What follows belongs to an exercise in optimizing a design on an open flow for small area, a short achievable clock period and few clock cycles per item; a production flow would make more cautious choices.
The RTL was checked by simulation tests, not by an equivalence proof against the original design.
Not every run is shown, and edits may drop behaviour that the tests do not exercise.

**Run 1: close-up of the layout**

Region (228, 63) to (268, 103) um. Cells in grey, sequential cells in the stronger grey; small squares are vias.
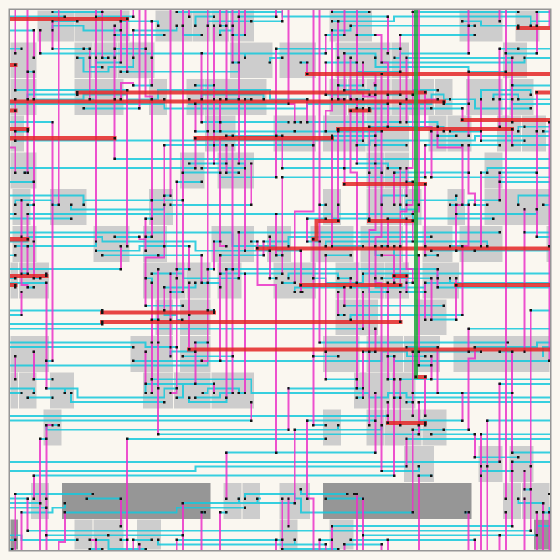
**Run 1: cells by drive strength**

(1.5 px per um)
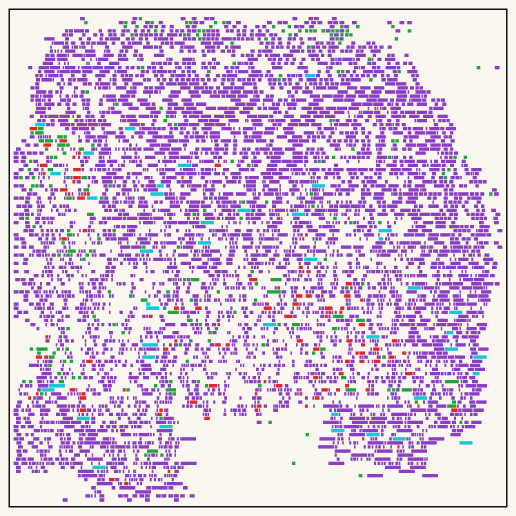
**Run 1: clock nets**

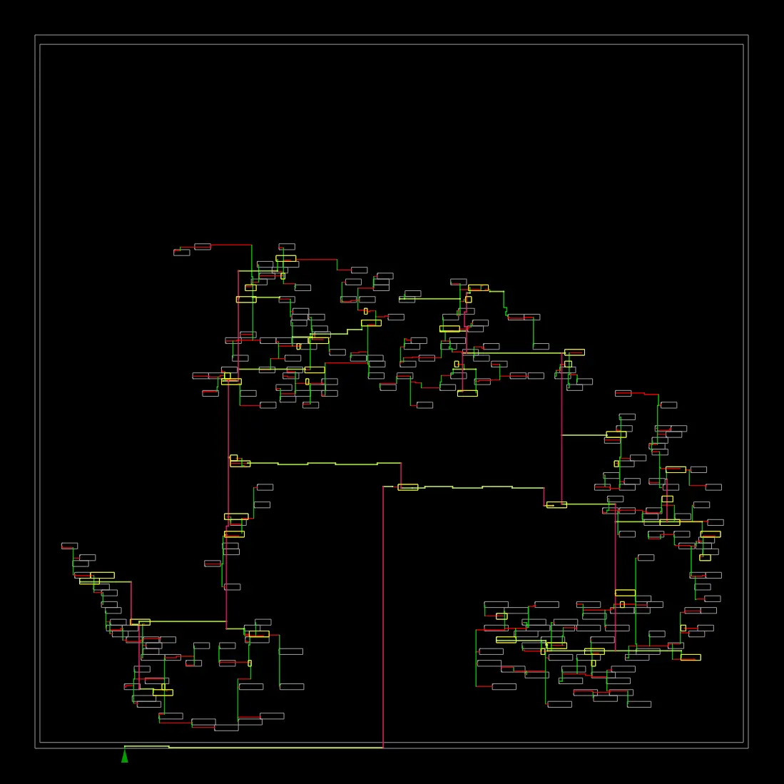
**Run 1: where the registers sit**

(1.5 px per um) Other sequential cells in the stronger grey, the rest of the logic in the fainter grey.
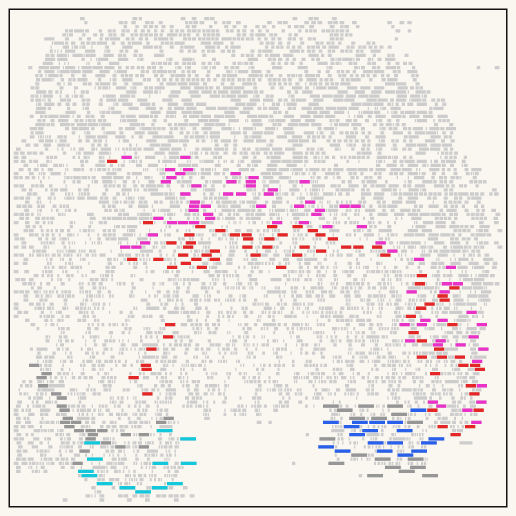
--- flow/design.v: outline only ---
// module mstep: 4396 lines
// module float64_mul: 172 lines
module float64_mul (
        ap_clk,
        ap_rst,
        ap_start,
        ap_done,
        ap_idle,
        ap_ready,
        a,
        b,
        ap_return
);
  // ...
==> flow/run.sh <==
#!/bin/bash
# synth_recipe.tcl (not shown) runs the flow's synth.tcl, then flattens the netlist and writes it again
# the make line also repeats each setting of config.mk as NAME=value (left out here)
make -C /OpenROAD-flow-scripts/flow DESIGN_CONFIG=/design/flow/config.mk WORK_HOME=/design/flow/orfs CLKGATE_MAP_FILE= SYNTH_SCRIPT=/design/flow/synth_recipe.tcl finish
==> flow/config.mk <==
export PLATFORM = sky130hd
export DESIGN_NAME = float64_mul
export DESIGN_NICKNAME = float64_mul
export VERILOG_FILES = /design/flow/design.v
export SDC_FILE = /design/flow/constraint.sdc
export NUM_CORES = 4
export LEC_CHECK = 0
export CAP_MARGIN = 20
export CORE_MARGIN = 2
export CORE_UTILIZATION = 40
export SLEW_MARGIN = 20
==> flow/constraint.sdc <==
create_clock -name core_clock -period 10.0 [get_ports {ap_clk}]
set_input_delay 2.0000 -clock core_clock [delete_from_list [all_inputs] [get_ports {ap_clk}]]
set_output_delay 2.0000 -clock core_clock [all_outputs]
set_load 0.01 [all_outputs]
==> qor.txt, run 1 <==
Diodes inserted = 7
Most frequent cell after synthesis = fa_1
Post-CTS Setup Bufs = 0
Seq/Total Area, Yosys = 0.114
Bufs w/o clock = 378
Crit path max-delay family = simple AND/OR/NAND/NOR gates
Area grow syn2layout = 9.97%
F_max = 0.105 GHz
Slew @ Worst Pin = 1.29 ns
Post-synthesis simple-gate area fraction = 0.178
Setup WS pre-CTS = 0.916 ns
GRT busiest layer = met2
Max cap viols = 0
Top sig layer = met5
R2R cell count = 23
CTS Hold Bufs = 0
Initial antenna violation count = 13
R2R setup slack = 2.77 ns
Largest cells by area after synthesis = fa_1, xor2_1, dfxtp_1, a22oi_1, ha_1
Multiplexer share of the synthesized area = 0.00457
GRT Total Usage = 0.356
Unrepaired setup endpoints after global routing = no
Post-DP Area = 0.0461 mm^2
Startpoint types = input port
Clock transition at the registers of the reported paths = 0.05 ns
Setup TNS Final = 0 ns
Wire per inst = 30.6 um
Hold Worst Slack = 0.566 ns
Nets = 5886
Gate Count Post-Synth = 5196
Input/output buffers = 197
Largest net degree at the start of global routing = 93
Cell taking the most area after synthesis = fa_1
Fraction of layout cells with a size suffix above 1 = 0.0696
Congestion Overflow GR = 0
Multi-input logic area = 0.0352 mm^2
Multi-input gates = 4258
Die area = 0.109 mm^2
Syn avg cell area = 8.22 um^2
Detailed Place HPWL = 158000 um
CP endpoint kind = output port
Post-Syn Area = 0.0427 mm^2
Slowest-stage cell, CP = nor4_1
Largest family of logic cells by synthesized area = adder cells
Vias = 43600
Core area = 0.106 mm^2
DR iter-0 viols = 6364
CTS buffer count = 27
Worst hold path depth = 2
Fraction of area in multi-input gates = 0.750
Std-Cell Rows = 119
Initial core utilization = 0.405
Placed cell count = 6471
Post-Synth XOR/XNOR Area = 0.135
IO Count = 198
Met3 wire length = 22400 um
Slew headroom = 0.138
Most common cell after layout, fill and taps aside = fa_1
Tap cells = 1391
Routed vias/inst = 6.67
CLK BUF = 37
Flops & latches, synth = 218
Max incr delay on CP = 0.95 ns
DRT Pass-1 Iters = 8
Non-clock buffer share = 0.0725
Post-cts resize count = 0
Clock Sinks = 218
Largest cell class = multi-input gates
Synth top area share = 0.223
CP Max Fanout = 19
Buf/Inv on CP = 5
Syn_nets = 5973
Clock network contribution to total cell area = 0.0187
Ys async rst share = 0
Final setup vio count = 0
Final worst-path cycle share = 0.951
Cells along the critical path = clkdlybuf4s50_1, buf_4, nor4_1, nand3_1, nor4_1, buf_4, nor2b_1, a311o_2, clkinv_1, or3_1, o21ai_0, o22ai_1, clkdlybuf4s50_1
Routing usage on met3 = 0.0959
Inverters, non-clock = 226
Routed Wire Length = 200000 um
Antenna Violating Nets Remaining = 0
Required time worst endpoint = 8.00 ns
Die Width = 331 um
Gpl congestion = 1.04
Main flop type after synthesis = dfxtp_1
Adder-cell share of the synthesized area = 0.273
Met1 usage = 0.456
Min cycle time layout = 9.51 ns
WL met1 = 77000 um
Post-synthesis compound-gate area fraction = 0.229
Top post-synthesis cells by count = fa_1, xor2_1, nand2_1, a22oi_1, nor2_1
Stages on worst setup path = 13
Final non-filler cell total = 6527
Die height = 331 um
Max reg flops = 72
Fillers = 10500
Max clock buf depth = 3
Non-Filler Cell Area, Final = 0.0470 mm^2
WL met2 = 87000 um
Root Buffer = clkbuf_16
Outcome = complete, no violations
Global routing usage on met2 = 0.543
Critical path class = in -> out
DRC viols = 0
First-pass GRT wire length = 287000 um
CTS tree = done
H-tree levels = 1
Final WS setup = 0.493 ns
Count of different cell masters after synthesis = 114
Min-Delay Path Class = reg -> reg
Testbench counts for the RTL of run 1, summed over its fixed seeds: cycles 9,600, items 2,400.
-- 'close-up of the layout' (at the start) --
legend:
  met1:
    colour: cyan
  met2:
    colour: magenta
  met3:
    colour: red
  met4:
    colour: green
cells with their middle in the window: 108
sequential cells in the window: 2
most frequent: nor2_1 (15), nand2_1 (12), a21oi_1 (11)

-- 'cells by drive strength' (at the start) --
legend:
  drive 6 and up:
    colour: cyan
    cells: 41
    share: 0.80%
    most_used: clkbuf_16
  drive 2:
    colour: red
    cells: 101
    share: 2.0%
    most_used: or2_2
  drive 1 or less:
    colour: purple
    cells: 4772
    share: 93%
    most_used: fa_1
  drive 3 to 4:
    colour: green
    cells: 215
    share: 4.2%
    most_used: buf_4

-- 'clock nets' (at the start) --
clock latency on the worst-skew pair: 0.60 ns
FF+latch count: 218
clock skew: 0.0211 ns

-- 'where the registers sit' (at the start) --
legend:
  acc_s:
    colour: red
    flops: 72
  ch1:
    colour: blue
    flops: 18
    where: lower right
  e:
    colour: cyan
    flops: 13
    where: lower left
  acc_c:
    colour: magenta
    flops: 71
not coloured: 44
Seq/total area: 0.103
post-layout utilization of the core: 0.445
sequential cell area: 0.00485 mm^2

==> run 2: too many edits to list; what changed since run 1 <==
flow/design.v: 4568 -> 4592 lines; modules unchanged: 0
  mstep: edited, 4396 -> 4398 lines
  float64_mul: edited, 172 -> 194 lines
==> module float64_mul as of run 2 <==
module float64_mul (
        ap_clk,
        ap_rst,
        ap_start,
        ap_done,
        ap_idle,
        ap_ready,
        a,
        b,
        ap_return
);
input   ap_clk;
input   ap_rst;
input   ap_start;
output  ap_done;
output  ap_idle;
output  ap_ready;
input  [63:0] a;
input  [63:0] b;
output [63:0] ap_return;
localparam [2:0] S_IDLE = 3'd0, S_IT1 = 3'd1, S_IT2 = 3'd2, S_FIN = 3'd3, S_SLOW = 3'd4, S_IT0 = 3'd5,
                 S_SPC = 3'd6;
wire        sa = a[63];
wire        sb = b[63];
wire [10:0] ea = a[62:52];
wire [10:0] eb = b[62:52];
wire [51:0] fa = a[51:0];
wire [51:0] fb = b[51:0];
wire        zs = sa ^ sb;
wire a_ez = (ea == 11'd0);
wire b_ez = (eb == 11'd0);
wire a_em = (ea == 11'h7ff);
wire b_em = (eb == 11'h7ff);
wire a_fz = (fa == 52'd0);
wire b_fz = (fb == 52'd0);
wire a_nan  = a_em & ~a_fz;
wire b_nan  = b_em & ~b_fz;
wire a_snan = a_nan & ~fa[51];
wire b_snan = b_nan & ~fb[51];
wire a_inf  = a_em & a_fz;
wire b_inf  = b_em & b_fz;
wire a_zero = a_ez & a_fz;
wire b_zero = b_ez & b_fz;
wire sp_nan  = a_nan | b_nan;
wire sp_nanb = sp_nan & (b_snan | (b_nan & ~a_snan));
wire sp_nana = sp_nan & ~sp_nanb;
wire sp_dnan = ~sp_nan & ((a_inf & b_zero) | (b_inf & a_zero));
wire sp_inf  = ~sp_nan & ~sp_dnan & (a_inf | b_inf);
wire sp_zero = ~sp_nan & ~(a_inf | b_inf) & (a_zero | b_zero | (a_ez & b_ez));
wire special = sp_nan | sp_dnan | sp_inf | sp_zero;
reg k_nanb, k_nana, k_dnan, k_inf;
always @(posedge ap_clk) begin
    k_nanb <= sp_nanb;
    k_nana <= sp_nana;
    k_dnan <= sp_dnan;
    k_inf  <= sp_inf;
end
wire [63:0] special_val = k_nanb ? (b | 64'h0008_0000_0000_0000) :
                          k_nana ? (a | 64'h0008_0000_0000_0000) :
                          k_dnan ? 64'h7FFF_FFFF_FFFF_FFFF :
                          k_inf  ? {zs, 11'h7ff, 52'd0} : {zs, 63'd0};
wire [11:0] esum = {1'b0, ea[10:1], ea[0] | a_ez} + {1'b0, eb[10:1], eb[0] | b_ez};
wire fast = ~a_ez & ~b_ez & (esum >= 12'd1024) & (esum <= 12'd3068);
reg  [2:0]  state;
reg  [72:0] acc_s;
reg  [72:0] acc_c;
reg  [17:0] ch0;          
reg  [17:0] ch1;          
reg  [12:0] e;            
reg         fast_r;       
reg  [10:0] ebase_r;
reg  [10:0] ebase1_r;
reg  [10:0] ebase2_r;
wire st_idle = (state == S_IDLE);
wire st_it1  = (state == S_IT1);
wire st_it2  = (state == S_IT2);
wire st_fin  = (state == S_FIN);
wire st_slow = (state == S_SLOW);
wire st_it0  = (state == S_IT0);
wire st_spc  = (state == S_SPC);
wire first   = st_idle | st_it0;
reg bhid_r;
reg asub;
always @(posedge ap_clk) bhid_r <= ~b_ez;
wire [52:0] sig_a = {~asub, fa};
wire [56:0] ywin  = {3'b000, bhid_r, fb, 1'b0};
wire [18:0] w     = st_it2 ? ywin[54:36] : st_it1 ? ywin[36:18] : ywin[18:0];
wire [18:0] rsum  = {1'b0, acc_s[17:0]} + {1'b0, acc_c[17:0]};
wire [54:0] as_in = first ? 55'd0 : acc_s[72:18];
wire [54:0] ac_in = first ? 55'd0 : acc_c[72:18];
wire        cin   = ~first & rsum[18];
wire [72:0] ts, tc;
wire        inj   = st_it2 & fast_r;
mstep u_step (.x(sig_a), .w(w), .first(first), .as_in(as_in), .ac_in(ac_in), .cin(cin),
              .inj(inj), .ts(ts), .tc(tc));
wire [69:0]  hi   = acc_s[69:0] + acc_c[69:0];
wire [105:0] y    = {hi, ch1, ch0};
wire [105:0] r    = {acc_s[69:0], ch1, ch0};
wire r_top   = r[105];
wire e_gt1   = ~e[12] & (e > 13'd1);
wire e_lt1   = e[12] | (e == 13'd0);
wire e_vlow  = e[12] & (e < 13'h1fc8);          
wire slow_done = ~(~r_top & e_gt1) & ~e_lt1;
wire slow_ovf  = ~e[12] & (e >= 13'd2047);
wire shl = ~r_top & e_gt1;
wire redo = a_ez & ~asub;
always @(posedge ap_clk) begin
    if (ap_rst | (st_slow & slow_done))
        asub <= 1'b0;
    else if (st_fin & redo)
        asub <= 1'b1;
end
always @(posedge ap_clk) begin
    if (ap_rst) begin
        state <= S_IDLE;
    end else begin
        case (state)
        S_IDLE: if (ap_start) state <= special ? S_SPC : S_IT1;
        S_SPC:  state <= S_IDLE;
        S_IT0:  state <= S_IT1;
        S_IT1:  state <= S_IT2;
        S_IT2:  state <= S_FIN;
        S_FIN:  state <= fast_r ? S_IDLE : (redo ? S_IT0 : S_SLOW);
        default: if (slow_done) state <= S_IDLE;
        endcase
    end
end
reg [105:0] r_next;
always @(*) begin
    if (shl)
        r_next = {r[104:0], 1'b0};
    else if (e_vlow)
        r_next = 106'd1;
    else
        r_next = {1'b0, r[105:2], r[1] | r[0]};
end
always @(posedge ap_clk) begin
    if (st_slow) begin
        acc_s <= {3'b000, r_next[105:36]};
        acc_c <= 73'd1 << 15;
    end else if (st_fin) begin
        acc_s <= {3'b000, hi};
        acc_c <= 73'd1 << 15;
    end else begin
        acc_s <= ts;
        acc_c <= tc;
    end
end
always @(posedge ap_clk) begin
    if (st_slow) begin
        ch0 <= r_next[17:0];
        ch1 <= r_next[35:18];
    end else begin
        if (st_it1) ch0 <= rsum[17:0];
        if (st_it2) ch1 <= rsum[17:0];
    end
end
always @(posedge ap_clk) begin
    fast_r  <= fast;
    ebase_r <= esum[10:0] - 11'd1023;
    ebase1_r <= esum[10:0] - 11'd1022;
    ebase2_r <= esum[10:0] - 11'd1021;
end
always @(posedge ap_clk) begin
    if (st_fin)
        e <= {1'b0, esum} - 13'd1022;
    else if (st_slow) begin
        if (shl)
            e <= e - 13'd1;
        else if (e_vlow)
            e <= 13'd1;
        else if (e_lt1)
            e <= e + 13'd1;
    end
end
wire        t     = y[105] | st_slow;
wire        z50   = ~|y[50:0];
wire        inc1  = y[52] & y[51];
wire [52:0] m1    = {1'b0, y[104:53]} + {52'd0, inc1};
wire        co1   = m1[52];
wire [51:0] mant1 = {m1[51:1], m1[0] & ~(inc1 & z50)};
wire [51:0] mant0 = {y[103:53], y[52] & ~(z50 & ~y[51])};
wire [10:0] em1   = e[10:0] - 11'd1;
wire [10:0] ep1   = e[10:0] + 11'd1;
wire [10:0] exp1s = (y[105] & co1) ? ep1 : (y[105] | co1) ? e[10:0] : em1;
wire [10:0] exp1  = st_slow ? exp1s : (co1 ? ebase2_r : ebase1_r);
wire [62:0] rounded = t ? {exp1, mant1} : {ebase_r, mant0};
assign ap_return = st_spc ? special_val :
                   (st_slow & slow_ovf) ? {zs, 11'h7ff, 52'd0} :
                   {zs, rounded};
assign ap_ready = ap_start & (st_spc | (st_fin & fast_r) | (st_slow & slow_done));
assign ap_idle  = ~ap_start;
assign ap_done  = ap_ready | ap_idle;
endmodule
--- a/flow/config.mk
+++ b/flow/config.mk
@@ -9,3 +9,4 @@
 export CORE_MARGIN = 2
 export CORE_UTILIZATION = 40
+export SETUP_SLACK_MARGIN = 3.0
 export SLEW_MARGIN = 20
==> run 2 against run 1 <==
Register-to-register slack gained 0.43 ns; highest routed layer unchanged; die area shrank 2.2%; clock skew shrank 0.0019 ns; clock-buffer cell count grew 7; via count grew 2.9%; sequential share of layout area shrank 0.095 points; first-iteration DRC count grew 12%; non-clock buffer count grew 130; critical endpoint is now ap_return[55]; flip-flop and latch count grew 16; critical path depth grew 5.
==> qor.txt, run 2 <==
Outcome = complete, no violations (unchanged)
Adder-cell share of the synthesized area = 0.279 (was 0.273)
DRT Pass-1 Iters = 10 (was 8)
Largest family of logic cells by synthesized area = adder cells (unchanged)
DR iter-0 viols = 7114 (was 6364)
CLK BUF = 44 (was 37)
Post-cts resize count = 644 (was 0)
Max clock buf depth = 3 (unchanged)
Post-layout utilization of the core = 0.491 (was 0.445)
Post-synthesis simple-gate area fraction = 0.165 (was 0.178)
Final WS setup = 2.28 ns (was 0.493 ns)
Post-Syn Area = 0.0417 mm^2 (was 0.0427 mm^2)
Syn_nets = 5896 (was 5973)
Flops & latches, synth = 234 (was 218)
Main flop type after synthesis = dfxtp_1 (unchanged)
Fraction of layout cells with a size suffix above 1 = 0.182 (was 0.0696)
Min cycle time layout = 7.72 ns (was 9.51 ns)
Clock skew = 0.0192 ns (was 0.0211 ns)
Routed vias/inst = 6.76 (was 6.67)
Routing usage on met3 = 0.115 (was 0.0959)
Inverters, non-clock = 304 (was 226)
Slowest-stage cell, CP = or4_4 (was nor4_1)
Clock network contribution to total cell area = 0.0184 (was 0.0187)
Placed cell count = 6336 (was 6471)
Top sig layer = met5 (unchanged)
Stages on worst setup path = 18 (was 13)
Initial antenna violation count = 18 (was 13)
Antenna Violating Nets Remaining = 0 (unchanged)
Initial core utilization = 0.403 (was 0.405)
Wire per inst = 32.2 um (was 30.6 um)
Congestion Overflow GR = 0 (unchanged)
Detailed Place HPWL = 156000 um (was 158000 um)
Post-CTS Setup Bufs = 135 (was 0)
Fillers = 9847 (was 10500)
WL met2 = 88000 um (was 87000 um)
Root Buffer = clkbuf_16 (unchanged)
GRT Total Usage = 0.379 (was 0.356)
Startpoint types = register (was input port)
Multi-input logic area = 0.0369 mm^2 (was 0.0352 mm^2)
Min-Delay Path Class = reg -> reg (unchanged)
Syn avg cell area = 8.15 um^2 (was 8.22 um^2)
Clock latency on the worst-skew pair = 0.60 ns (about the same)
Vias = 44800 (was 43600)
CTS tree = done (unchanged)
Largest cells by area after synthesis = fa_1, xnor2_1, dfxtp_1, a22oi_1, ha_1 (was fa_1, xor2_1, dfxtp_1, a22oi_1, ha_1)
Slew headroom = 0.217 (was 0.138)
Post-Synth XOR/XNOR Area = 0.120 (was 0.135)
Die height = 327 um (was 331 um)
Met1 usage = 0.503 (was 0.456)
Crit path max-delay family = simple AND/OR/NAND/NOR gates (unchanged)
Multi-input gates = 4145 (was 4258)
Clock transition at the registers of the reported paths = 0.06 ns (was 0.05 ns)
CTS buffer count = 29 (was 27)
Routed Wire Length = 213000 um (was 200000 um)
Ys async rst share = 0 (unchanged)
H-tree levels = 1 (unchanged)
CP Max Fanout = 8 (was 19)
Clock Sinks = 234 (was 218)
Gate Count Post-Synth = 5120 (was 5196)
Setup WS pre-CTS = 1.34 ns (was 0.916 ns)
Hold Worst Slack = 0.504 ns (was 0.566 ns)
Unrepaired setup endpoints after global routing = yes (was no)
Most common cell after layout, fill and taps aside = xnor2_1 (was fa_1)
Count of different cell masters after synthesis = 94 (was 114)
Die area = 0.107 mm^2 (was 0.109 mm^2)
Gpl congestion = 1.09 (was 1.04)
Slew @ Worst Pin = 1.17 ns (was 1.29 ns)
Most frequent cell after synthesis = xnor2_1 (was fa_1)
Global routing usage on met2 = 0.557 (was 0.543)
Seq/total area = 0.102 (was 0.103)
Non-clock buffer share = 0.0943 (was 0.0725)
CTS Hold Bufs = 0 (unchanged)
Met3 wire length = 29800 um (was 22400 um)
FF+latch count = 234 (was 218)
Fraction of area in multi-input gates = 0.727 (was 0.750)
Top post-synthesis cells by count = xnor2_1, fa_1, nand2_1, nor2_1, a21oi_1 (was fa_1, xor2_1, nand2_1, a22oi_1, nor2_1)
Final setup vio count = 0 (unchanged)
Area grow syn2layout = 21.7% (was 9.97%)
R2R cell count = 19 (was 23)
CP endpoint kind = output port (unchanged)
Cell taking the most area after synthesis = fa_1 (unchanged)
Critical path class = reg -> out (was in -> out)
Post-synthesis compound-gate area fraction = 0.233 (was 0.229)
Input/output buffers = 197 (unchanged)
Cells along the critical path = ha_4, a21o_1, a31o_4, buf_4, o21ai_4, a211oi_2, or2_2, and4_1, or4_4, or4_4, or2_4, nor4_4, buf_4, buf_6, mux2_4, a221oi_4, o32ai_2, buf_2 (was clkdlybuf4s50_1, buf_4, nor4_1, nand3_1, nor4_1, buf_4, nor2b_1, a311o_2, clkinv_1, or3_1, o21ai_0, o22ai_1, clkdlybuf4s50_1)
R2R setup slack = 3.20 ns (was 2.77 ns)
Sequential cell area = 0.00520 mm^2 (was 0.00485 mm^2)
DRC viols = 0 (unchanged)
Max incr delay on CP = 0.55 ns (was 0.95 ns)
Buf/Inv on CP = 4 (was 5)
WL met1 = 80700 um (was 77000 um)
Max reg flops = 72 (unchanged)
F_max = 0.130 GHz (was 0.105 GHz)
Bufs w/o clock = 508 (was 378)
Required time worst endpoint = 8.00 ns (about the same)
Worst hold path depth = 2 (unchanged)
Largest cell class = multi-input gates (unchanged)
Synth top area share = 0.228 (was 0.223)
Non-Filler Cell Area, Final = 0.0508 mm^2 (was 0.0470 mm^2)
Setup TNS Final = 0 ns (unchanged)
Std-Cell Rows = 118 (was 119)
Final non-filler cell total = 6629 (was 6527)
GRT busiest layer = met2 (unchanged)
Core area = 0.103 mm^2 (was 0.106 mm^2)
Diodes inserted = 6 (was 7)
Testbench counts for the RTL of run 2, summed over its fixed seeds: cycles 9,600, items 2,400.
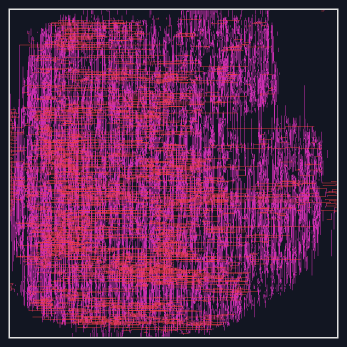
**Above:** run 2 (wiring by layer).
(1 px per um) Two of the layers only.
legend:
  met2:
    colour: magenta
    wire_length: 88.0 mm
  met3:
    colour: red
    wire_length: 29.8 mm

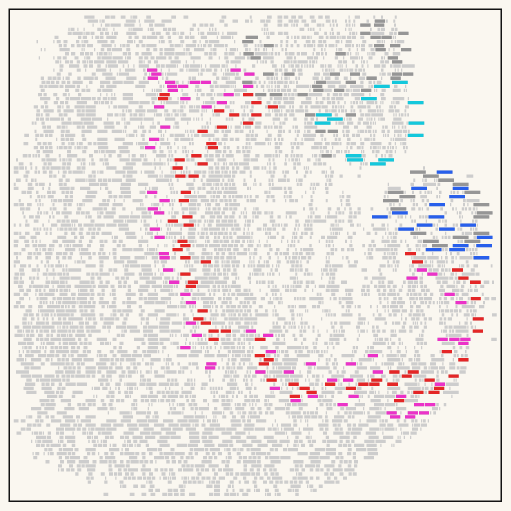
**Above:** run 2 (where the registers sit).
(1.5 px per um) Other sequential cells in the stronger grey, the rest of the logic in the fainter grey.
legend:
  e:
    colour: cyan
    flops: 13
    where: upper right
  ch1:
    colour: blue
    flops: 18
    where: middle right
  acc_s:
    colour: red
    flops: 72
  acc_c:
    colour: magenta
    flops: 71
not coloured: 60

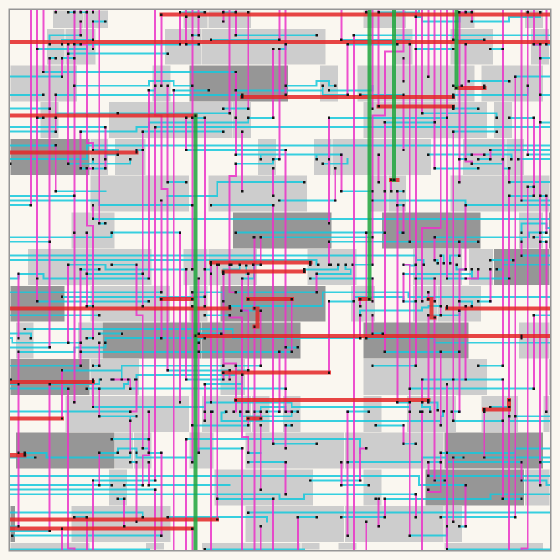
**Above:** run 2 (close-up of the layout).
Region (225, 62) to (265, 102) um. Cells in grey, sequential cells in the stronger grey; small squares are vias.
legend:
  met3:
    colour: red
  met4:
    colour: green
  met1:
    colour: cyan
  met2:
    colour: magenta
cells with their middle in the window: 81
most frequent: nand2_1 (18), dfxtp_1 (12), fa_1 (10)
sequential cells in the window: 14

==> run 3, diff against run 2 <==
--- a/flow/design.v
+++ b/flow/design.v
@@ -4572,7 +4572,9 @@
     end
 end
 wire        t     = y[105] | st_slow;
-wire        z50   = ~|y[50:0];
+wire [14:0] zx    = acc_s[14:0] ^ acc_c[14:0];
+wire [14:0] zo    = {acc_s[13:0] | acc_c[13:0], 1'b0};
+wire        z50   = ~|{zx ^ zo, ch1, ch0};
 wire        inc1  = y[52] & y[51];
 wire [52:0] m1    = {1'b0, y[104:53]} + {52'd0, inc1};
 wire        co1   = m1[52];
==> flow/flow/run.sh (new file) <==
#!/bin/bash
# The standard layout (standard.sh, unchanged synthesis), except that the port
# buffers that global placement inserts on every input and output are plain
# sky130_fd_sc_hd__buf_4 cells instead of the delay buffers buffer_ports picks by default.
set -euo pipefail
export BUFFER_PORTS_ARGS="-buffer_cell sky130_fd_sc_hd__buf_4"
bash standard.sh finish > orfs_make.log 2>&1
==> flow/standard.sh (new file) <==
#!/bin/bash
# synth_recipe.tcl (not shown) runs the flow's synth.tcl, then flattens the netlist and writes it again
# the make line also repeats each setting of config.mk as NAME=value (left out here)
make -C /OpenROAD-flow-scripts/flow DESIGN_CONFIG=/design/flow/config.mk WORK_HOME=/design/flow/orfs CLKGATE_MAP_FILE= SYNTH_SCRIPT=/design/flow/synth_recipe.tcl "${@:-finish}"
--- a/flow/config.mk
+++ b/flow/config.mk
@@ -5,8 +5,8 @@
 export SDC_FILE = /design/flow/constraint.sdc
 export NUM_CORES = 4
 export LEC_CHECK = 0
-export CAP_MARGIN = 20
+export CAP_MARGIN = 30
 export CORE_MARGIN = 2
 export CORE_UTILIZATION = 40
 export SETUP_SLACK_MARGIN = 3.0
-export SLEW_MARGIN = 20
+export SLEW_MARGIN = 30
removed: flow/run.sh
==> run 3 against run 2 <==
Largest cell class unchanged; routed wire length is 4.4% lower; global-route usage is 2.2 points lower; worst hold slack worse by 0.040 ns; area after synthesis is 0.99% higher; first-iteration DRC count is 4.1% lower; design area is 1.3% lower; maximum frequency is 6.0% higher; sequential share of layout area is 0.23 points higher; highest routed layer unchanged; clock skew is 0.010 ns higher.
==> qor.txt, run 3 <==
Worst hold path depth = 2 (unchanged)
First-pass GRT wire length = 288000 um (was 300000 um)
Max clock buf depth = 3 (unchanged)
Vias = 44100 (was 44800)
Most common cell after layout, fill and taps aside = xnor2_1 (unchanged)
Crit path max-delay family = simple AND/OR/NAND/NOR gates (unchanged)
Routed Wire Length = 204000 um (was 213000 um)
Antenna Violating Nets Remaining = 0 (unchanged)
Fraction of area in multi-input gates = 0.737 (was 0.727)
Gate Count Post-Synth = 5150 (was 5120)
Largest cell class = multi-input gates (unchanged)
Required time worst endpoint = 8.00 ns (about the same)
Min cycle time layout = 7.28 ns (was 7.72 ns)
Area grow syn2layout = 18.9% (was 21.7%)
CP endpoint kind = output port (unchanged)
Gpl congestion = 1.02 (was 1.09)
Slew headroom = 0.313 (was 0.217)
Post-synthesis simple-gate area fraction = 0.162 (was 0.165)
Final WS setup = 2.72 ns (was 2.28 ns)
Detailed Place HPWL = 152000 um (was 156000 um)
Flops & latches, synth = 234 (unchanged)
Max reg flops = 72 (unchanged)
WL met1 = 80200 um (was 80700 um)
Clock latency on the worst-skew pair = 0.60 ns (about the same)
Std-Cell Rows = 119 (was 118)
Min-Delay Path Class = reg -> reg (unchanged)
Critical path class = reg -> out (unchanged)
R2R setup slack = 3.07 ns (was 3.20 ns)
IO Count = 198 (unchanged)
Clock transition at the registers of the reported paths = 0.06 ns (about the same)
DRC viols = 0 (unchanged)
Startpoint types = register (unchanged)
Slowest-stage cell, CP = dfxtp_1 (was or4_4)
Multi-input gates = 4166 (was 4145)
Synth top area share = 0.226 (was 0.228)
CTS Hold Bufs = 0 (unchanged)
Seq/Total Area, Yosys = 0.123 (was 0.124)
GRT Total Usage = 0.358 (was 0.379)
FF+latch count = 234 (unchanged)
H-tree levels = 1 (unchanged)
Ys async rst share = 0 (unchanged)
Unrepaired setup endpoints after global routing = yes (unchanged)
Input/output buffers = 197 (unchanged)
Wire per inst = 30.7 um (was 32.2 um)
Tap cells = 1391 (was 1380)
Post-layout utilization of the core = 0.477 (was 0.491)
Clock network contribution to total cell area = 0.0188 (was 0.0184)
Post-Synth XOR/XNOR Area = 0.123 (was 0.120)
Bufs w/o clock = 487 (was 508)
Top sig layer = met5 (unchanged)
Met1 usage = 0.495 (was 0.503)
Post-cts resize count = 370 (was 644)
WL met2 = 83000 um (was 88000 um)
Routing usage on met3 = 0.113 (was 0.115)
Routed vias/inst = 6.64 (was 6.76)
Main flop type after synthesis = dfxtp_1 (unchanged)
Die height = 329 um (was 327 um)
Post-synthesis compound-gate area fraction = 0.234 (was 0.233)
DR iter-0 viols = 6822 (was 7114)
Top post-synthesis cells by count = xnor2_1, fa_1, nor2_1, nand2_1, a21oi_1 (was xnor2_1, fa_1, nand2_1, nor2_1, a21oi_1)
Most frequent cell after synthesis = xnor2_1 (unchanged)
Stages on worst setup path = 15 (was 18)
GRT busiest layer = met2 (unchanged)
Post-DP Area = 0.0445 mm^2 (was 0.0447 mm^2)
Buf/Inv on CP = 1 (was 4)
CTS buffer count = 27 (was 29)
Largest family of logic cells by synthesized area = adder cells (unchanged)
Initial antenna violation count = 11 (was 18)
Final non-filler cell total = 6644 (was 6629)
Die Width = 329 um (was 327 um)
Count of different cell masters after synthesis = 102 (was 94)
Fillers = 10100 (was 9847)
Clock Sinks = 234 (unchanged)
Adder-cell share of the synthesized area = 0.280 (was 0.279)
Hold Worst Slack = 0.465 ns (was 0.504 ns)
Global routing usage on met2 = 0.513 (was 0.557)
Nets = 6019 (was 5998)
Outcome = complete, no violations (unchanged)
Syn avg cell area = 8.18 um^2 (was 8.15 um^2)
Inverters, non-clock = 313 (was 304)
DRT Pass-1 Iters = 8 (was 10)
Max cap viols = 0 (unchanged)
Cells along the critical path = ha_4, a21oi_2, o21ai_2, or2_1, o221ai_2, and3_1, xnor2_1, and4b_1, and4bb_4, nand4_1, or2_4, or3b_4, a31oi_4, o22ai_2, buf_6 (was ha_4, a21o_1, a31o_4, buf_4, o21ai_4, a211oi_2, or2_2, and4_1, or4_4, or4_4, or2_4, nor4_4, buf_4, buf_6, mux2_4, a221oi_4, o32ai_2, buf_2)
Vias in the first global route = 41200 (was 42600)
Largest net degree at the start of global routing = 80 (was 92)
Syn_nets = 5940 (was 5896)
R2R cell count = 21 (was 19)
Fraction of layout cells with a size suffix above 1 = 0.197 (was 0.182)
CTS tree = done (unchanged)
Slew @ Worst Pin = 1.03 ns (was 1.17 ns)
Final setup vio count = 0 (unchanged)
Sequential cell area = 0.00525 mm^2 (was 0.00520 mm^2)
Initial core utilization = 0.402 (was 0.403)
Post-CTS Setup Bufs = 123 (was 135)
Die area = 0.108 mm^2 (was 0.107 mm^2)
F_max = 0.137 GHz (was 0.130 GHz)
Diodes inserted = 3 (was 6)
Multiplexer share of the synthesized area = 0.00861 (was 0.00926)
Core area = 0.105 mm^2 (was 0.103 mm^2)
Yosys Warn Count = 1 (unchanged)
Largest cells by area after synthesis = fa_1, xnor2_1, dfxtp_1, ha_1, a22oi_1 (was fa_1, xnor2_1, dfxtp_1, a22oi_1, ha_1)
Cell taking the most area after synthesis = fa_1 (unchanged)
Placed cell count = 6366 (was 6336)
Testbench counts for the RTL of run 3, summed over its fixed seeds: cycles 9,600, items 2,400.
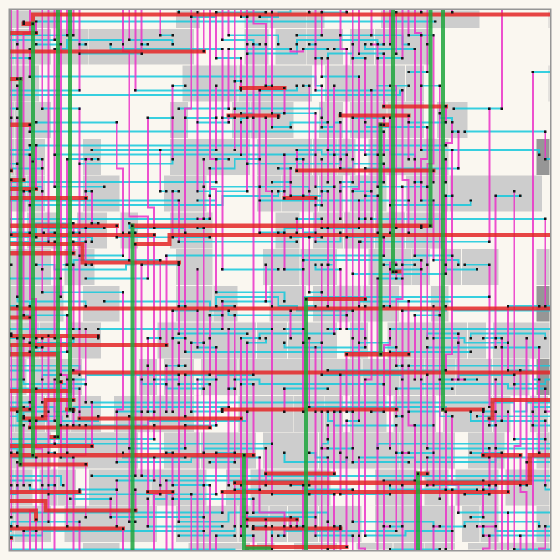
**Above:** run 3 (close-up of the layout).
Region (226, 62) to (266, 102) um. Cells in grey, sequential cells in the stronger grey; small squares are vias.
legend:
  met3:
    colour: red
  met4:
    colour: green
  met1:
    colour: cyan
  met2:
    colour: magenta
most frequent: buf_4 (22), nor2_1 (15), nand2_1 (10)
cells with their middle in the window: 124
sequential cells in the window: 0

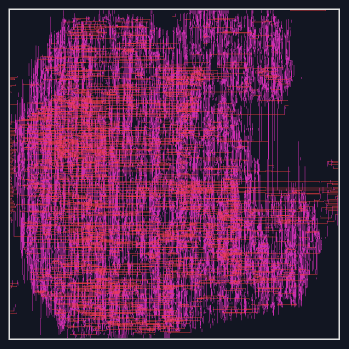
**Above:** run 3 (wiring by layer).
(1 px per um) Two of the layers only.
legend:
  met3:
    colour: red
    wire_length: 29.6 mm
  met2:
    colour: magenta
    wire_length: 83.0 mm

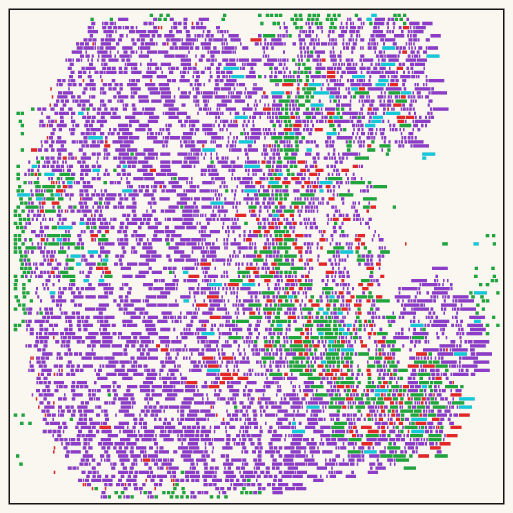
**Above:** run 3 (cells by drive strength).
(1.5 px per um)
legend:
  drive 6 and up:
    colour: cyan
    cells: 96
    share: 1.8%
    most_used: buf_6
  drive 1 or less:
    colour: purple
    cells: 4216
    share: 80%
    most_used: xnor2_1
  drive 3 to 4:
    colour: green
    cells: 631
    share: 12%
    most_used: buf_4
  drive 2:
    colour: red
    cells: 307
    share: 5.8%
    most_used: inv_2

==> run 4, diff against run 3 <==
--- a/flow/config.mk
+++ b/flow/config.mk
@@ -8,5 +8,5 @@
 export CAP_MARGIN = 30
 export CORE_MARGIN = 2
 export CORE_UTILIZATION = 40
-export SETUP_SLACK_MARGIN = 3.0
+export SETUP_SLACK_MARGIN = 2.5
 export SLEW_MARGIN = 30
==> run 4 against run 3 <==
Still clean on timing, DRC and antenna; die area stayed put; first-iteration DRC count is 5.2% lower; routed wire length is 3.4% lower; synthesized cell count stayed put; register-to-register slack worse by 0.27 ns; worst setup slack worse by 0.20 ns; sequential share of layout area is 0.55 points higher; global-route usage is 0.47 points lower; design area is 6.0% lower; highest routed layer unchanged.
==> qor.txt, run 4 <==
Stages on worst setup path = 15 (unchanged)
Met1 usage = 0.497 (was 0.495)
Routed Wire Length = 197000 um (was 204000 um)
Seq/Total Area, Yosys = 0.123 (unchanged)
Setup WS pre-CTS = 1.71 ns (was 1.45 ns)
Std-Cell Rows = 119 (unchanged)
Nets = 5862 (was 6019)
Non-clock buffer share = 0.0561 (was 0.0813)
Initial core utilization = 0.402 (unchanged)
Multi-input logic area = 0.0355 mm^2 (was 0.0369 mm^2)
Most frequent cell after synthesis = xnor2_1 (unchanged)
R2R cell count = 19 (was 21)
Die height = 329 um (unchanged)
Post-synthesis compound-gate area fraction = 0.234 (unchanged)
Sequential cell area = 0.00519 mm^2 (was 0.00525 mm^2)
Post-synthesis simple-gate area fraction = 0.162 (unchanged)
Gpl congestion = 1.02 (about the same)
Non-Filler Cell Area, Final = 0.0471 mm^2 (was 0.0501 mm^2)
Largest cell class = multi-input gates (unchanged)
Max clock buf depth = 3 (unchanged)
Min-Delay Path Class = reg -> reg (unchanged)
R2R setup slack = 2.80 ns (was 3.07 ns)
Core area = 0.105 mm^2 (unchanged)
Diodes inserted = 2 (was 3)
Top post-synthesis cells by count = xnor2_1, fa_1, nor2_1, nand2_1, a21oi_1 (unchanged)
Met3 wire length = 27800 um (was 29600 um)
Yosys Warn Count = 1 (unchanged)
Clock Sinks = 234 (unchanged)
Vias = 43000 (was 44100)
Max Slew Vio Count = 0 (unchanged)
Crit path max-delay family = compound AO/OA/AOI/OAI gates (was simple AND/OR/NAND/NOR gates)
Main flop type after synthesis = dfxtp_1 (unchanged)
Flops & latches, synth = 234 (unchanged)
CP endpoint kind = output port (unchanged)
Die area = 0.108 mm^2 (unchanged)
Outcome = complete, no violations (unchanged)
CTS tree = done (unchanged)
Buf/Inv on CP = 1 (unchanged)
Placed cell count = 6368 (was 6366)
Unrepaired setup endpoints after global routing = yes (unchanged)
Final setup vio count = 0 (unchanged)
Antenna Violating Nets Remaining = 0 (unchanged)
Global routing usage on met2 = 0.507 (was 0.513)
Max reg flops = 72 (unchanged)
Final worst-path cycle share = 0.748 (was 0.728)
Worst hold path depth = 2 (unchanged)
CTS Hold Bufs = 0 (unchanged)
GRT Total Usage = 0.353 (was 0.358)
Max incr delay on CP = 0.56 ns (was 0.49 ns)
Bufs w/o clock = 335 (was 487)
WL met2 = 80800 um (was 83000 um)
DRC viols = 0 (unchanged)
Final Hold Fails = 0 (unchanged)
Post-DP Area = 0.0445 mm^2 (about the same)
Required time worst endpoint = 8.00 ns (about the same)
Final WS setup = 2.52 ns (was 2.72 ns)
Input/output buffers = 197 (unchanged)
IO Count = 198 (unchanged)
Fraction of area in multi-input gates = 0.753 (was 0.737)
Multi-input gates = 4161 (was 4166)
Wire per inst = 30.4 um (was 30.7 um)
F_max = 0.134 GHz (was 0.137 GHz)
Fraction of layout cells with a size suffix above 1 = 0.137 (was 0.197)
Post-Syn Area = 0.0421 mm^2 (unchanged)
Clock latency on the worst-skew pair = 0.59 ns (was 0.60 ns)
Vias in the first global route = 40400 (was 41200)
Ys async rst share = 0 (unchanged)
Slew headroom = 0.171 (was 0.313)
Synth top area share = 0.226 (unchanged)
Hold Worst Slack = 0.472 ns (was 0.465 ns)
Cell taking the most area after synthesis = fa_1 (unchanged)
Clock skew = 0.0231 ns (was 0.0292 ns)
CTS buffer count = 27 (unchanged)
Routing usage on met3 = 0.105 (was 0.113)
Multiplexer share of the synthesized area = 0.00861 (unchanged)
Seq/total area = 0.110 (was 0.105)
FF+latch count = 234 (unchanged)
Top sig layer = met5 (unchanged)
Adder-cell share of the synthesized area = 0.280 (unchanged)
GRT busiest layer = met2 (unchanged)
Post-Synth XOR/XNOR Area = 0.123 (unchanged)
DR iter-0 viols = 6468 (was 6822)
CLK BUF = 39 (was 29)
WL met1 = 79600 um (was 80200 um)
Startpoint types = register (unchanged)
Largest net degree at the start of global routing = 81 (was 80)
First-pass GRT wire length = 284000 um (was 288000 um)
Most frequent cells in the layout = xnor2_1, fa_1, nor2_1 (was xnor2_1, fa_1, buf_4)
Slowest-stage cell, CP = or3b_1 (was dfxtp_1)
Syn avg cell area = 8.18 um^2 (unchanged)
Inverters, non-clock = 313 (unchanged)
Largest cells by area after synthesis = fa_1, xnor2_1, dfxtp_1, ha_1, a22oi_1 (unchanged)
EDFF count, synth = 49 (unchanged)
Detailed Place HPWL = 153000 um (was 152000 um)
H-tree levels = 1 (unchanged)
Post-CTS Setup Bufs = 23 (was 123)
Cells along the critical path = ha_2, a21oi_1, o21ai_2, a22oi_2, nor2_1, a31oi_1, o211ai_1, or3b_1, nor2_2, nand4_1, or2_1, or3b_4, a31oi_4, o22ai_2, buf_4 (was ha_4, a21oi_2, o21ai_2, or2_1, o221ai_2, and3_1, xnor2_1, and4b_1, and4bb_4, nand4_1, or2_4, or3b_4, a31oi_4, o22ai_2, buf_6)
Tap cells = 1391 (unchanged)
Post-cts resize count = 91 (was 370)
Gate Count Post-Synth = 5150 (unchanged)
Count of different cell masters after synthesis = 102 (unchanged)
Critical path class = reg -> out (unchanged)
Routed vias/inst = 6.63 (was 6.64)
Congestion Overflow GR = 0 (unchanged)
Clock transition at the registers of the reported paths = 0.06 ns (about the same)
Initial antenna violation count = 12 (was 11)
Fillers = 10300 (was 10100)
Die Width = 329 um (unchanged)
Largest family of logic cells by synthesized area = adder cells (unchanged)
Slew @ Worst Pin = 1.23 ns (was 1.03 ns)
Area grow syn2layout = 11.8% (was 18.9%)
Most common cell after layout, fill and taps aside = xnor2_1 (unchanged)
CP Max Fanout = 11 (was 9)
WP data arrival = 5.48 ns (was 5.28 ns)
Max cap viols = 0 (unchanged)
DRT Pass-1 Iters = 9 (was 8)
Syn_nets = 5940 (unchanged)
Clock network contribution to total cell area = 0.0188 (about the same)
Root Buffer = clkbuf_16 (unchanged)
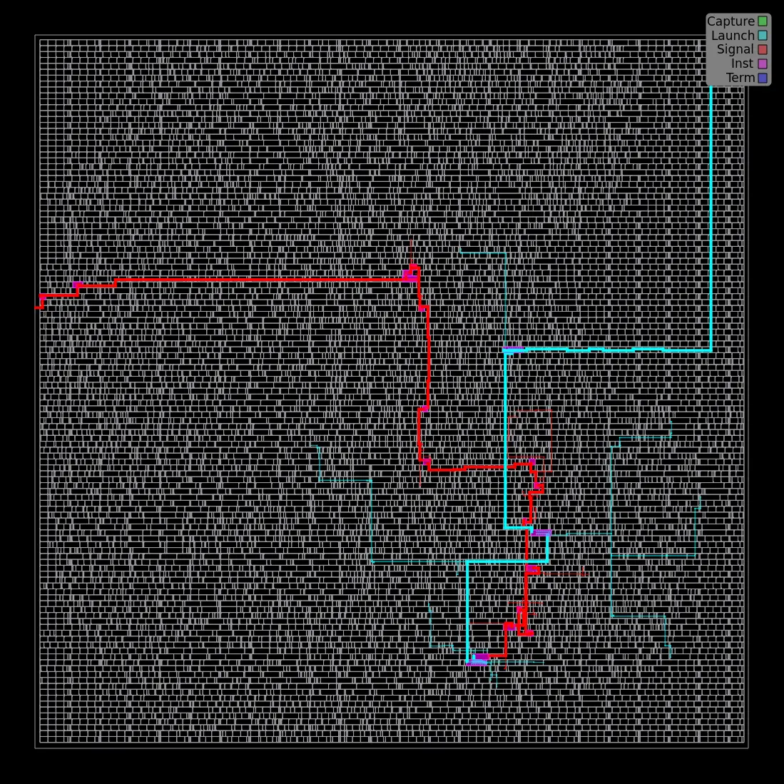
**Above:** run 4 (path with the least slack).
final non-filler cell total: 6483
post-layout utilization of the core: 0.449
Setup TNS Final: 0 ns
min cycle time layout: 7.48 ns

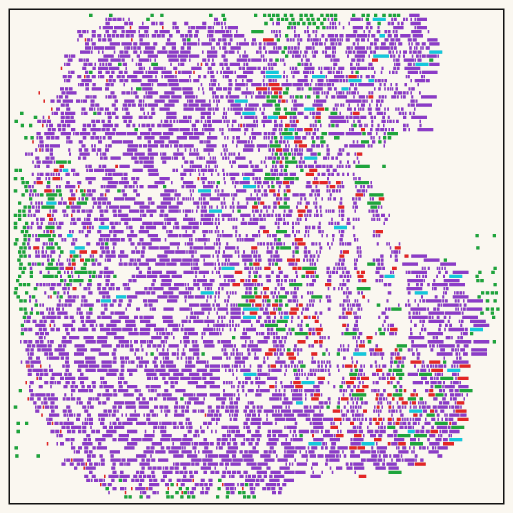
**Above:** run 4 (cells by drive strength).
(1.5 px per um)
legend:
  drive 6 and up:
    colour: cyan
    cells: 50
    share: 0.98%
    most_used: clkbuf_16
  drive 1 or less:
    colour: purple
    cells: 4391
    share: 86%
    most_used: xnor2_1
  drive 2:
    colour: red
    cells: 241
    share: 4.7%
    most_used: inv_2
  drive 3 to 4:
    colour: green
    cells: 408
    share: 8.0%
    most_used: buf_4

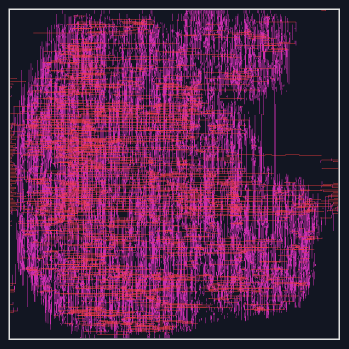
**Above:** run 4 (wiring by layer).
(1 px per um) Two of the layers only.
legend:
  met2:
    colour: magenta
    wire_length: 80.8 mm
  met3:
    colour: red
    wire_length: 27.8 mm

==> run 5, diff against run 4 <==
--- a/flow/config.mk
+++ b/flow/config.mk
@@ -7,6 +7,6 @@
 export LEC_CHECK = 0
 export CAP_MARGIN = 30
 export CORE_MARGIN = 2
-export CORE_UTILIZATION = 40
+export CORE_UTILIZATION = 45
 export SETUP_SLACK_MARGIN = 2.5
 export SLEW_MARGIN = 30
==> run 5 against run 4 <==
Synthesized cell count unchanged; flip-flop and latch count unchanged; critical path depth unchanged; highest routed layer unchanged.
==> qor.txt, run 5 <==
Outcome = complete, no violations (unchanged)
Met1 usage = 0.542 (was 0.497)
Gate Count Post-Synth = 5150 (unchanged)
Met3 wire length = 27300 um (was 27800 um)
Top sig layer = met5 (unchanged)
Non-Filler Cell Area, Final = 0.0471 mm^2 (about the same)
Setup TNS Final = 0 ns (unchanged)
Flops & latches, synth = 234 (unchanged)
Max incr delay on CP = 0.50 ns (was 0.56 ns)
H-tree levels = 1 (unchanged)
Post-CTS Setup Bufs = 27 (was 23)
Cell taking the most area after synthesis = fa_1 (unchanged)
Seq/Total Area, Yosys = 0.123 (unchanged)
Post-Synth XOR/XNOR Area = 0.123 (unchanged)
CTS Hold Bufs = 0 (unchanged)
GRT Total Usage = 0.387 (was 0.353)
Startpoint types = register (unchanged)
Fraction of layout cells with a size suffix above 1 = 0.143 (was 0.137)
WP data arrival = 5.44 ns (was 5.48 ns)
GRT busiest layer = met2 (unchanged)
Die area = 0.0961 mm^2 (was 0.108 mm^2)
Clock transition at the registers of the reported paths = 0.07 ns (was 0.06 ns)
Ys async rst share = 0 (unchanged)
Largest family of logic cells by synthesized area = adder cells (unchanged)
Antenna Violating Nets Remaining = 0 (unchanged)
Multi-input logic area = 0.0355 mm^2 (about the same)
Die height = 310 um (was 329 um)
Std-Cell Rows = 112 (was 119)
Worst hold path depth = 2 (unchanged)
Post-Syn Area = 0.0421 mm^2 (unchanged)
EDFF count, synth = 49 (unchanged)
CP Max Fanout = 12 (was 11)
Routing usage on met3 = 0.131 (was 0.105)
Max clock buf depth = 3 (unchanged)
Most common cell after layout, fill and taps aside = xnor2_1 (unchanged)
Die Width = 310 um (was 329 um)
CP endpoint kind = output port (unchanged)
Post-synthesis compound-gate area fraction = 0.234 (unchanged)
Top post-synthesis cells by count = xnor2_1, fa_1, nor2_1, nand2_1, a21oi_1 (unchanged)
Core area = 0.0930 mm^2 (was 0.105 mm^2)
Yosys Warn Count = 1 (unchanged)
Tap cells = 1254 (was 1391)
Slowest-stage cell, CP = and4bb_2 (was or3b_1)
First-pass GRT wire length = 276000 um (was 284000 um)
Count of different cell masters after synthesis = 102 (unchanged)
Slew headroom = 0.227 (was 0.171)
R2R setup slack = 2.70 ns (was 2.80 ns)
WL met1 = 77800 um (was 79600 um)
Most frequent cell after synthesis = xnor2_1 (unchanged)
Inverters, non-clock = 313 (unchanged)
WL met2 = 77200 um (was 80800 um)
Nets = 5868 (was 5862)
Clock network contribution to total cell area = 0.0187 (was 0.0188)
Initial antenna violation count = 7 (was 12)
Adder-cell share of the synthesized area = 0.280 (unchanged)
Syn_nets = 5940 (unchanged)
CTS buffer count = 27 (unchanged)
Critical path class = reg -> out (unchanged)
Routed Wire Length = 193000 um (was 197000 um)
Crit path max-delay family = simple AND/OR/NAND/NOR gates (was compound AO/OA/AOI/OAI gates)
Clock Sinks = 234 (unchanged)
Hold Worst Slack = 0.474 ns (was 0.472 ns)
Clock skew = 0.0300 ns (was 0.0231 ns)
Congestion Overflow GR = 0 (unchanged)
Post-DP Area = 0.0444 mm^2 (was 0.0445 mm^2)
CTS tree = done (unchanged)
Clock latency on the worst-skew pair = 0.60 ns (was 0.59 ns)
Post-synthesis simple-gate area fraction = 0.162 (unchanged)
Synth top area share = 0.226 (unchanged)
Main flop type after synthesis = dfxtp_1 (unchanged)
Fillers = 9067 (was 10300)
Unrepaired setup endpoints after global routing = yes (unchanged)
Routed vias/inst = 6.73 (was 6.63)
Slew @ Worst Pin = 1.15 ns (was 1.23 ns)
Setup WS pre-CTS = 1.83 ns (was 1.71 ns)
Vias in the first global route = 39700 (was 40400)
Vias = 42800 (was 43000)
Cells along the critical path = ha_2, a21oi_1, o21ai_1, or2_1, o221ai_1, and3_1, o21bai_1, xnor2_2, and4bb_2, nand4_1, or2_1, or3b_4, a31oi_4, o22ai_2, buf_4 (was ha_2, a21oi_1, o21ai_2, a22oi_2, nor2_1, a31oi_1, o211ai_1, or3b_1, nor2_2, nand4_1, or2_1, or3b_4, a31oi_4, o22ai_2, buf_4)
F_max = 0.134 GHz (about the same)
Max reg flops = 72 (unchanged)
IO Count = 198 (unchanged)
Final worst-path cycle share = 0.744 (was 0.748)
Gpl congestion = 1.03 (was 1.02)
Bufs w/o clock = 342 (was 335)
Multi-input gates = 4160 (was 4161)
Wire per inst = 30.3 um (was 30.4 um)
DR iter-0 viols = 6531 (was 6468)
Diodes inserted = 3 (was 2)
Final Hold Fails = 0 (unchanged)
Post-cts resize count = 111 (was 91)
Max Slew Vio Count = 0 (unchanged)
Seq/total area = 0.111 (was 0.110)
Fraction of area in multi-input gates = 0.754 (was 0.753)
Initial core utilization = 0.453 (was 0.402)
Root Buffer = clkbuf_16 (unchanged)
Largest cell class = multi-input gates (unchanged)
Non-clock buffer share = 0.0582 (was 0.0561)
Sequential cell area = 0.00521 mm^2 (was 0.00519 mm^2)
DRT Pass-1 Iters = 9 (unchanged)
Final setup vio count = 0 (unchanged)
Global routing usage on met2 = 0.543 (was 0.507)
Most frequent cells in the layout = xnor2_1, fa_1, nor2_1 (unchanged)
Area grow syn2layout = 11.7% (was 11.8%)
CLK BUF = 33 (was 39)
Syn avg cell area = 8.18 um^2 (unchanged)
Required time worst endpoint = 8.00 ns (about the same)
Stages on worst setup path = 15 (unchanged)
FF+latch count = 234 (unchanged)
Max cap viols = 0 (unchanged)
DRC viols = 0 (unchanged)
Largest net degree at the start of global routing = 82 (was 81)
Input/output buffers = 197 (unchanged)
Multiplexer share of the synthesized area = 0.00861 (unchanged)
Largest cells by area after synthesis = fa_1, xnor2_1, dfxtp_1, ha_1, a22oi_1 (unchanged)
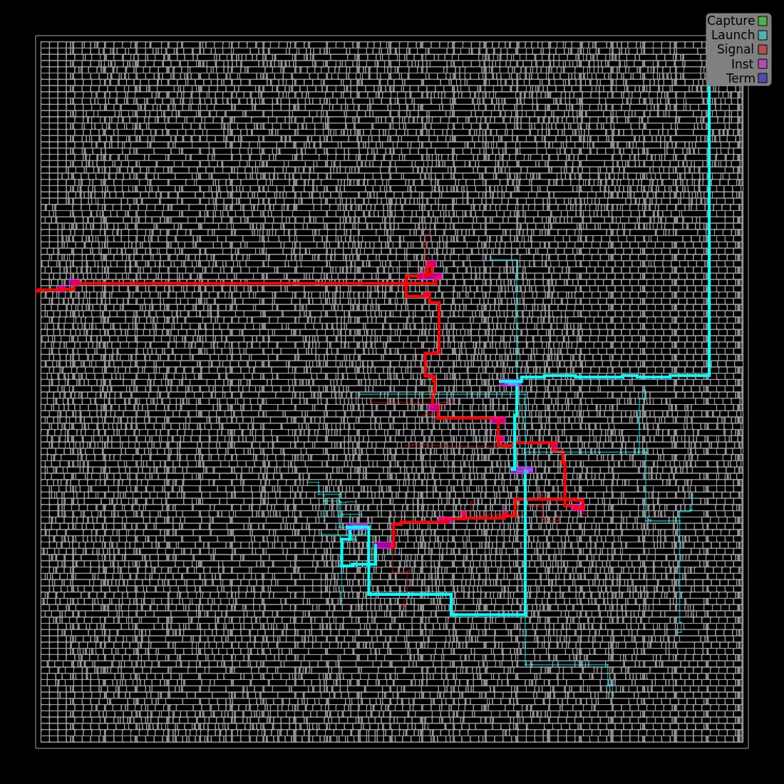
**Above:** run 5 (path with the least slack).
Final WS setup: 2.56 ns
min cycle time layout: 7.44 ns
post-layout utilization of the core: 0.506
final non-filler cell total: 6355

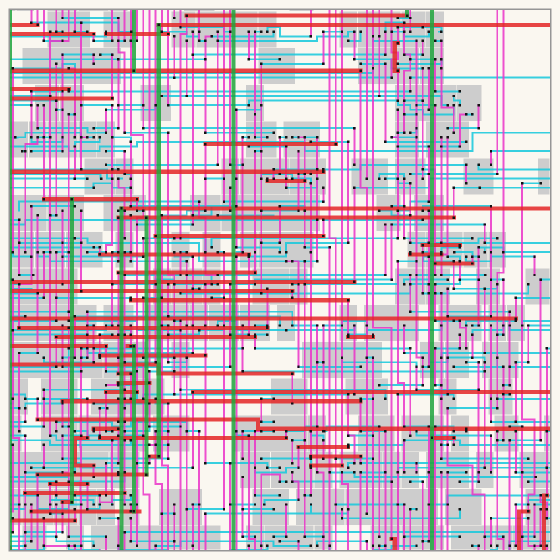
**Above:** run 5 (close-up of the layout).
Region (213, 58) to (253, 98) um. Cells in grey, sequential cells in the stronger grey; small squares are vias.
legend:
  met3:
    colour: red
  met2:
    colour: magenta
  met1:
    colour: cyan
  met4:
    colour: green
cells with their middle in the window: 136
sequential cells in the window: 0
most frequent: nor2_1 (21), nand2_1 (18), a21oi_1 (8)

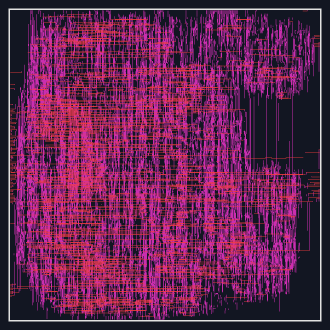
**Above:** run 5 (wiring by layer).
(1 px per um) Two of the layers only.
legend:
  met2:
    colour: magenta
    wire_length: 77.2 mm
  met3:
    colour: red
    wire_length: 27.3 mm

==> run 6, diff against run 5 <==
--- a/flow/config.mk
+++ b/flow/config.mk
@@ -8,5 +8,6 @@
 export CAP_MARGIN = 30
 export CORE_MARGIN = 2
 export CORE_UTILIZATION = 45
+export PLACE_DENSITY = 0.65
 export SETUP_SLACK_MARGIN = 2.5
 export SLEW_MARGIN = 30
==> run 6 against run 5 <==
Still clean on timing, DRC and antenna; worst setup slack better by 0.0084 ns; register-to-register slack worse by 0.03 ns; critical path depth up 1; critical path type is now in -> reg; critical endpoint is now acc_s[16].
==> qor.txt, run 6 <==
Met1 usage = 0.521 (was 0.542)
Input/output buffers = 197 (unchanged)
Max clock buf depth = 3 (unchanged)
Initial antenna violation count = 2 (was 7)
Clock skew = 0.0186 ns (was 0.0300 ns)
Top post-synthesis cells by count = xnor2_1, fa_1, nor2_1, nand2_1, a21oi_1 (unchanged)
Antenna Violating Nets Remaining = 0 (unchanged)
Diodes inserted = 2 (was 3)
Syn avg cell area = 8.18 um^2 (unchanged)
Routed Wire Length = 191000 um (was 193000 um)
Die height = 310 um (unchanged)
Die area = 0.0961 mm^2 (unchanged)
Post-layout utilization of the core = 0.508 (was 0.506)
Gate Count Post-Synth = 5150 (unchanged)
Post-cts resize count = 112 (was 111)
Final Hold Fails = 0 (unchanged)
DRT Pass-1 Iters = 9 (unchanged)
Hold Worst Slack = 0.466 ns (was 0.474 ns)
Main flop type after synthesis = dfxtp_1 (unchanged)
GRT Total Usage = 0.381 (was 0.387)
Final WS setup = 2.57 ns (was 2.56 ns)
Placed cell count = 6225 (was 6232)
Setup TNS Final = 0 ns (unchanged)
Startpoint types = input port (was register)
Wire per inst = 30.0 um (was 30.3 um)
Post-DP Area = 0.0443 mm^2 (was 0.0444 mm^2)
Crit path max-delay family = adder cells (was simple AND/OR/NAND/NOR gates)
Max incr delay on CP = 0.58 ns (was 0.50 ns)
Vias = 43300 (was 42800)
EDFF count, synth = 49 (unchanged)
Final setup vio count = 0 (unchanged)
Seq/Total Area, Yosys = 0.123 (unchanged)
Max cap viols = 0 (unchanged)
Congestion Overflow GR = 0 (unchanged)
Std-Cell Rows = 112 (unchanged)
Cells along the critical path = buf_4, mux2i_1, o21ai_1, nand2b_2, inv_4, buf_12, xnor2_1, a221oi_1, fa_1, fa_1, fa_1, fa_1, fa_1, nor2_1, a221oi_1, o21ai_0 (was ha_2, a21oi_1, o21ai_1, or2_1, o221ai_1, and3_1, o21bai_1, xnor2_2, and4bb_2, nand4_1, or2_1, or3b_4, a31oi_4, o22ai_2, buf_4)
Stages on worst setup path = 16 (was 15)
Met3 wire length = 29500 um (was 27300 um)
Clock transition at the registers of the reported paths = 0.06 ns (was 0.07 ns)
H-tree levels = 1 (unchanged)
Seq/total area = 0.110 (was 0.111)
Post-synthesis compound-gate area fraction = 0.234 (unchanged)
Buf/Inv on CP = 3 (was 1)
Non-clock buffer share = 0.0562 (was 0.0582)
Cell taking the most area after synthesis = fa_1 (unchanged)
Top sig layer = met5 (unchanged)
GRT busiest layer = met2 (unchanged)
Post-Syn Area = 0.0421 mm^2 (unchanged)
Syn_nets = 5940 (unchanged)
CTS tree = done (unchanged)
Yosys Warn Count = 1 (unchanged)
Vias in the first global route = 40300 (was 39700)
Slew headroom = 0.314 (was 0.227)
Post-CTS Setup Bufs = 18 (was 27)
Core area = 0.0930 mm^2 (unchanged)
Nets = 5859 (was 5868)
DRC viols = 0 (unchanged)
Most frequent cell after synthesis = xnor2_1 (unchanged)
R2R cell count = 21 (was 18)
WP data arrival = 7.80 ns (was 5.44 ns)
Flops & latches, synth = 234 (unchanged)
Max reg flops = 72 (unchanged)
Outcome = complete, no violations (unchanged)
CTS buffer count = 28 (was 27)
Bufs w/o clock = 329 (was 342)
Fraction of layout cells with a size suffix above 1 = 0.139 (was 0.143)
Post-Synth XOR/XNOR Area = 0.123 (unchanged)
Count of different cell masters after synthesis = 102 (unchanged)
First-pass GRT wire length = 272000 um (was 276000 um)
Most frequent cells in the layout = xnor2_1, fa_1, nor2_1 (unchanged)
Die Width = 310 um (unchanged)
DR iter-0 viols = 7253 (was 6531)
Ys async rst share = 0 (unchanged)
Critical path class = in -> reg (was reg -> out)
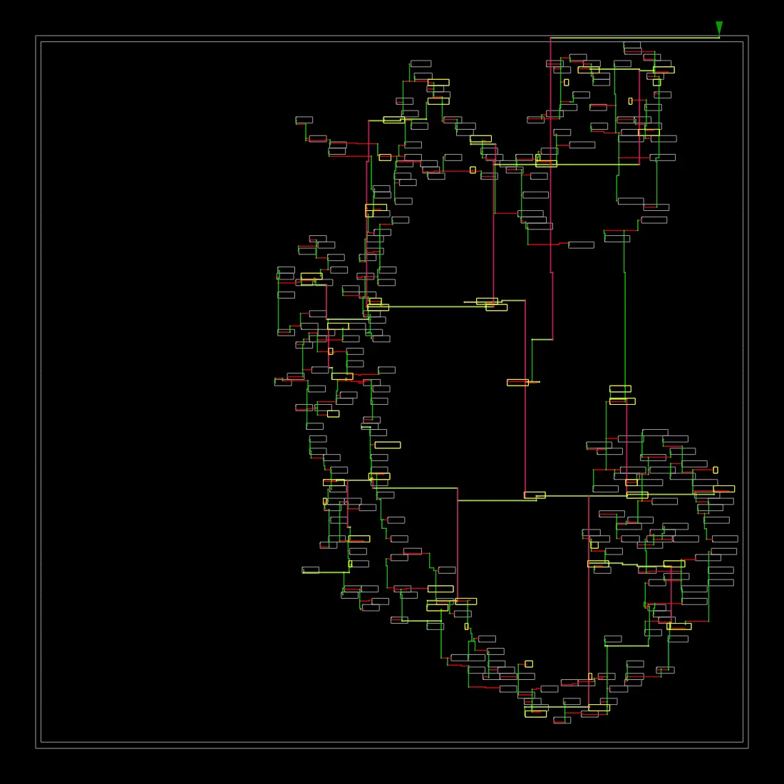
**Above:** run 6 (clock nets).
FF+latch count: 234
clock latency on the worst-skew pair: 0.59 ns
CLK BUF: 35
Clock Sinks: 234

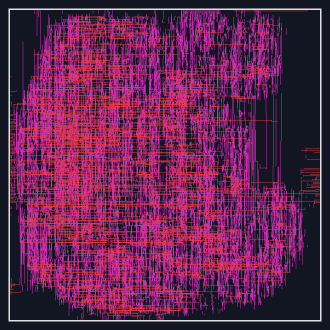
**Above:** run 6 (wiring by layer).
(1 px per um) Two of the layers only.
legend:
  met3:
    colour: red
    wire_length: 29.5 mm
  met2:
    colour: magenta
    wire_length: 76.8 mm

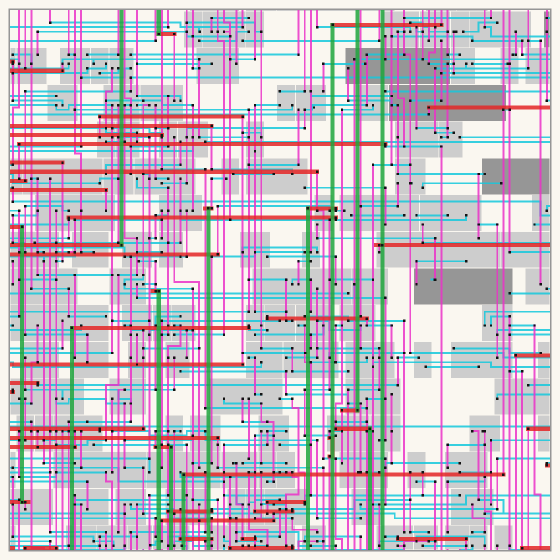
**Above:** run 6 (close-up of the layout).
Region (213, 58) to (253, 98) um. Cells in grey, sequential cells in the stronger grey; small squares are vias.
legend:
  met2:
    colour: magenta
  met4:
    colour: green
  met3:
    colour: red
  met1:
    colour: cyan
sequential cells in the window: 4
cells with their middle in the window: 118
most frequent: nor2_1 (15), nand2_1 (10), buf_4 (7)

==> run 7, diff against run 6 <==
==> flow/flow/run.sh (replaced) <==
#!/bin/bash
# The standard layout (standard.sh, unchanged synthesis), except that the port
# buffers that global placement inserts on every input and output are plain
# sky130_fd_sc_hd__buf_2 cells instead of the delay buffers buffer_ports picks by default.
set -euo pipefail
export BUFFER_PORTS_ARGS="-buffer_cell sky130_fd_sc_hd__buf_2"
bash standard.sh finish > orfs_make.log 2>&1
==> flow/config.mk (replaced) <==
export PLATFORM = sky130hd
export DESIGN_NAME = float64_mul
export DESIGN_NICKNAME = float64_mul
export VERILOG_FILES = /design/flow/design.v
export SDC_FILE = /design/flow/constraint.sdc
export NUM_CORES = 4
export LEC_CHECK = 0
export CAP_MARGIN = 25
export CORE_MARGIN = 2
export CORE_UTILIZATION = 45
export SETUP_SLACK_MARGIN = 2.5
export SLEW_MARGIN = 25
==> run 7 against run 6 <==
Still clean on timing, DRC and antenna; via count fell by 0.42%; die area did not move; area after synthesis did not move; maximum frequency fell by 0.25%; first-iteration DRC count fell by 11%; worst setup slack got worse by 0.019 ns; global-route usage rose by 0.67 points; critical endpoint is now ap_return[62]; largest cell class unchanged.
==> qor.txt, run 7 <==
Outcome = complete, no violations (unchanged)
Largest net degree at the start of global routing = 80 (was 93)
Die height = 310 um (unchanged)
Slew @ Worst Pin = 1.12 ns (was 1.02 ns)
Unrepaired setup endpoints after global routing = yes (was no)
WL met2 = 79300 um (was 76800 um)
Routing usage on met3 = 0.135 (was 0.128)
EDFF count, synth = 49 (unchanged)
Std-Cell Rows = 112 (unchanged)
Yosys Warn Count = 1 (unchanged)
Slowest-stage cell, CP = ha_1 (was o21ai_1)
DR iter-0 viols = 6460 (was 7253)
Congestion Overflow GR = 0 (unchanged)
First-pass GRT wire length = 277000 um (was 272000 um)
Syn_nets = 5940 (unchanged)
R2R cell count = 19 (was 21)
Post-CTS Setup Bufs = 35 (was 18)
Max incr delay on CP = 0.56 ns (was 0.58 ns)
Antenna Violating Nets Remaining = 0 (unchanged)
Gpl congestion = 1.03 (was 1.06)
Startpoint types = register (was input port)
Slew headroom = 0.248 (was 0.314)
Diodes inserted = 9 (was 2)
Adder-cell share of the synthesized area = 0.280 (unchanged)
Hold Worst Slack = 0.473 ns (was 0.466 ns)
Seq/total area = 0.111 (was 0.110)
Stages on worst setup path = 15 (was 16)
Core area = 0.0930 mm^2 (unchanged)
FF+latch count = 234 (unchanged)
Cell taking the most area after synthesis = fa_1 (unchanged)
Count of different cell masters after synthesis = 102 (unchanged)
Setup WS pre-CTS = 1.89 ns (about the same)
Max clock buf depth = 3 (unchanged)
Worst hold path depth = 2 (unchanged)
Top post-synthesis cells by count = xnor2_1, fa_1, nor2_1, nand2_1, a21oi_1 (unchanged)
Placed cell count = 6235 (was 6225)
Final Hold Fails = 0 (unchanged)
GRT busiest layer = met2 (unchanged)
Fillers = 9054 (was 8882)
Inverters, non-clock = 313 (unchanged)
CTS tree = done (unchanged)
Post-synthesis simple-gate area fraction = 0.162 (unchanged)
Flops & latches, synth = 234 (unchanged)
Bufs w/o clock = 367 (was 329)
DRC viols = 0 (unchanged)
WL met1 = 76800 um (was 72900 um)
Final WS setup = 2.55 ns (was 2.57 ns)
Non-clock buffer share = 0.0500 (was 0.0562)
CTS Hold Bufs = 0 (unchanged)
Final worst-path cycle share = 0.745 (was 0.743)
Min cycle time layout = 7.45 ns (was 7.43 ns)
Initial antenna violation count = 11 (was 2)
WP data arrival = 5.45 ns (was 7.80 ns)
Tap cells = 1254 (unchanged)
Synth top area share = 0.226 (unchanged)
Required time worst endpoint = 8.00 ns (was 10.37 ns)
Main flop type after synthesis = dfxtp_1 (unchanged)
Global routing usage on met2 = 0.555 (was 0.543)
Top sig layer = met5 (unchanged)
Vias in the first global route = 40100 (was 40300)
Most frequent cells in the layout = xnor2_1, fa_1, nor2_1 (unchanged)
Cells along the critical path = ha_1, nand4_1, nor4_1, and2_1, a221oi_1, buf_4, o31a_1, xnor2_1, nand4_4, nor4_4, buf_12, mux2i_1, mux2i_1, o21ai_1, buf_2 (was buf_4, mux2i_1, o21ai_1, nand2b_2, inv_4, buf_12, xnor2_1, a221oi_1, fa_1, fa_1, fa_1, fa_1, fa_1, nor2_1, a221oi_1, o21ai_0)
Met1 usage = 0.538 (was 0.521)
Routed Wire Length = 192000 um (was 191000 um)
Post-Synth XOR/XNOR Area = 0.123 (unchanged)
Input/output buffers = 197 (unchanged)
Critical path class = reg -> out (was in -> reg)
Clock latency on the worst-skew pair = 0.59 ns (about the same)
Clock transition at the registers of the reported paths = 0.07 ns (was 0.06 ns)
Syn avg cell area = 8.18 um^2 (unchanged)
Fraction of layout cells with a size suffix above 1 = 0.145 (was 0.139)
DRT Pass-1 Iters = 7 (was 9)
Post-Syn Area = 0.0421 mm^2 (unchanged)
Max reg flops = 72 (unchanged)
Multi-input gates = 4159 (was 4163)
CP endpoint kind = output port (was register)
CLK BUF = 42 (was 35)
Buf/Inv on CP = 3 (unchanged)
GRT Total Usage = 0.387 (was 0.381)
Max cap viols = 0 (unchanged)
Post-synthesis compound-gate area fraction = 0.234 (unchanged)
Clock skew = 0.0185 ns (was 0.0186 ns)
Largest cells by area after synthesis = fa_1, xnor2_1, dfxtp_1, ha_1, a22oi_1 (unchanged)
Non-Filler Cell Area, Final = 0.0466 mm^2 (was 0.0472 mm^2)
Largest cell class = multi-input gates (unchanged)
Max Slew Vio Count = 0 (unchanged)
F_max = 0.134 GHz (was 0.135 GHz)
Vias = 43100 (was 43300)
Die Width = 310 um (unchanged)
Area grow syn2layout = 10.6% (was 12.1%)
Most common cell after layout, fill and taps aside = xnor2_1 (unchanged)
Multiplexer share of the synthesized area = 0.00861 (unchanged)
Largest family of logic cells by synthesized area = adder cells (unchanged)
Post-cts resize count = 86 (was 112)
Met3 wire length = 27700 um (was 29500 um)
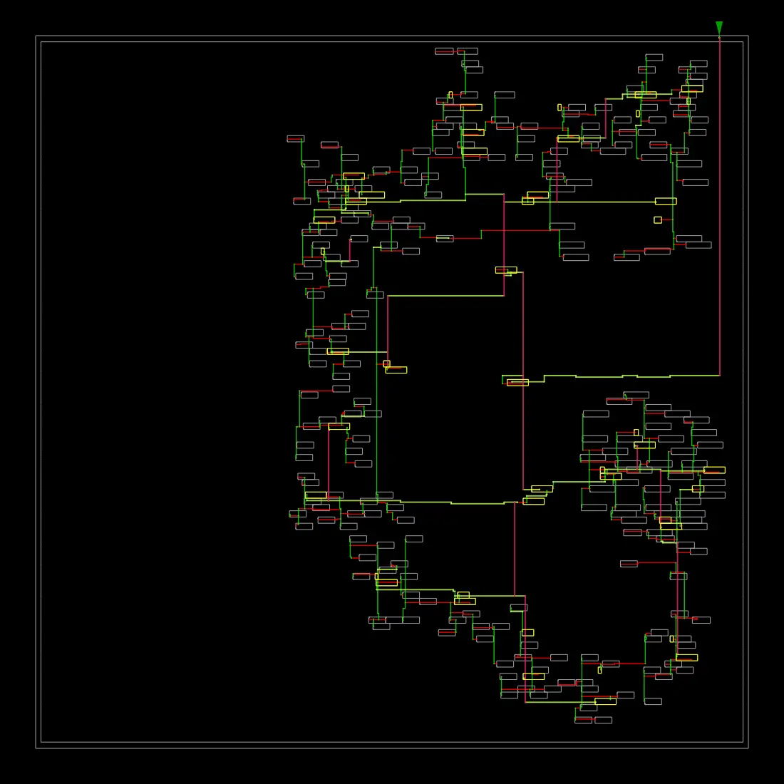
**Above:** run 7 (clock nets).
CTS buffer count: 26

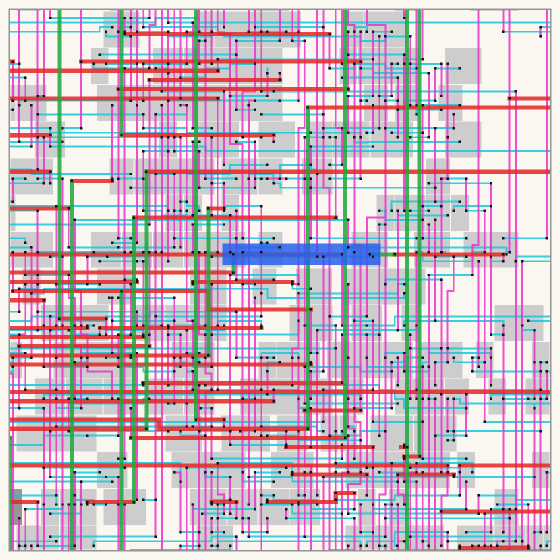
**Above:** run 7 (close-up of the layout).
Region (213, 58) to (253, 98) um. Cells in grey, sequential cells in the stronger grey; small squares are vias.
legend:
  met3:
    colour: red
  met4:
    colour: green
  met5:
    colour: blue
  met1:
    colour: cyan
  met2:
    colour: magenta
cells with their middle in the window: 123
sequential cells in the window: 0
most frequent: nor2_1 (18), nand2_1 (17), nand4_1 (9)

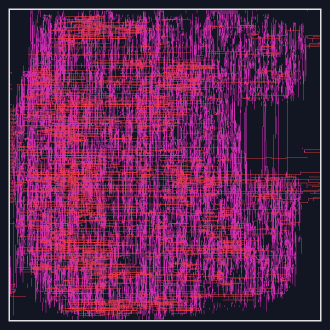
**Above:** run 7 (wiring by layer).
(1 px per um) Two of the layers only.
legend:
  met2:
    colour: magenta
    wire_length: 79.3 mm
  met3:
    colour: red
    wire_length: 27.7 mm

==> run 8, diff against run 7 <==
--- a/flow/config.mk
+++ b/flow/config.mk
@@ -8,5 +8,6 @@
 export CAP_MARGIN = 25
 export CORE_MARGIN = 2
 export CORE_UTILIZATION = 45
-export SETUP_SLACK_MARGIN = 2.5
+export PLACE_DENSITY = 0.65
+export SETUP_SLACK_MARGIN = 2.75
 export SLEW_MARGIN = 25
==> run 8 against run 7 <==
Critical path type unchanged; maximum frequency increased by 1.8%; global-route usage increased by 0.26 points; worst setup slack improved by 0.13 ns; utilization increased by 1.2 points; flip-flop and latch count unchanged; die area unchanged; critical path depth increased by 4; first-iteration DRC count increased by 3.3%.
==> qor.txt, run 8 <==
GRT busiest layer = met2 (unchanged)
Largest net degree at the start of global routing = 82 (was 80)
Die area = 0.0961 mm^2 (unchanged)
Top sig layer = met5 (unchanged)
Clock transition at the registers of the reported paths = 0.07 ns (about the same)
Root Buffer = clkbuf_16 (unchanged)
Setup TNS Final = 0 ns (unchanged)
Main flop type after synthesis = dfxtp_1 (unchanged)
Met1 usage = 0.532 (was 0.538)
Gpl congestion = 1.05 (was 1.03)
Antenna Violating Nets Remaining = 0 (unchanged)
Largest family of logic cells by synthesized area = adder cells (unchanged)
Met3 wire length = 29800 um (was 27700 um)
Std-Cell Rows = 112 (unchanged)
Congestion Overflow GR = 0 (unchanged)
Clock Sinks = 234 (unchanged)
FF+latch count = 234 (unchanged)
Fillers = 8981 (was 9054)
Worst hold path depth = 2 (unchanged)
Synth top area share = 0.226 (unchanged)
Final worst-path cycle share = 0.732 (was 0.745)
Global routing usage on met2 = 0.566 (was 0.555)
CTS tree = done (unchanged)
Placed cell count = 6228 (was 6235)
Input/output buffers = 197 (unchanged)
Detailed Place HPWL = 148000 um (about the same)
Wire per inst = 30.5 um (was 30.1 um)
Crit-path most repeated cell = buf_4 (was mux2i_1)
IO Count = 198 (unchanged)
Initial core utilization = 0.453 (unchanged)
Post-synthesis simple-gate area fraction = 0.162 (unchanged)
Multiplexer share of the synthesized area = 0.00861 (unchanged)
Seq/total area = 0.110 (was 0.111)
Die Width = 310 um (unchanged)
WL met2 = 79500 um (was 79300 um)
Post-cts resize count = 210 (was 86)
Outcome = complete, no violations (unchanged)
Non-clock buffer share = 0.0551 (was 0.0500)
Buf/Inv on CP = 5 (was 3)
Post-Syn Area = 0.0421 mm^2 (unchanged)
Setup WS pre-CTS = 1.58 ns (was 1.89 ns)
Ys async rst share = 0 (unchanged)
Tap cells = 1254 (unchanged)
Max incr delay on CP = 0.40 ns (was 0.56 ns)
Most frequent cells in the layout = xnor2_1, fa_1, nor2_1 (unchanged)
Crit path max-delay family = simple AND/OR/NAND/NOR gates (unchanged)
Slew headroom = 0.265 (was 0.248)
First-pass GRT wire length = 278000 um (was 277000 um)
Inverters, non-clock = 313 (unchanged)
Hold Worst Slack = 0.485 ns (was 0.473 ns)
Final non-filler cell total = 6407 (was 6383)
DR iter-0 viols = 6670 (was 6460)
Syn avg cell area = 8.18 um^2 (unchanged)
Sequential cell area = 0.00522 mm^2 (was 0.00519 mm^2)
Cell taking the most area after synthesis = fa_1 (unchanged)
Post-synthesis compound-gate area fraction = 0.234 (unchanged)
Diodes inserted = 1 (was 9)
Top post-synthesis cells by count = xnor2_1, fa_1, nor2_1, nand2_1, a21oi_1 (unchanged)
EDFF count, synth = 49 (unchanged)
Post-DP Area = 0.0438 mm^2 (about the same)
Final Hold Fails = 0 (unchanged)
CP endpoint kind = output port (unchanged)
Startpoint types = register (unchanged)
DRT Pass-1 Iters = 8 (was 7)
DRC viols = 0 (unchanged)
Largest cells by area after synthesis = fa_1, xnor2_1, dfxtp_1, ha_1, a22oi_1 (unchanged)
Adder-cell share of the synthesized area = 0.280 (unchanged)
Initial antenna violation count = 13 (was 11)
Min cycle time layout = 7.32 ns (was 7.45 ns)
Gate Count Post-Synth = 5150 (unchanged)
Critical path class = reg -> out (unchanged)
Cells along the critical path = inv_1, ha_4, a21oi_4, buf_4, o21ai_1, nor4_2, nor4b_2, buf_4, ha_4, nand2_4, or3_4, nor3b_4, buf_4, nand4_1, or2_1, or3b_4, a31oi_4, o22ai_2, buf_2 (was ha_1, nand4_1, nor4_1, and2_1, a221oi_1, buf_4, o31a_1, xnor2_1, nand4_4, nor4_4, buf_12, mux2i_1, mux2i_1, o21ai_1, buf_2)
Unrepaired setup endpoints after global routing = yes (unchanged)
Syn_nets = 5940 (unchanged)
Routing usage on met3 = 0.134 (was 0.135)
Vias in the first global route = 40500 (was 40100)
WL met1 = 74900 um (was 76800 um)
Clock network contribution to total cell area = 0.0186 (was 0.0185)
Max clock buf depth = 3 (unchanged)
CTS buffer count = 27 (was 26)
Most frequent cell after synthesis = xnor2_1 (unchanged)
Slew @ Worst Pin = 1.10 ns (was 1.12 ns)
Max Slew Vio Count = 0 (unchanged)
CLK BUF = 38 (was 42)
Required time worst endpoint = 8.00 ns (about the same)
Clock skew = 0.0179 ns (was 0.0185 ns)
Fraction of area in multi-input gates = 0.759 (was 0.761)
Routed vias/inst = 6.81 (was 6.76)
Multi-input logic area = 0.0362 mm^2 (was 0.0355 mm^2)
Fraction of layout cells with a size suffix above 1 = 0.167 (was 0.145)
WP data arrival = 5.32 ns (was 5.45 ns)
Min-Delay Path Class = reg -> reg (unchanged)
Final setup vio count = 0 (unchanged)
Max cap viols = 0 (unchanged)
Post-Synth XOR/XNOR Area = 0.123 (unchanged)
Flops & latches, synth = 234 (unchanged)
Clock latency on the worst-skew pair = 0.58 ns (was 0.59 ns)
Nets = 5922 (was 5891)
Core area = 0.0930 mm^2 (unchanged)
Max reg flops = 72 (unchanged)
GRT Total Usage = 0.390 (was 0.387)
Post-CTS Setup Bufs = 48 (was 35)
Slowest-stage cell, CP = o21ai_1 (was ha_1)
Post-layout utilization of the core = 0.512 (was 0.501)
Yosys Warn Count = 1 (unchanged)
Multi-input gates = 4165 (was 4159)
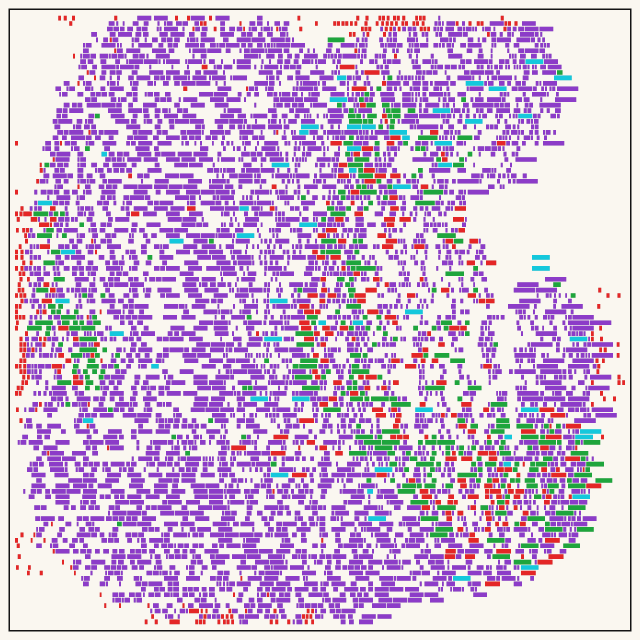
**Above:** run 8 (cells by drive strength).
(2 px per um)
legend:
  drive 6 and up:
    colour: cyan
    cells: 55
    share: 1.1%
    most_used: clkbuf_16
  drive 1 or less:
    colour: purple
    cells: 4293
    share: 83%
    most_used: xnor2_1
  drive 3 to 4:
    colour: green
    cells: 314
    share: 6.1%
    most_used: buf_4
  drive 2:
    colour: red
    cells: 490
    share: 9.5%
    most_used: buf_2
area grow syn2layout: 13.1%
Non-Filler Cell Area, Final: 0.0477 mm^2
bufs w/o clock: 391
Final WS setup: 2.68 ns

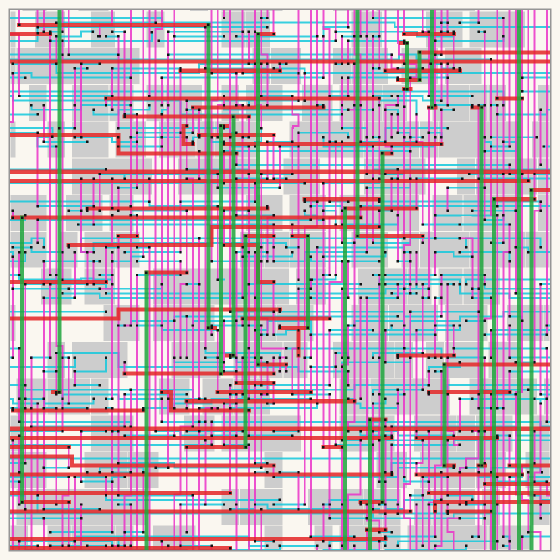
**Above:** run 8 (close-up of the layout).
Region (213, 58) to (253, 98) um. Cells in grey, sequential cells in the stronger grey; small squares are vias.
legend:
  met4:
    colour: green
  met2:
    colour: magenta
  met1:
    colour: cyan
  met3:
    colour: red
sequential cells in the window: 0
most frequent: buf_4 (19), nor2_1 (14), nand2_1 (13)
cells with their middle in the window: 140

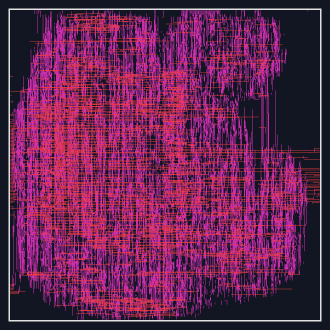
**Above:** run 8 (wiring by layer).
(1 px per um) Two of the layers only.
legend:
  met3:
    colour: red
    wire_length: 29.8 mm
  met2:
    colour: magenta
    wire_length: 79.5 mm
Routed Wire Length: 195000 um
vias: 43600

==> run 9, diff against run 8 <==
--- a/flow/config.mk
+++ b/flow/config.mk
@@ -9,5 +9,5 @@
 export CORE_MARGIN = 2
 export CORE_UTILIZATION = 45
 export PLACE_DENSITY = 0.65
-export SETUP_SLACK_MARGIN = 2.75
+export SETUP_SLACK_MARGIN = 3.0
 export SLEW_MARGIN = 25
==> run 9 against run 8 <==
Critical path depth increased by 2; sequential share of layout area fell by 0.21 points; area after synthesis did not move; first-iteration DRC count grew 10%; non-clock buffer count up 29; maximum frequency grew 0.73%; critical path type unchanged; critical endpoint unchanged.
==> qor.txt, run 9 <==
Fraction of area in multi-input gates = 0.758 (was 0.759)
Ys async rst share = 0 (unchanged)
GRT Total Usage = 0.398 (was 0.390)
Post-Syn Area = 0.0421 mm^2 (unchanged)
Final non-filler cell total = 6438 (was 6407)
Clock network contribution to total cell area = 0.0182 (was 0.0186)
Unrepaired setup endpoints after global routing = yes (unchanged)
DRT Pass-1 Iters = 9 (was 8)
Buf/Inv on CP = 5 (unchanged)
Largest cells by area after synthesis = fa_1, xnor2_1, dfxtp_1, ha_1, a22oi_1 (unchanged)
Slew @ Worst Pin = 1.14 ns (was 1.10 ns)
Slew headroom = 0.235 (was 0.265)
Final Hold Fails = 0 (unchanged)
CP endpoint kind = output port (unchanged)
Multiplexer share of the synthesized area = 0.00861 (unchanged)
Multi-input logic area = 0.0368 mm^2 (was 0.0362 mm^2)
Max clock buf depth = 3 (unchanged)
Cells along the critical path = ha_4, inv_2, fa_2, nand2b_4, a21oi_4, buf_6, o21a_4, nor4_2, nor4b_2, buf_4, ha_4, nand2_4, or3_4, nor3b_4, buf_6, nand4_1, or2_1, or3b_4, a31oi_4, o22ai_1, buf_2 (was inv_1, ha_4, a21oi_4, buf_4, o21ai_1, nor4_2, nor4b_2, buf_4, ha_4, nand2_4, or3_4, nor3b_4, buf_4, nand4_1, or2_1, or3b_4, a31oi_4, o22ai_2, buf_2)
Clock transition at the registers of the reported paths = 0.07 ns (about the same)
Core area = 0.0930 mm^2 (unchanged)
Tap cells = 1254 (unchanged)
Clock Sinks = 234 (unchanged)
Max incr delay on CP = 0.41 ns (was 0.40 ns)
Fillers = 8879 (was 8981)
Min cycle time layout = 7.27 ns (was 7.32 ns)
Count of different cell masters after synthesis = 102 (unchanged)
Hold Worst Slack = 0.467 ns (was 0.485 ns)
Fraction of layout cells with a size suffix above 1 = 0.183 (was 0.167)
Die Width = 310 um (unchanged)
Outcome = complete, no violations (unchanged)
Syn avg cell area = 8.18 um^2 (unchanged)
Post-DP Area = 0.0438 mm^2 (about the same)
Slowest-stage cell, CP = or3_4 (was o21ai_1)
Detailed Place HPWL = 149000 um (was 148000 um)
Post-Synth XOR/XNOR Area = 0.123 (unchanged)
Final setup vio count = 0 (unchanged)
Multi-input gates = 4164 (was 4165)
F_max = 0.138 GHz (was 0.137 GHz)
GRT busiest layer = met2 (unchanged)
Top post-synthesis cells by count = xnor2_1, fa_1, nor2_1, nand2_1, a21oi_1 (unchanged)
Antenna Violating Nets Remaining = 0 (unchanged)
Std-Cell Rows = 112 (unchanged)
Post-CTS Setup Bufs = 85 (was 48)
Met1 usage = 0.551 (was 0.532)
CP Max Fanout = 7 (was 5)
Vias in the first global route = 40800 (was 40500)
First-pass GRT wire length = 284000 um (was 278000 um)
CTS tree = done (unchanged)
Final worst-path cycle share = 0.727 (was 0.732)
Global routing usage on met2 = 0.567 (was 0.566)
IO Count = 198 (unchanged)
DR iter-0 viols = 7336 (was 6670)
Vias = 44200 (was 43600)
Largest net degree at the start of global routing = 86 (was 82)
Stages on worst setup path = 21 (was 19)
Most frequent cells in the layout = xnor2_1, fa_1, nor2_1 (unchanged)
Gate Count Post-Synth = 5150 (unchanged)
Inverters, non-clock = 313 (unchanged)
Congestion Overflow GR = 0 (unchanged)
R2R setup slack = 3.13 ns (was 2.92 ns)
Seq/Total Area, Yosys = 0.123 (unchanged)
Post-synthesis compound-gate area fraction = 0.234 (unchanged)
Initial core utilization = 0.453 (unchanged)
Min-Delay Path Class = reg -> reg (unchanged)
Cell taking the most area after synthesis = fa_1 (unchanged)
FF+latch count = 234 (unchanged)
Most frequent cell after synthesis = xnor2_1 (unchanged)
Largest cell class = multi-input gates (unchanged)
WP data arrival = 5.27 ns (was 5.32 ns)
Initial antenna violation count = 17 (was 13)
DRC viols = 0 (unchanged)
Routed Wire Length = 199000 um (was 195000 um)
WL met2 = 80400 um (was 79500 um)
Most common cell after layout, fill and taps aside = xnor2_1 (unchanged)
H-tree levels = 1 (unchanged)
R2R cell count = 18 (unchanged)
Placed cell count = 6231 (was 6228)
Wire per inst = 30.9 um (was 30.5 um)
Largest family of logic cells by synthesized area = adder cells (unchanged)
Sequential cell area = 0.00522 mm^2 (about the same)
Post-synthesis simple-gate area fraction = 0.162 (unchanged)
Setup WS pre-CTS = 1.57 ns (was 1.58 ns)
Clock skew = 0.0252 ns (was 0.0179 ns)
CTS buffer count = 27 (unchanged)
EDFF count, synth = 49 (unchanged)
Nets = 5950 (was 5922)
Gpl congestion = 1.04 (was 1.05)
Required time worst endpoint = 8.00 ns (about the same)
Root Buffer = clkbuf_16 (unchanged)
Die height = 310 um (unchanged)
WL met1 = 77300 um (was 74900 um)
Yosys Warn Count = 1 (unchanged)
Adder-cell share of the synthesized area = 0.280 (unchanged)
Worst hold path depth = 2 (unchanged)
Seq/total area = 0.107 (was 0.110)
Post-cts resize count = 333 (was 210)
Max Slew Vio Count = 0 (unchanged)
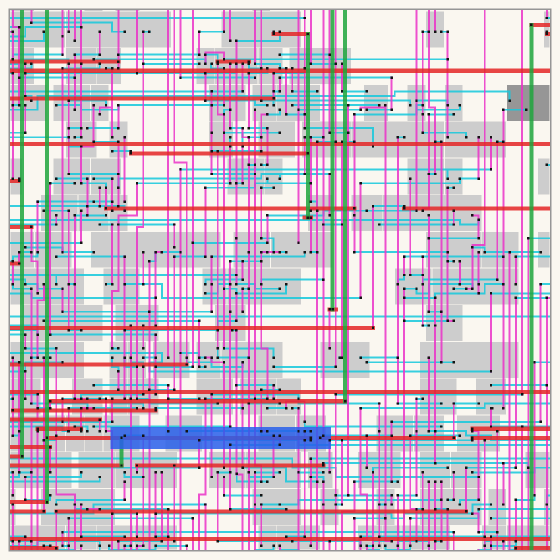
**Above:** run 9 (close-up of the layout).
Region (213, 58) to (253, 98) um. Cells in grey, sequential cells in the stronger grey; small squares are vias.
legend:
  met2:
    colour: magenta
  met3:
    colour: red
  met1:
    colour: cyan
  met5:
    colour: blue
  met4:
    colour: green
cells with their middle in the window: 109
most frequent: buf_4 (18), nor2_1 (11), nand2_1 (8)
sequential cells in the window: 0

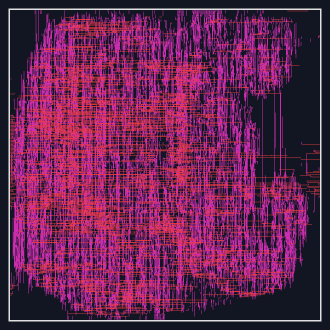
**Above:** run 9 (wiring by layer).
(1 px per um) Two of the layers only.
legend:
  met3:
    colour: red
    wire_length: 30.3 mm
  met2:
    colour: magenta
    wire_length: 80.4 mm

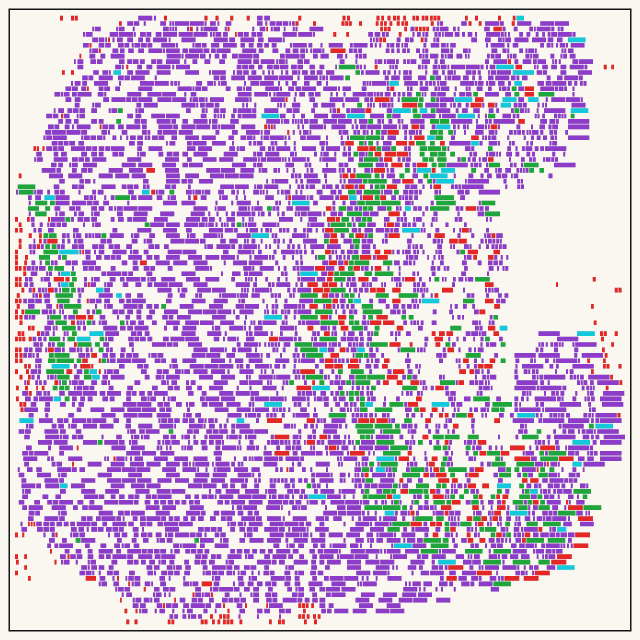
**Above:** run 9 (cells by drive strength).
(2 px per um)
legend:
  drive 2:
    colour: red
    cells: 507
    share: 9.8%
    most_used: buf_2
  drive 3 to 4:
    colour: green
    cells: 366
    share: 7.1%
    most_used: buf_4
  drive 6 and up:
    colour: cyan
    cells: 73
    share: 1.4%
    most_used: clkbuf_16
  drive 1 or less:
    colour: purple
    cells: 4234
    share: 82%
    most_used: xnor2_1
bufs w/o clock: 420
Non-Filler Cell Area, Final: 0.0485 mm^2
Final WS setup: 2.73 ns
area grow syn2layout: 15.1%

==> run 10, diff against run 9 <==
--- a/flow/design.v
+++ b/flow/design.v
@@ -4467,8 +4467,6 @@
 reg  [12:0] e;            
 reg         fast_r;       
 reg  [10:0] ebase_r;
-reg  [10:0] ebase1_r;
-reg  [10:0] ebase2_r;
 wire st_idle = (state == S_IDLE);
 wire st_it1  = (state == S_IT1);
 wire st_it2  = (state == S_IT2);
@@ -4556,8 +4554,6 @@
 always @(posedge ap_clk) begin
     fast_r  <= fast;
     ebase_r <= esum[10:0] - 11'd1023;
-    ebase1_r <= esum[10:0] - 11'd1022;
-    ebase2_r <= esum[10:0] - 11'd1021;
 end
 always @(posedge ap_clk) begin
     if (st_fin)
@@ -4583,7 +4579,9 @@
 wire [10:0] em1   = e[10:0] - 11'd1;
 wire [10:0] ep1   = e[10:0] + 11'd1;
 wire [10:0] exp1s = (y[105] & co1) ? ep1 : (y[105] | co1) ? e[10:0] : em1;
-wire [10:0] exp1  = st_slow ? exp1s : (co1 ? ebase2_r : ebase1_r);
+wire [10:0] ebase1 = ebase_r + 11'd1;
+wire [10:0] ebase2 = ebase_r + 11'd2;
+wire [10:0] exp1  = st_slow ? exp1s : (co1 ? ebase2 : ebase1);
 wire [62:0] rounded = t ? {exp1, mant1} : {ebase_r, mant0};
 assign ap_return = st_spc ? special_val :
                    (st_slow & slow_ovf) ? {zs, 11'h7ff, 52'd0} :
--- a/flow/config.mk
+++ b/flow/config.mk
@@ -8,6 +8,5 @@
 export CAP_MARGIN = 25
 export CORE_MARGIN = 2
 export CORE_UTILIZATION = 45
-export PLACE_DENSITY = 0.65
-export SETUP_SLACK_MARGIN = 3.0
+export SETUP_SLACK_MARGIN = 2.5
 export SLEW_MARGIN = 25
==> run 10 against run 9 <==
Still clean; via count decreased by 3.6%; area after synthesis fell by 1.4%; worst hold slack improved by 0.039 ns; worst setup slack worse by 0.36 ns; synthesized cell count shrank 1.5%; critical endpoint is now ap_return[56].
==> qor.txt, run 10 <==
Core area = 0.0915 mm^2 (was 0.0930 mm^2)
Initial core utilization = 0.454 (was 0.453)
Nets = 5801 (was 5950)
CTS Hold Bufs = 0 (unchanged)
R2R cell count = 20 (was 18)
Min-Delay Path Class = reg -> reg (unchanged)
Clock Sinks = 213 (was 234)
Sequential cell area = 0.00478 mm^2 (was 0.00522 mm^2)
Outcome = complete, no violations (unchanged)
Die height = 308 um (was 310 um)
Main flop type after synthesis = dfxtp_1 (unchanged)
Area grow syn2layout = 11.2% (was 15.1%)
First-pass GRT wire length = 281000 um (was 284000 um)
Global routing usage on met2 = 0.564 (was 0.567)
Detailed Place HPWL = 151000 um (was 149000 um)
H-tree levels = 1 (unchanged)
Die area = 0.0948 mm^2 (was 0.0961 mm^2)
Final WS setup = 2.37 ns (was 2.73 ns)
Diodes inserted = 2 (was 4)
Yosys Warn Count = 1 (unchanged)
Max Slew Vio Count = 0 (unchanged)
Required time worst endpoint = 8.00 ns (about the same)
Top post-synthesis cells by count = xnor2_1, fa_1, nor2_1, nand2_1, a21oi_1 (unchanged)
Ys async rst share = 0 (unchanged)
Multi-input logic area = 0.0357 mm^2 (was 0.0368 mm^2)
Vias = 42600 (was 44200)
Final non-filler cell total = 6217 (was 6438)
Max cap viols = 0 (unchanged)
Top sig layer = met5 (unchanged)
GRT Total Usage = 0.401 (was 0.398)
Multiplexer share of the synthesized area = 0.00831 (was 0.00861)
Clock transition at the registers of the reported paths = 0.06 ns (was 0.07 ns)
Wire per inst = 31.5 um (was 30.9 um)
Flops & latches, synth = 213 (was 234)
Non-Filler Cell Area, Final = 0.0462 mm^2 (was 0.0485 mm^2)
Unrepaired setup endpoints after global routing = yes (unchanged)
Root Buffer = clkbuf_16 (unchanged)
Met3 wire length = 30700 um (was 30300 um)
Syn avg cell area = 8.19 um^2 (was 8.18 um^2)
Clock network contribution to total cell area = 0.0186 (was 0.0182)
Largest cells by area after synthesis = fa_1, xnor2_1, dfxtp_1, ha_1, a22oi_1 (unchanged)
Final worst-path cycle share = 0.763 (was 0.727)
Slew headroom = 0.187 (was 0.235)
Gate Count Post-Synth = 5075 (was 5150)
Fraction of layout cells with a size suffix above 1 = 0.155 (was 0.183)
Setup WS pre-CTS = 1.44 ns (was 1.57 ns)
Post-Syn Area = 0.0415 mm^2 (was 0.0421 mm^2)
Non-clock buffer share = 0.0480 (was 0.0600)
Routing usage on met3 = 0.156 (was 0.129)
Hold Worst Slack = 0.507 ns (was 0.467 ns)
Setup TNS Final = 0 ns (unchanged)
Routed Wire Length = 196000 um (was 199000 um)
GRT busiest layer = met2 (unchanged)
Crit path max-delay family = compound AO/OA/AOI/OAI gates (was simple AND/OR/NAND/NOR gates)
Testbench counts for the RTL of run 10, summed over its fixed seeds: cycles 9,600, items 2,400.
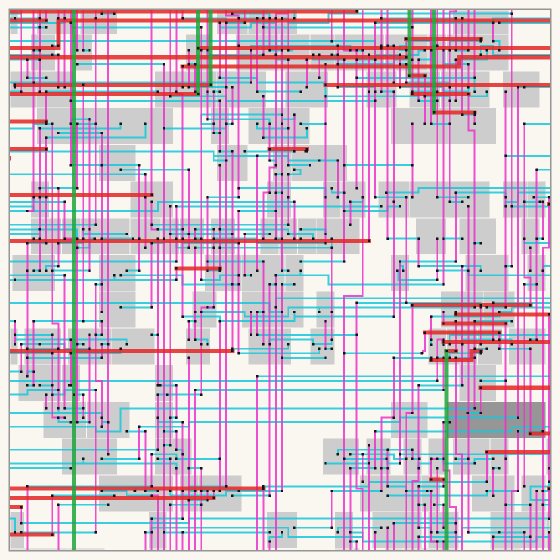
**Above:** run 10 (close-up of the layout).
Region (211, 57) to (251, 97) um. Cells in grey, sequential cells in the stronger grey; small squares are vias.
legend:
  met1:
    colour: cyan
  met3:
    colour: red
  met4:
    colour: green
  met2:
    colour: magenta
most frequent: nand2_1 (14), nor2_1 (9), buf_4 (8)
cells with their middle in the window: 110
sequential cells in the window: 1

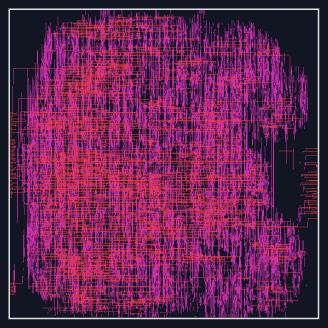
**Above:** run 10 (wiring by layer).
(1 px per um) Two of the layers only.
legend:
  met3:
    colour: red
    wire_length: 30.7 mm
  met2:
    colour: magenta
    wire_length: 78.2 mm

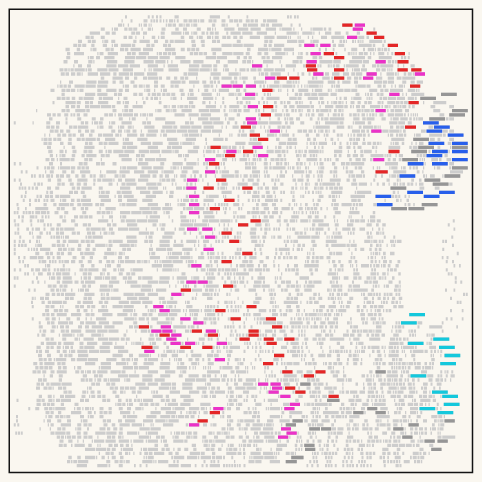
**Above:** run 10 (where the registers sit).
(1.5 px per um) Other sequential cells in the stronger grey, the rest of the logic in the fainter grey.
legend:
  acc_c:
    colour: magenta
    flops: 71
  e:
    colour: cyan
    flops: 13
    where: lower right
  acc_s:
    colour: red
    flops: 72
  ch1:
    colour: blue
    flops: 18
not coloured: 39

==> run 11, diff against run 10 <==
--- a/flow/config.mk
+++ b/flow/config.mk
@@ -8,5 +8,6 @@
 export CAP_MARGIN = 25
 export CORE_MARGIN = 2
 export CORE_UTILIZATION = 45
-export SETUP_SLACK_MARGIN = 2.5
+export PLACE_DENSITY = 0.65
+export SETUP_SLACK_MARGIN = 2.75
 export SLEW_MARGIN = 25
==> run 11 against run 10 <==
Still clean; global-route usage up 0.94 points; non-clock buffer count grew 77; clock-buffer cell count increased by 4; register-to-register slack improved by 0.12 ns; critical path depth fell by 3; sequential share of layout area is 0.30 points lower; utilization increased by 1.6 points; maximum frequency up 1.5%; first-iteration DRC count increased by 2.0%; critical path type unchanged; largest cell class unchanged.
==> qor.txt, run 11 <==
IO Count = 198 (unchanged)
Slew headroom = 0.292 (was 0.187)
Largest cell class = multi-input gates (unchanged)
CTS Hold Bufs = 0 (unchanged)
DRC viols = 0 (unchanged)
Final Hold Fails = 0 (unchanged)
Clock latency on the worst-skew pair = 0.59 ns (about the same)
Max clock buf depth = 3 (unchanged)
Flops & latches, synth = 213 (unchanged)
Die height = 308 um (unchanged)
Max cap viols = 0 (unchanged)
CP endpoint kind = output port (unchanged)
R2R setup slack = 2.82 ns (was 2.70 ns)
Crit path max-delay family = compound AO/OA/AOI/OAI gates (unchanged)
Tap cells = 1186 (unchanged)
DR iter-0 viols = 7381 (was 7237)
Count of different cell masters after synthesis = 105 (unchanged)
GRT busiest layer = met2 (unchanged)
Seq/total area = 0.100 (was 0.103)
Most common cell after layout, fill and taps aside = xnor2_1 (unchanged)
Stages on worst setup path = 17 (was 20)
Top post-synthesis cells by count = xnor2_1, fa_1, nor2_1, nand2_1, a21oi_1 (unchanged)
Top sig layer = met5 (unchanged)
Post-synthesis compound-gate area fraction = 0.236 (unchanged)
Area grow syn2layout = 14.8% (was 11.2%)
Bufs w/o clock = 420 (was 343)
Routing usage on met3 = 0.149 (was 0.156)
Max incr delay on CP = 0.60 ns (was 0.54 ns)
Detailed Place HPWL = 153000 um (was 151000 um)
Buf/Inv on CP = 3 (was 4)
Inverters, non-clock = 305 (unchanged)
Adder-cell share of the synthesized area = 0.284 (unchanged)
Diodes inserted = 9 (was 2)
Vias in the first global route = 40700 (was 39900)
Clock transition at the registers of the reported paths = 0.07 ns (was 0.06 ns)
Global routing usage on met2 = 0.578 (was 0.564)
Final setup vio count = 0 (unchanged)
EDFF count, synth = 49 (unchanged)
DRT Pass-1 Iters = 7 (unchanged)
Ys async rst share = 0 (unchanged)
Fillers = 8619 (was 8809)
Final worst-path cycle share = 0.751 (was 0.763)
CTS buffer count = 27 (unchanged)
Multiplexer share of the synthesized area = 0.00831 (unchanged)
R2R cell count = 19 (was 20)
Post-Syn Area = 0.0415 mm^2 (unchanged)
Clock Sinks = 213 (unchanged)
H-tree levels = 1 (unchanged)
Fraction of area in multi-input gates = 0.764 (was 0.773)
Initial antenna violation count = 14 (was 5)
Multi-input logic area = 0.0364 mm^2 (was 0.0357 mm^2)
Placed cell count = 6092 (was 6085)
Clock skew = 0.0169 ns (was 0.0305 ns)
Fraction of layout cells with a size suffix above 1 = 0.187 (was 0.155)
Post-cts resize count = 280 (was 190)
Post-CTS Setup Bufs = 82 (was 41)
Post-synthesis simple-gate area fraction = 0.158 (unchanged)
Nets = 5880 (was 5801)
CP Max Fanout = 10 (was 4)
Cell taking the most area after synthesis = fa_1 (unchanged)
Clock network contribution to total cell area = 0.0195 (was 0.0186)
Antenna Violating Nets Remaining = 0 (unchanged)
Worst hold path depth = 2 (unchanged)
Outcome = complete, no violations (unchanged)
CTS tree = done (unchanged)
F_max = 0.133 GHz (was 0.131 GHz)
Input/output buffers = 197 (unchanged)
Met1 usage = 0.561 (was 0.554)
Most frequent cell after synthesis = xnor2_1 (unchanged)
Yosys Warn Count = 1 (unchanged)
Std-Cell Rows = 111 (unchanged)
Post-Synth XOR/XNOR Area = 0.130 (unchanged)
Max reg flops = 72 (unchanged)
Min cycle time layout = 7.51 ns (was 7.63 ns)
Slew @ Worst Pin = 1.06 ns (was 1.22 ns)
Startpoint types = register (unchanged)
Hold Worst Slack = 0.501 ns (was 0.507 ns)
WL met2 = 80800 um (was 78200 um)
Setup TNS Final = 0 ns (unchanged)
Final non-filler cell total = 6305 (was 6217)
Multi-input gates = 4123 (was 4121)
Max Slew Vio Count = 0 (unchanged)
Syn avg cell area = 8.19 um^2 (unchanged)
Largest net degree at the start of global routing = 88 (was 82)
Die Width = 308 um (unchanged)
Main flop type after synthesis = dfxtp_1 (unchanged)
WP data arrival = 5.51 ns (was 5.63 ns)
Final WS setup = 2.49 ns (was 2.37 ns)
Initial core utilization = 0.454 (unchanged)
Core area = 0.0915 mm^2 (unchanged)
First-pass GRT wire length = 287000 um (was 281000 um)
Slowest-stage cell, CP = a31oi_1 (was a2111o_1)
Min-Delay Path Class = reg -> reg (unchanged)
Unrepaired setup endpoints after global routing = yes (unchanged)
Synth top area share = 0.229 (unchanged)
Root Buffer = clkbuf_16 (unchanged)
WL met1 = 77600 um (was 78200 um)
Sequential cell area = 0.00479 mm^2 (was 0.00478 mm^2)
Routed vias/inst = 6.93 (was 6.86)
Largest family of logic cells by synthesized area = adder cells (unchanged)
Largest cells by area after synthesis = fa_1, xnor2_1, dfxtp_1, ha_1, a22oi_1 (unchanged)
CLK BUF = 39 (was 35)
Syn_nets = 5865 (unchanged)
FF+latch count = 213 (unchanged)
Congestion Overflow GR = 0 (unchanged)
Die area = 0.0948 mm^2 (unchanged)
Non-clock buffer share = 0.0603 (was 0.0480)
Setup WS pre-CTS = 1.62 ns (was 1.44 ns)
Seq/Total Area, Yosys = 0.114 (unchanged)
Post-layout utilization of the core = 0.521 (was 0.505)
Gate Count Post-Synth = 5075 (unchanged)
Met3 wire length = 31700 um (was 30700 um)
Non-Filler Cell Area, Final = 0.0477 mm^2 (was 0.0462 mm^2)
Gpl congestion = 1.08 (was 1.11)
Cells along the critical path = ha_2, a21oi_1, o21ai_0, a21o_1, a31oi_1, nor2_1, a311oi_2, nand3_1, or4_4, nor4_4, buf_6, buf_6, mux2i_2, xor2_1, a21oi_2, a21oi_2, buf_2 (was ha_4, inv_2, fa_2, nand2b_4, a21o_4, a2111o_1, a211oi_4, o21ai_0, nor3b_4, a2111oi_4, nand4_1, or4_4, nor4_4, buf_6, buf_6, mux2i_1, xor2_1, nand2_1, a31oi_1, buf_2)
Critical path class = reg -> out (unchanged)
Post-DP Area = 0.0431 mm^2 (about the same)
Most frequent cells in the layout = xnor2_1, fa_1, nand2_1 (unchanged)
Required time worst endpoint = 8.00 ns (about the same)
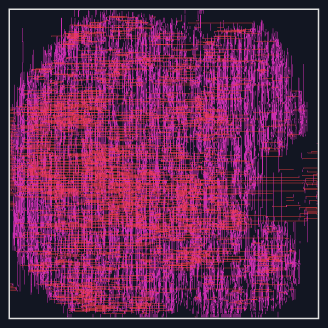
**Above:** run 11 (wiring by layer).
(1 px per um) Two of the layers only.
legend:
  met3:
    colour: red
    wire_length: 31.7 mm
  met2:
    colour: magenta
    wire_length: 80.8 mm
Routed Wire Length: 202000 um
wire per inst: 32.0 um
vias: 43700
GRT Total Usage: 0.410

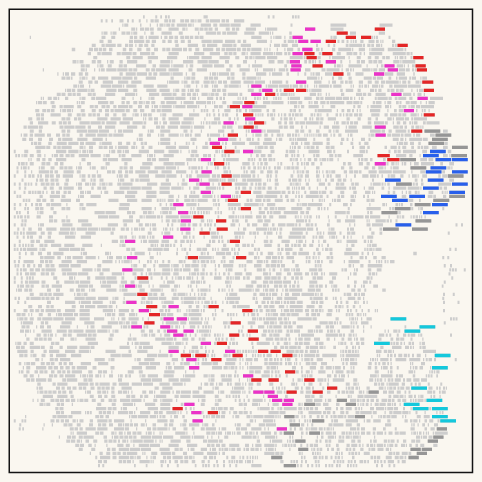
**Above:** run 11 (where the registers sit).
(1.5 px per um) Other sequential cells in the stronger grey, the rest of the logic in the fainter grey.
legend:
  acc_s:
    colour: red
    flops: 72
  ch1:
    colour: blue
    flops: 18
  e:
    colour: cyan
    flops: 13
    where: lower right
  acc_c:
    colour: magenta
    flops: 71

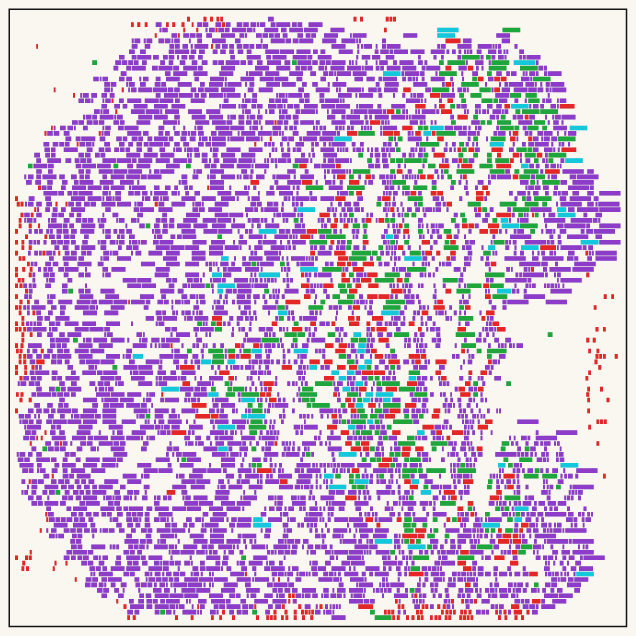
**Above:** run 11 (cells by drive strength).
(2 px per um)
legend:
  drive 6 and up:
    colour: cyan
    cells: 80
    share: 1.6%
    most_used: clkbuf_16
  drive 1 or less:
    colour: purple
    cells: 4156
    share: 81%
    most_used: xnor2_1
  drive 2:
    colour: red
    cells: 525
    share: 10%
    most_used: buf_2
  drive 3 to 4:
    colour: green
    cells: 349
    share: 6.8%
    most_used: buf_4

==> run 12, diff against run 11 <==
--- a/flow/design.v
+++ b/flow/design.v
@@ -4491,7 +4491,7 @@
               .inj(inj), .ts(ts), .tc(tc));
 wire [69:0]  hi   = acc_s[69:0] + acc_c[69:0];
 wire [105:0] y    = {hi, ch1, ch0};
-wire [105:0] r    = {acc_s[69:0], ch1, ch0};
+wire [105:0] r    = y;
 wire r_top   = r[105];
 wire e_gt1   = ~e[12] & (e > 13'd1);
 wire e_lt1   = e[12] | (e == 13'd0);
@@ -4523,7 +4523,9 @@
 end
 reg [105:0] r_next;
 always @(*) begin
-    if (shl)
+    if (st_fin)
+        r_next = r;
+    else if (shl)
         r_next = {r[104:0], 1'b0};
     else if (e_vlow)
         r_next = 106'd1;
@@ -4531,12 +4533,9 @@
         r_next = {1'b0, r[105:2], r[1] | r[0]};
 end
 always @(posedge ap_clk) begin
-    if (st_slow) begin
+    if (st_fin | st_slow) begin
         acc_s <= {3'b000, r_next[105:36]};
-        acc_c <= 73'd1 << 15;
-    end else if (st_fin) begin
-        acc_s <= {3'b000, hi};
-        acc_c <= 73'd1 << 15;
+        acc_c <= 73'd0;
     end else begin
         acc_s <= ts;
         acc_c <= tc;
@@ -4571,10 +4570,10 @@
 wire [14:0] zx    = acc_s[14:0] ^ acc_c[14:0];
 wire [14:0] zo    = {acc_s[13:0] | acc_c[13:0], 1'b0};
 wire        z50   = ~|{zx ^ zo, ch1, ch0};
-wire        inc1  = y[52] & y[51];
+wire        inc1  = st_slow ? (y[52] & (y[53] | y[51] | ~z50)) : (y[52] & y[51]);
 wire [52:0] m1    = {1'b0, y[104:53]} + {52'd0, inc1};
 wire        co1   = m1[52];
-wire [51:0] mant1 = {m1[51:1], m1[0] & ~(inc1 & z50)};
+wire [51:0] mant1 = {m1[51:1], m1[0] & ~(inc1 & z50 & ~st_slow)};
 wire [51:0] mant0 = {y[103:53], y[52] & ~(z50 & ~y[51])};
 wire [10:0] em1   = e[10:0] - 11'd1;
 wire [10:0] ep1   = e[10:0] + 11'd1;
==> flow/flow/run.sh (replaced) <==
#!/bin/bash
# The standard layout (standard.sh, unchanged synthesis), except that the port
# buffers that global placement inserts on every input and output are plain
# sky130_fd_sc_hd__buf_4 cells instead of the delay buffers buffer_ports picks by default.
set -euo pipefail
export BUFFER_PORTS_ARGS="-buffer_cell sky130_fd_sc_hd__buf_4"
bash standard.sh finish > orfs_make.log 2>&1
==> flow/config.mk (replaced) <==
export PLATFORM = sky130hd
export DESIGN_NAME = float64_mul
export DESIGN_NICKNAME = float64_mul
export VERILOG_FILES = /design/flow/design.v
export SDC_FILE = /design/flow/constraint.sdc
export NUM_CORES = 4
export LEC_CHECK = 0
export CAP_MARGIN = 30
export CORE_MARGIN = 2
export CORE_UTILIZATION = 40
export SETUP_SLACK_MARGIN = 2.5
export SLEW_MARGIN = 30
==> run 12 against run 11 <==
Sequential share of layout area decreased by 0.11 points; highest routed layer unchanged; die area increased by 13%; still clean on timing, DRC and antenna.
==> qor.txt, run 12 <==
Post-Synth XOR/XNOR Area = 0.126 (was 0.130)
Sequential cell area = 0.00477 mm^2 (was 0.00479 mm^2)
First-pass GRT wire length = 295000 um (was 287000 um)
Clock skew = 0.0622 ns (was 0.0169 ns)
Largest net degree at the start of global routing = 75 (was 88)
Most frequent cell after synthesis = xnor2_1 (unchanged)
FF+latch count = 213 (unchanged)
Final setup vio count = 0 (unchanged)
Fillers = 10200 (was 8619)
Multi-input gates = 4132 (was 4123)
Routed vias/inst = 6.69 (was 6.93)
Diodes inserted = 3 (was 9)
Clock transition at the registers of the reported paths = 0.06 ns (was 0.07 ns)
Startpoint types = register (unchanged)
Clock latency on the worst-skew pair = 0.64 ns (was 0.59 ns)
Bufs w/o clock = 395 (was 420)
Top post-synthesis cells by count = xnor2_1, fa_1, nor2_1, nand2_1, clkbuf_1 (was xnor2_1, fa_1, nor2_1, nand2_1, a21oi_1)
Seq/Total Area, Yosys = 0.114 (about the same)
Area grow syn2layout = 15.2% (was 14.8%)
Core area = 0.103 mm^2 (was 0.0915 mm^2)
Post-synthesis simple-gate area fraction = 0.157 (was 0.158)
Met3 wire length = 28600 um (was 31700 um)
Tap cells = 1380 (was 1186)
Placed cell count = 6324 (was 6092)
Vias in the first global route = 41200 (was 40700)
Max Slew Vio Count = 0 (unchanged)
Cells along the critical path = ha_4, fa_2, a211oi_4, o211a_4, o22ai_4, o211ai_1, a31oi_1, and4b_2, nand4b_1, or4_4, nor4_4, buf_6, buf_4, and3_4, mux2i_2, xor2_1, nor3_1, a211oi_1, buf_4 (was ha_2, a21oi_1, o21ai_0, a21o_1, a31oi_1, nor2_1, a311oi_2, nand3_1, or4_4, nor4_4, buf_6, buf_6, mux2i_2, xor2_1, a21oi_2, a21oi_2, buf_2)
WL met1 = 82700 um (was 77600 um)
Routed Wire Length = 207000 um (was 202000 um)
Count of different cell masters after synthesis = 96 (was 105)
Post-Syn Area = 0.0417 mm^2 (was 0.0415 mm^2)
Slew headroom = 0.248 (was 0.292)
CTS Hold Bufs = 0 (unchanged)
Cell taking the most area after synthesis = fa_1 (unchanged)
Multi-input logic area = 0.0361 mm^2 (was 0.0364 mm^2)
CP endpoint kind = output port (unchanged)
Main flop type after synthesis = dfxtp_1 (unchanged)
Clock Sinks = 213 (unchanged)
Required time worst endpoint = 8.00 ns (about the same)
Gpl congestion = 1.06 (was 1.08)
Worst hold path depth = 2 (unchanged)
Largest family of logic cells by synthesized area = adder cells (unchanged)
Adder-cell share of the synthesized area = 0.283 (was 0.284)
Max clock buf depth = 3 (unchanged)
Syn avg cell area = 8.14 um^2 (was 8.19 um^2)
Detailed Place HPWL = 161000 um (was 153000 um)
Max cap viols = 0 (unchanged)
Routing usage on met3 = 0.114 (was 0.149)
DR iter-0 viols = 6451 (was 7381)
Non-clock buffer share = 0.0656 (was 0.0603)
Post-CTS Setup Bufs = 59 (was 82)
Fraction of layout cells with a size suffix above 1 = 0.167 (was 0.187)
Congestion Overflow GR = 0 (unchanged)
Initial antenna violation count = 11 (was 14)
IO Count = 198 (unchanged)
Wire per inst = 31.8 um (was 32.0 um)
Most frequent cells in the layout = xnor2_1, fa_1, nor2_1 (was xnor2_1, fa_1, nand2_1)
Min-Delay Path Class = reg -> reg (unchanged)
Setup WS pre-CTS = 1.13 ns (was 1.62 ns)
Hold Worst Slack = 0.557 ns (was 0.501 ns)
Unrepaired setup endpoints after global routing = yes (unchanged)
Post-cts resize count = 235 (was 280)
Slowest-stage cell, CP = or4_4 (was a31oi_1)
Gate Count Post-Synth = 5122 (was 5075)
Ys async rst share = 0 (unchanged)
Seq/total area = 0.0993 (was 0.100)
DRT Pass-1 Iters = 6 (was 7)
Inverters, non-clock = 322 (was 305)
Initial core utilization = 0.403 (was 0.454)
Input/output buffers = 197 (unchanged)
GRT busiest layer = met2 (unchanged)
CLK BUF = 36 (was 39)
Vias = 43500 (was 43700)
Fraction of area in multi-input gates = 0.752 (was 0.764)
Antenna Violating Nets Remaining = 0 (unchanged)
CTS buffer count = 29 (was 27)
Syn_nets = 5912 (was 5865)
Clock network contribution to total cell area = 0.0216 (was 0.0195)
Die area = 0.107 mm^2 (was 0.0948 mm^2)
Final worst-path cycle share = 0.753 (was 0.751)
Outcome = complete, no violations (unchanged)
EDFF count, synth = 49 (unchanged)
Final Hold Fails = 0 (unchanged)
DRC viols = 0 (unchanged)
Buf/Inv on CP = 3 (unchanged)
Yosys Warn Count = 1 (unchanged)
Flops & latches, synth = 213 (unchanged)
Max reg flops = 72 (unchanged)
Post-synthesis compound-gate area fraction = 0.241 (was 0.236)
F_max = 0.133 GHz (about the same)
Crit-path most repeated cell = buf_4
Met1 usage = 0.518 (was 0.561)
Max incr delay on CP = 0.48 ns (was 0.60 ns)
Top sig layer = met5 (unchanged)
Multiplexer share of the synthesized area = 0.00633 (was 0.00831)
Post-DP Area = 0.0440 mm^2 (was 0.0431 mm^2)
CP Max Fanout = 4 (was 10)
Most common cell after layout, fill and taps aside = xnor2_1 (unchanged)
Setup TNS Final = 0 ns (unchanged)
Slew @ Worst Pin = 1.12 ns (was 1.06 ns)
GRT Total Usage = 0.374 (was 0.410)
Largest cell class = multi-input gates (unchanged)
Synth top area share = 0.229 (about the same)
CTS tree = done (unchanged)
R2R cell count = 16 (was 19)
Critical path class = reg -> out (unchanged)
H-tree levels = 1 (unchanged)
Std-Cell Rows = 118 (was 111)
WL met2 = 83900 um (was 80800 um)
Crit path max-delay family = simple AND/OR/NAND/NOR gates (was compound AO/OA/AOI/OAI gates)
Stages on worst setup path = 19 (was 17)
Global routing usage on met2 = 0.528 (was 0.578)
Die height = 327 um (was 308 um)
Root Buffer = clkbuf_16 (unchanged)
R2R setup slack = 2.63 ns (was 2.82 ns)
WP data arrival = 5.53 ns (was 5.51 ns)
Die Width = 327 um (was 308 um)
Nets = 5883 (was 5880)
Largest cells by area after synthesis = fa_1, xnor2_1, dfxtp_1, ha_1, a22oi_1 (unchanged)
Testbench counts for the RTL of run 12, summed over its fixed seeds: cycles 9,600, items 2,400.
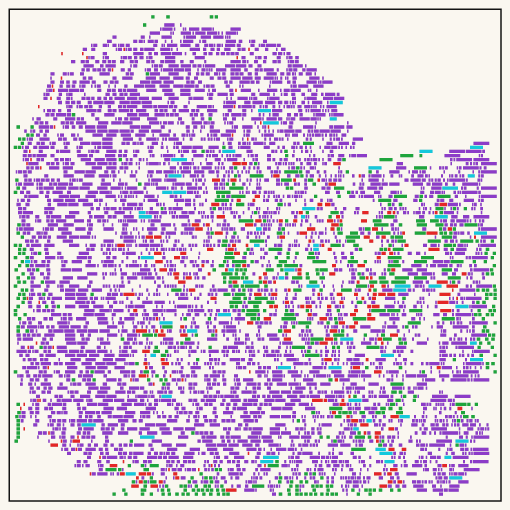
**Above:** run 12 (cells by drive strength).
(1.5 px per um)
legend:
  drive 6 and up:
    colour: cyan
    cells: 61
    share: 1.2%
    most_used: clkbuf_16
  drive 2:
    colour: red
    cells: 257
    share: 5.0%
    most_used: inv_2
  drive 1 or less:
    colour: purple
    cells: 4264
    share: 83%
    most_used: xnor2_1
  drive 3 to 4:
    colour: green
    cells: 534
    share: 10%
    most_used: buf_4
Non-Filler Cell Area, Final: 0.0480 mm^2
Final WS setup: 2.47 ns

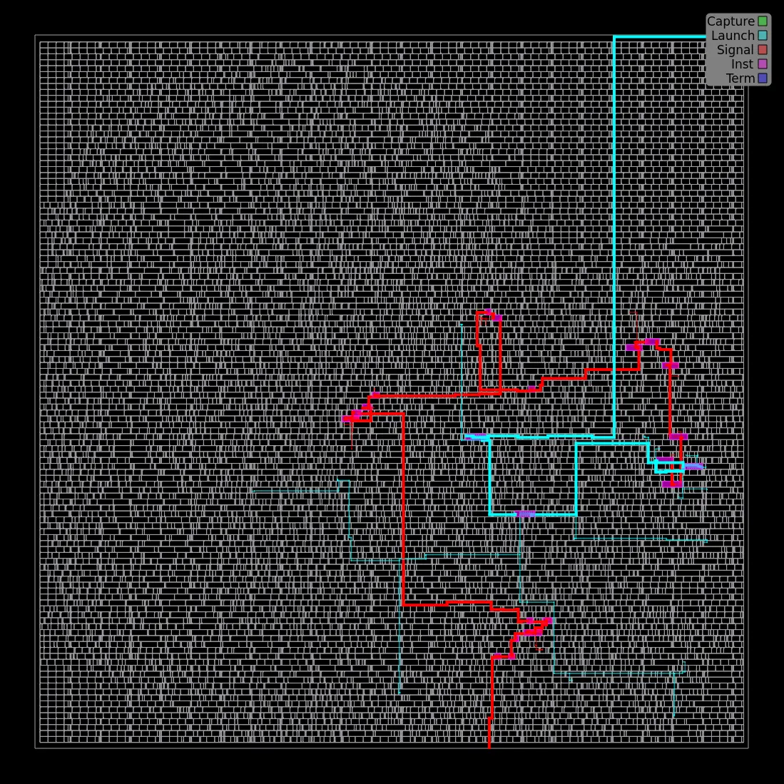
**Above:** run 12 (path with the least slack).
final non-filler cell total: 6499
min cycle time layout: 7.53 ns
post-layout utilization of the core: 0.464

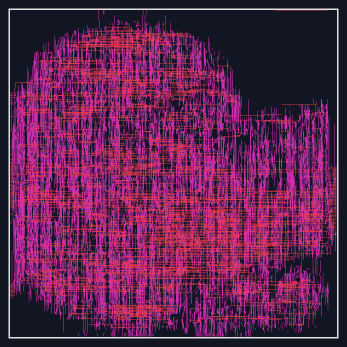
**Above:** run 12 (wiring by layer).
(1 px per um) Two of the layers only.
legend:
  met3:
    colour: red
    wire_length: 28.6 mm
  met2:
    colour: magenta
    wire_length: 83.9 mm

-- port drivers added, routing unchanged --
The results above use ideal ports. As a check the final layouts listed here were re-extracted and re-timed, cells and wires unchanged. Step 1 sets driving cells, clkbuf_16 on the clock port and buf_2 on the other inputs (assumed; they add their load-dependent delay and slew). Step 2, shift: input delay + t, output delay - t, t = (earliest + latest rising clock arrival at the registers) / 2. This alone moves slack from input paths to output paths. Slacks: ideal / step 1 / step 2; pairs: ideal / step 1.
| run | t (ns) | setup WS [ns] | clock arrival spread, ns |
|---|---|---|---|
| run 1 | 0.642 | 0.493 / 0.466 / 0.466 | 0.021 / 0.022 |
| run 2 | 0.650 | 2.284 / 2.224 / 2.336 | 0.019 / 0.020 |
| run 3 | 0.645 | 2.721 / 2.661 / 2.367 | 0.029 / 0.030 |
| run 4 | 0.631 | 2.517 / 2.461 / 2.075 | 0.024 / 0.023 |
| run 5 | 0.644 | 2.564 / 2.505 / 2.117 | 0.030 / 0.030 |
| run 6 | 0.643 | 2.573 / 2.521 / 1.966 | 0.019 / 0.018 |
| run 7 | 0.639 | 2.554 / 2.497 / 2.060 | 0.019 / 0.019 |
| run 8 | 0.634 | 2.682 / 2.622 / 2.091 | 0.019 / 0.018 |
| run 9 | 0.634 | 2.735 / 2.676 / 2.434 | 0.026 / 0.026 |
| run 10 | 0.629 | 2.375 / 2.319 / 2.017 | 0.030 / 0.031 |
| run 11 | 0.635 | 2.490 / 2.437 / 2.327 | 0.017 / 0.017 |
| run 12 | 0.677 | 2.474 / 2.406 / 2.205 | 0.062 / 0.062 |
After both steps every run listed still meets setup and hold. The setup slack of run 6, which loses most, moves by -0.052 ns with the drivers and by -0.607 ns with both steps.
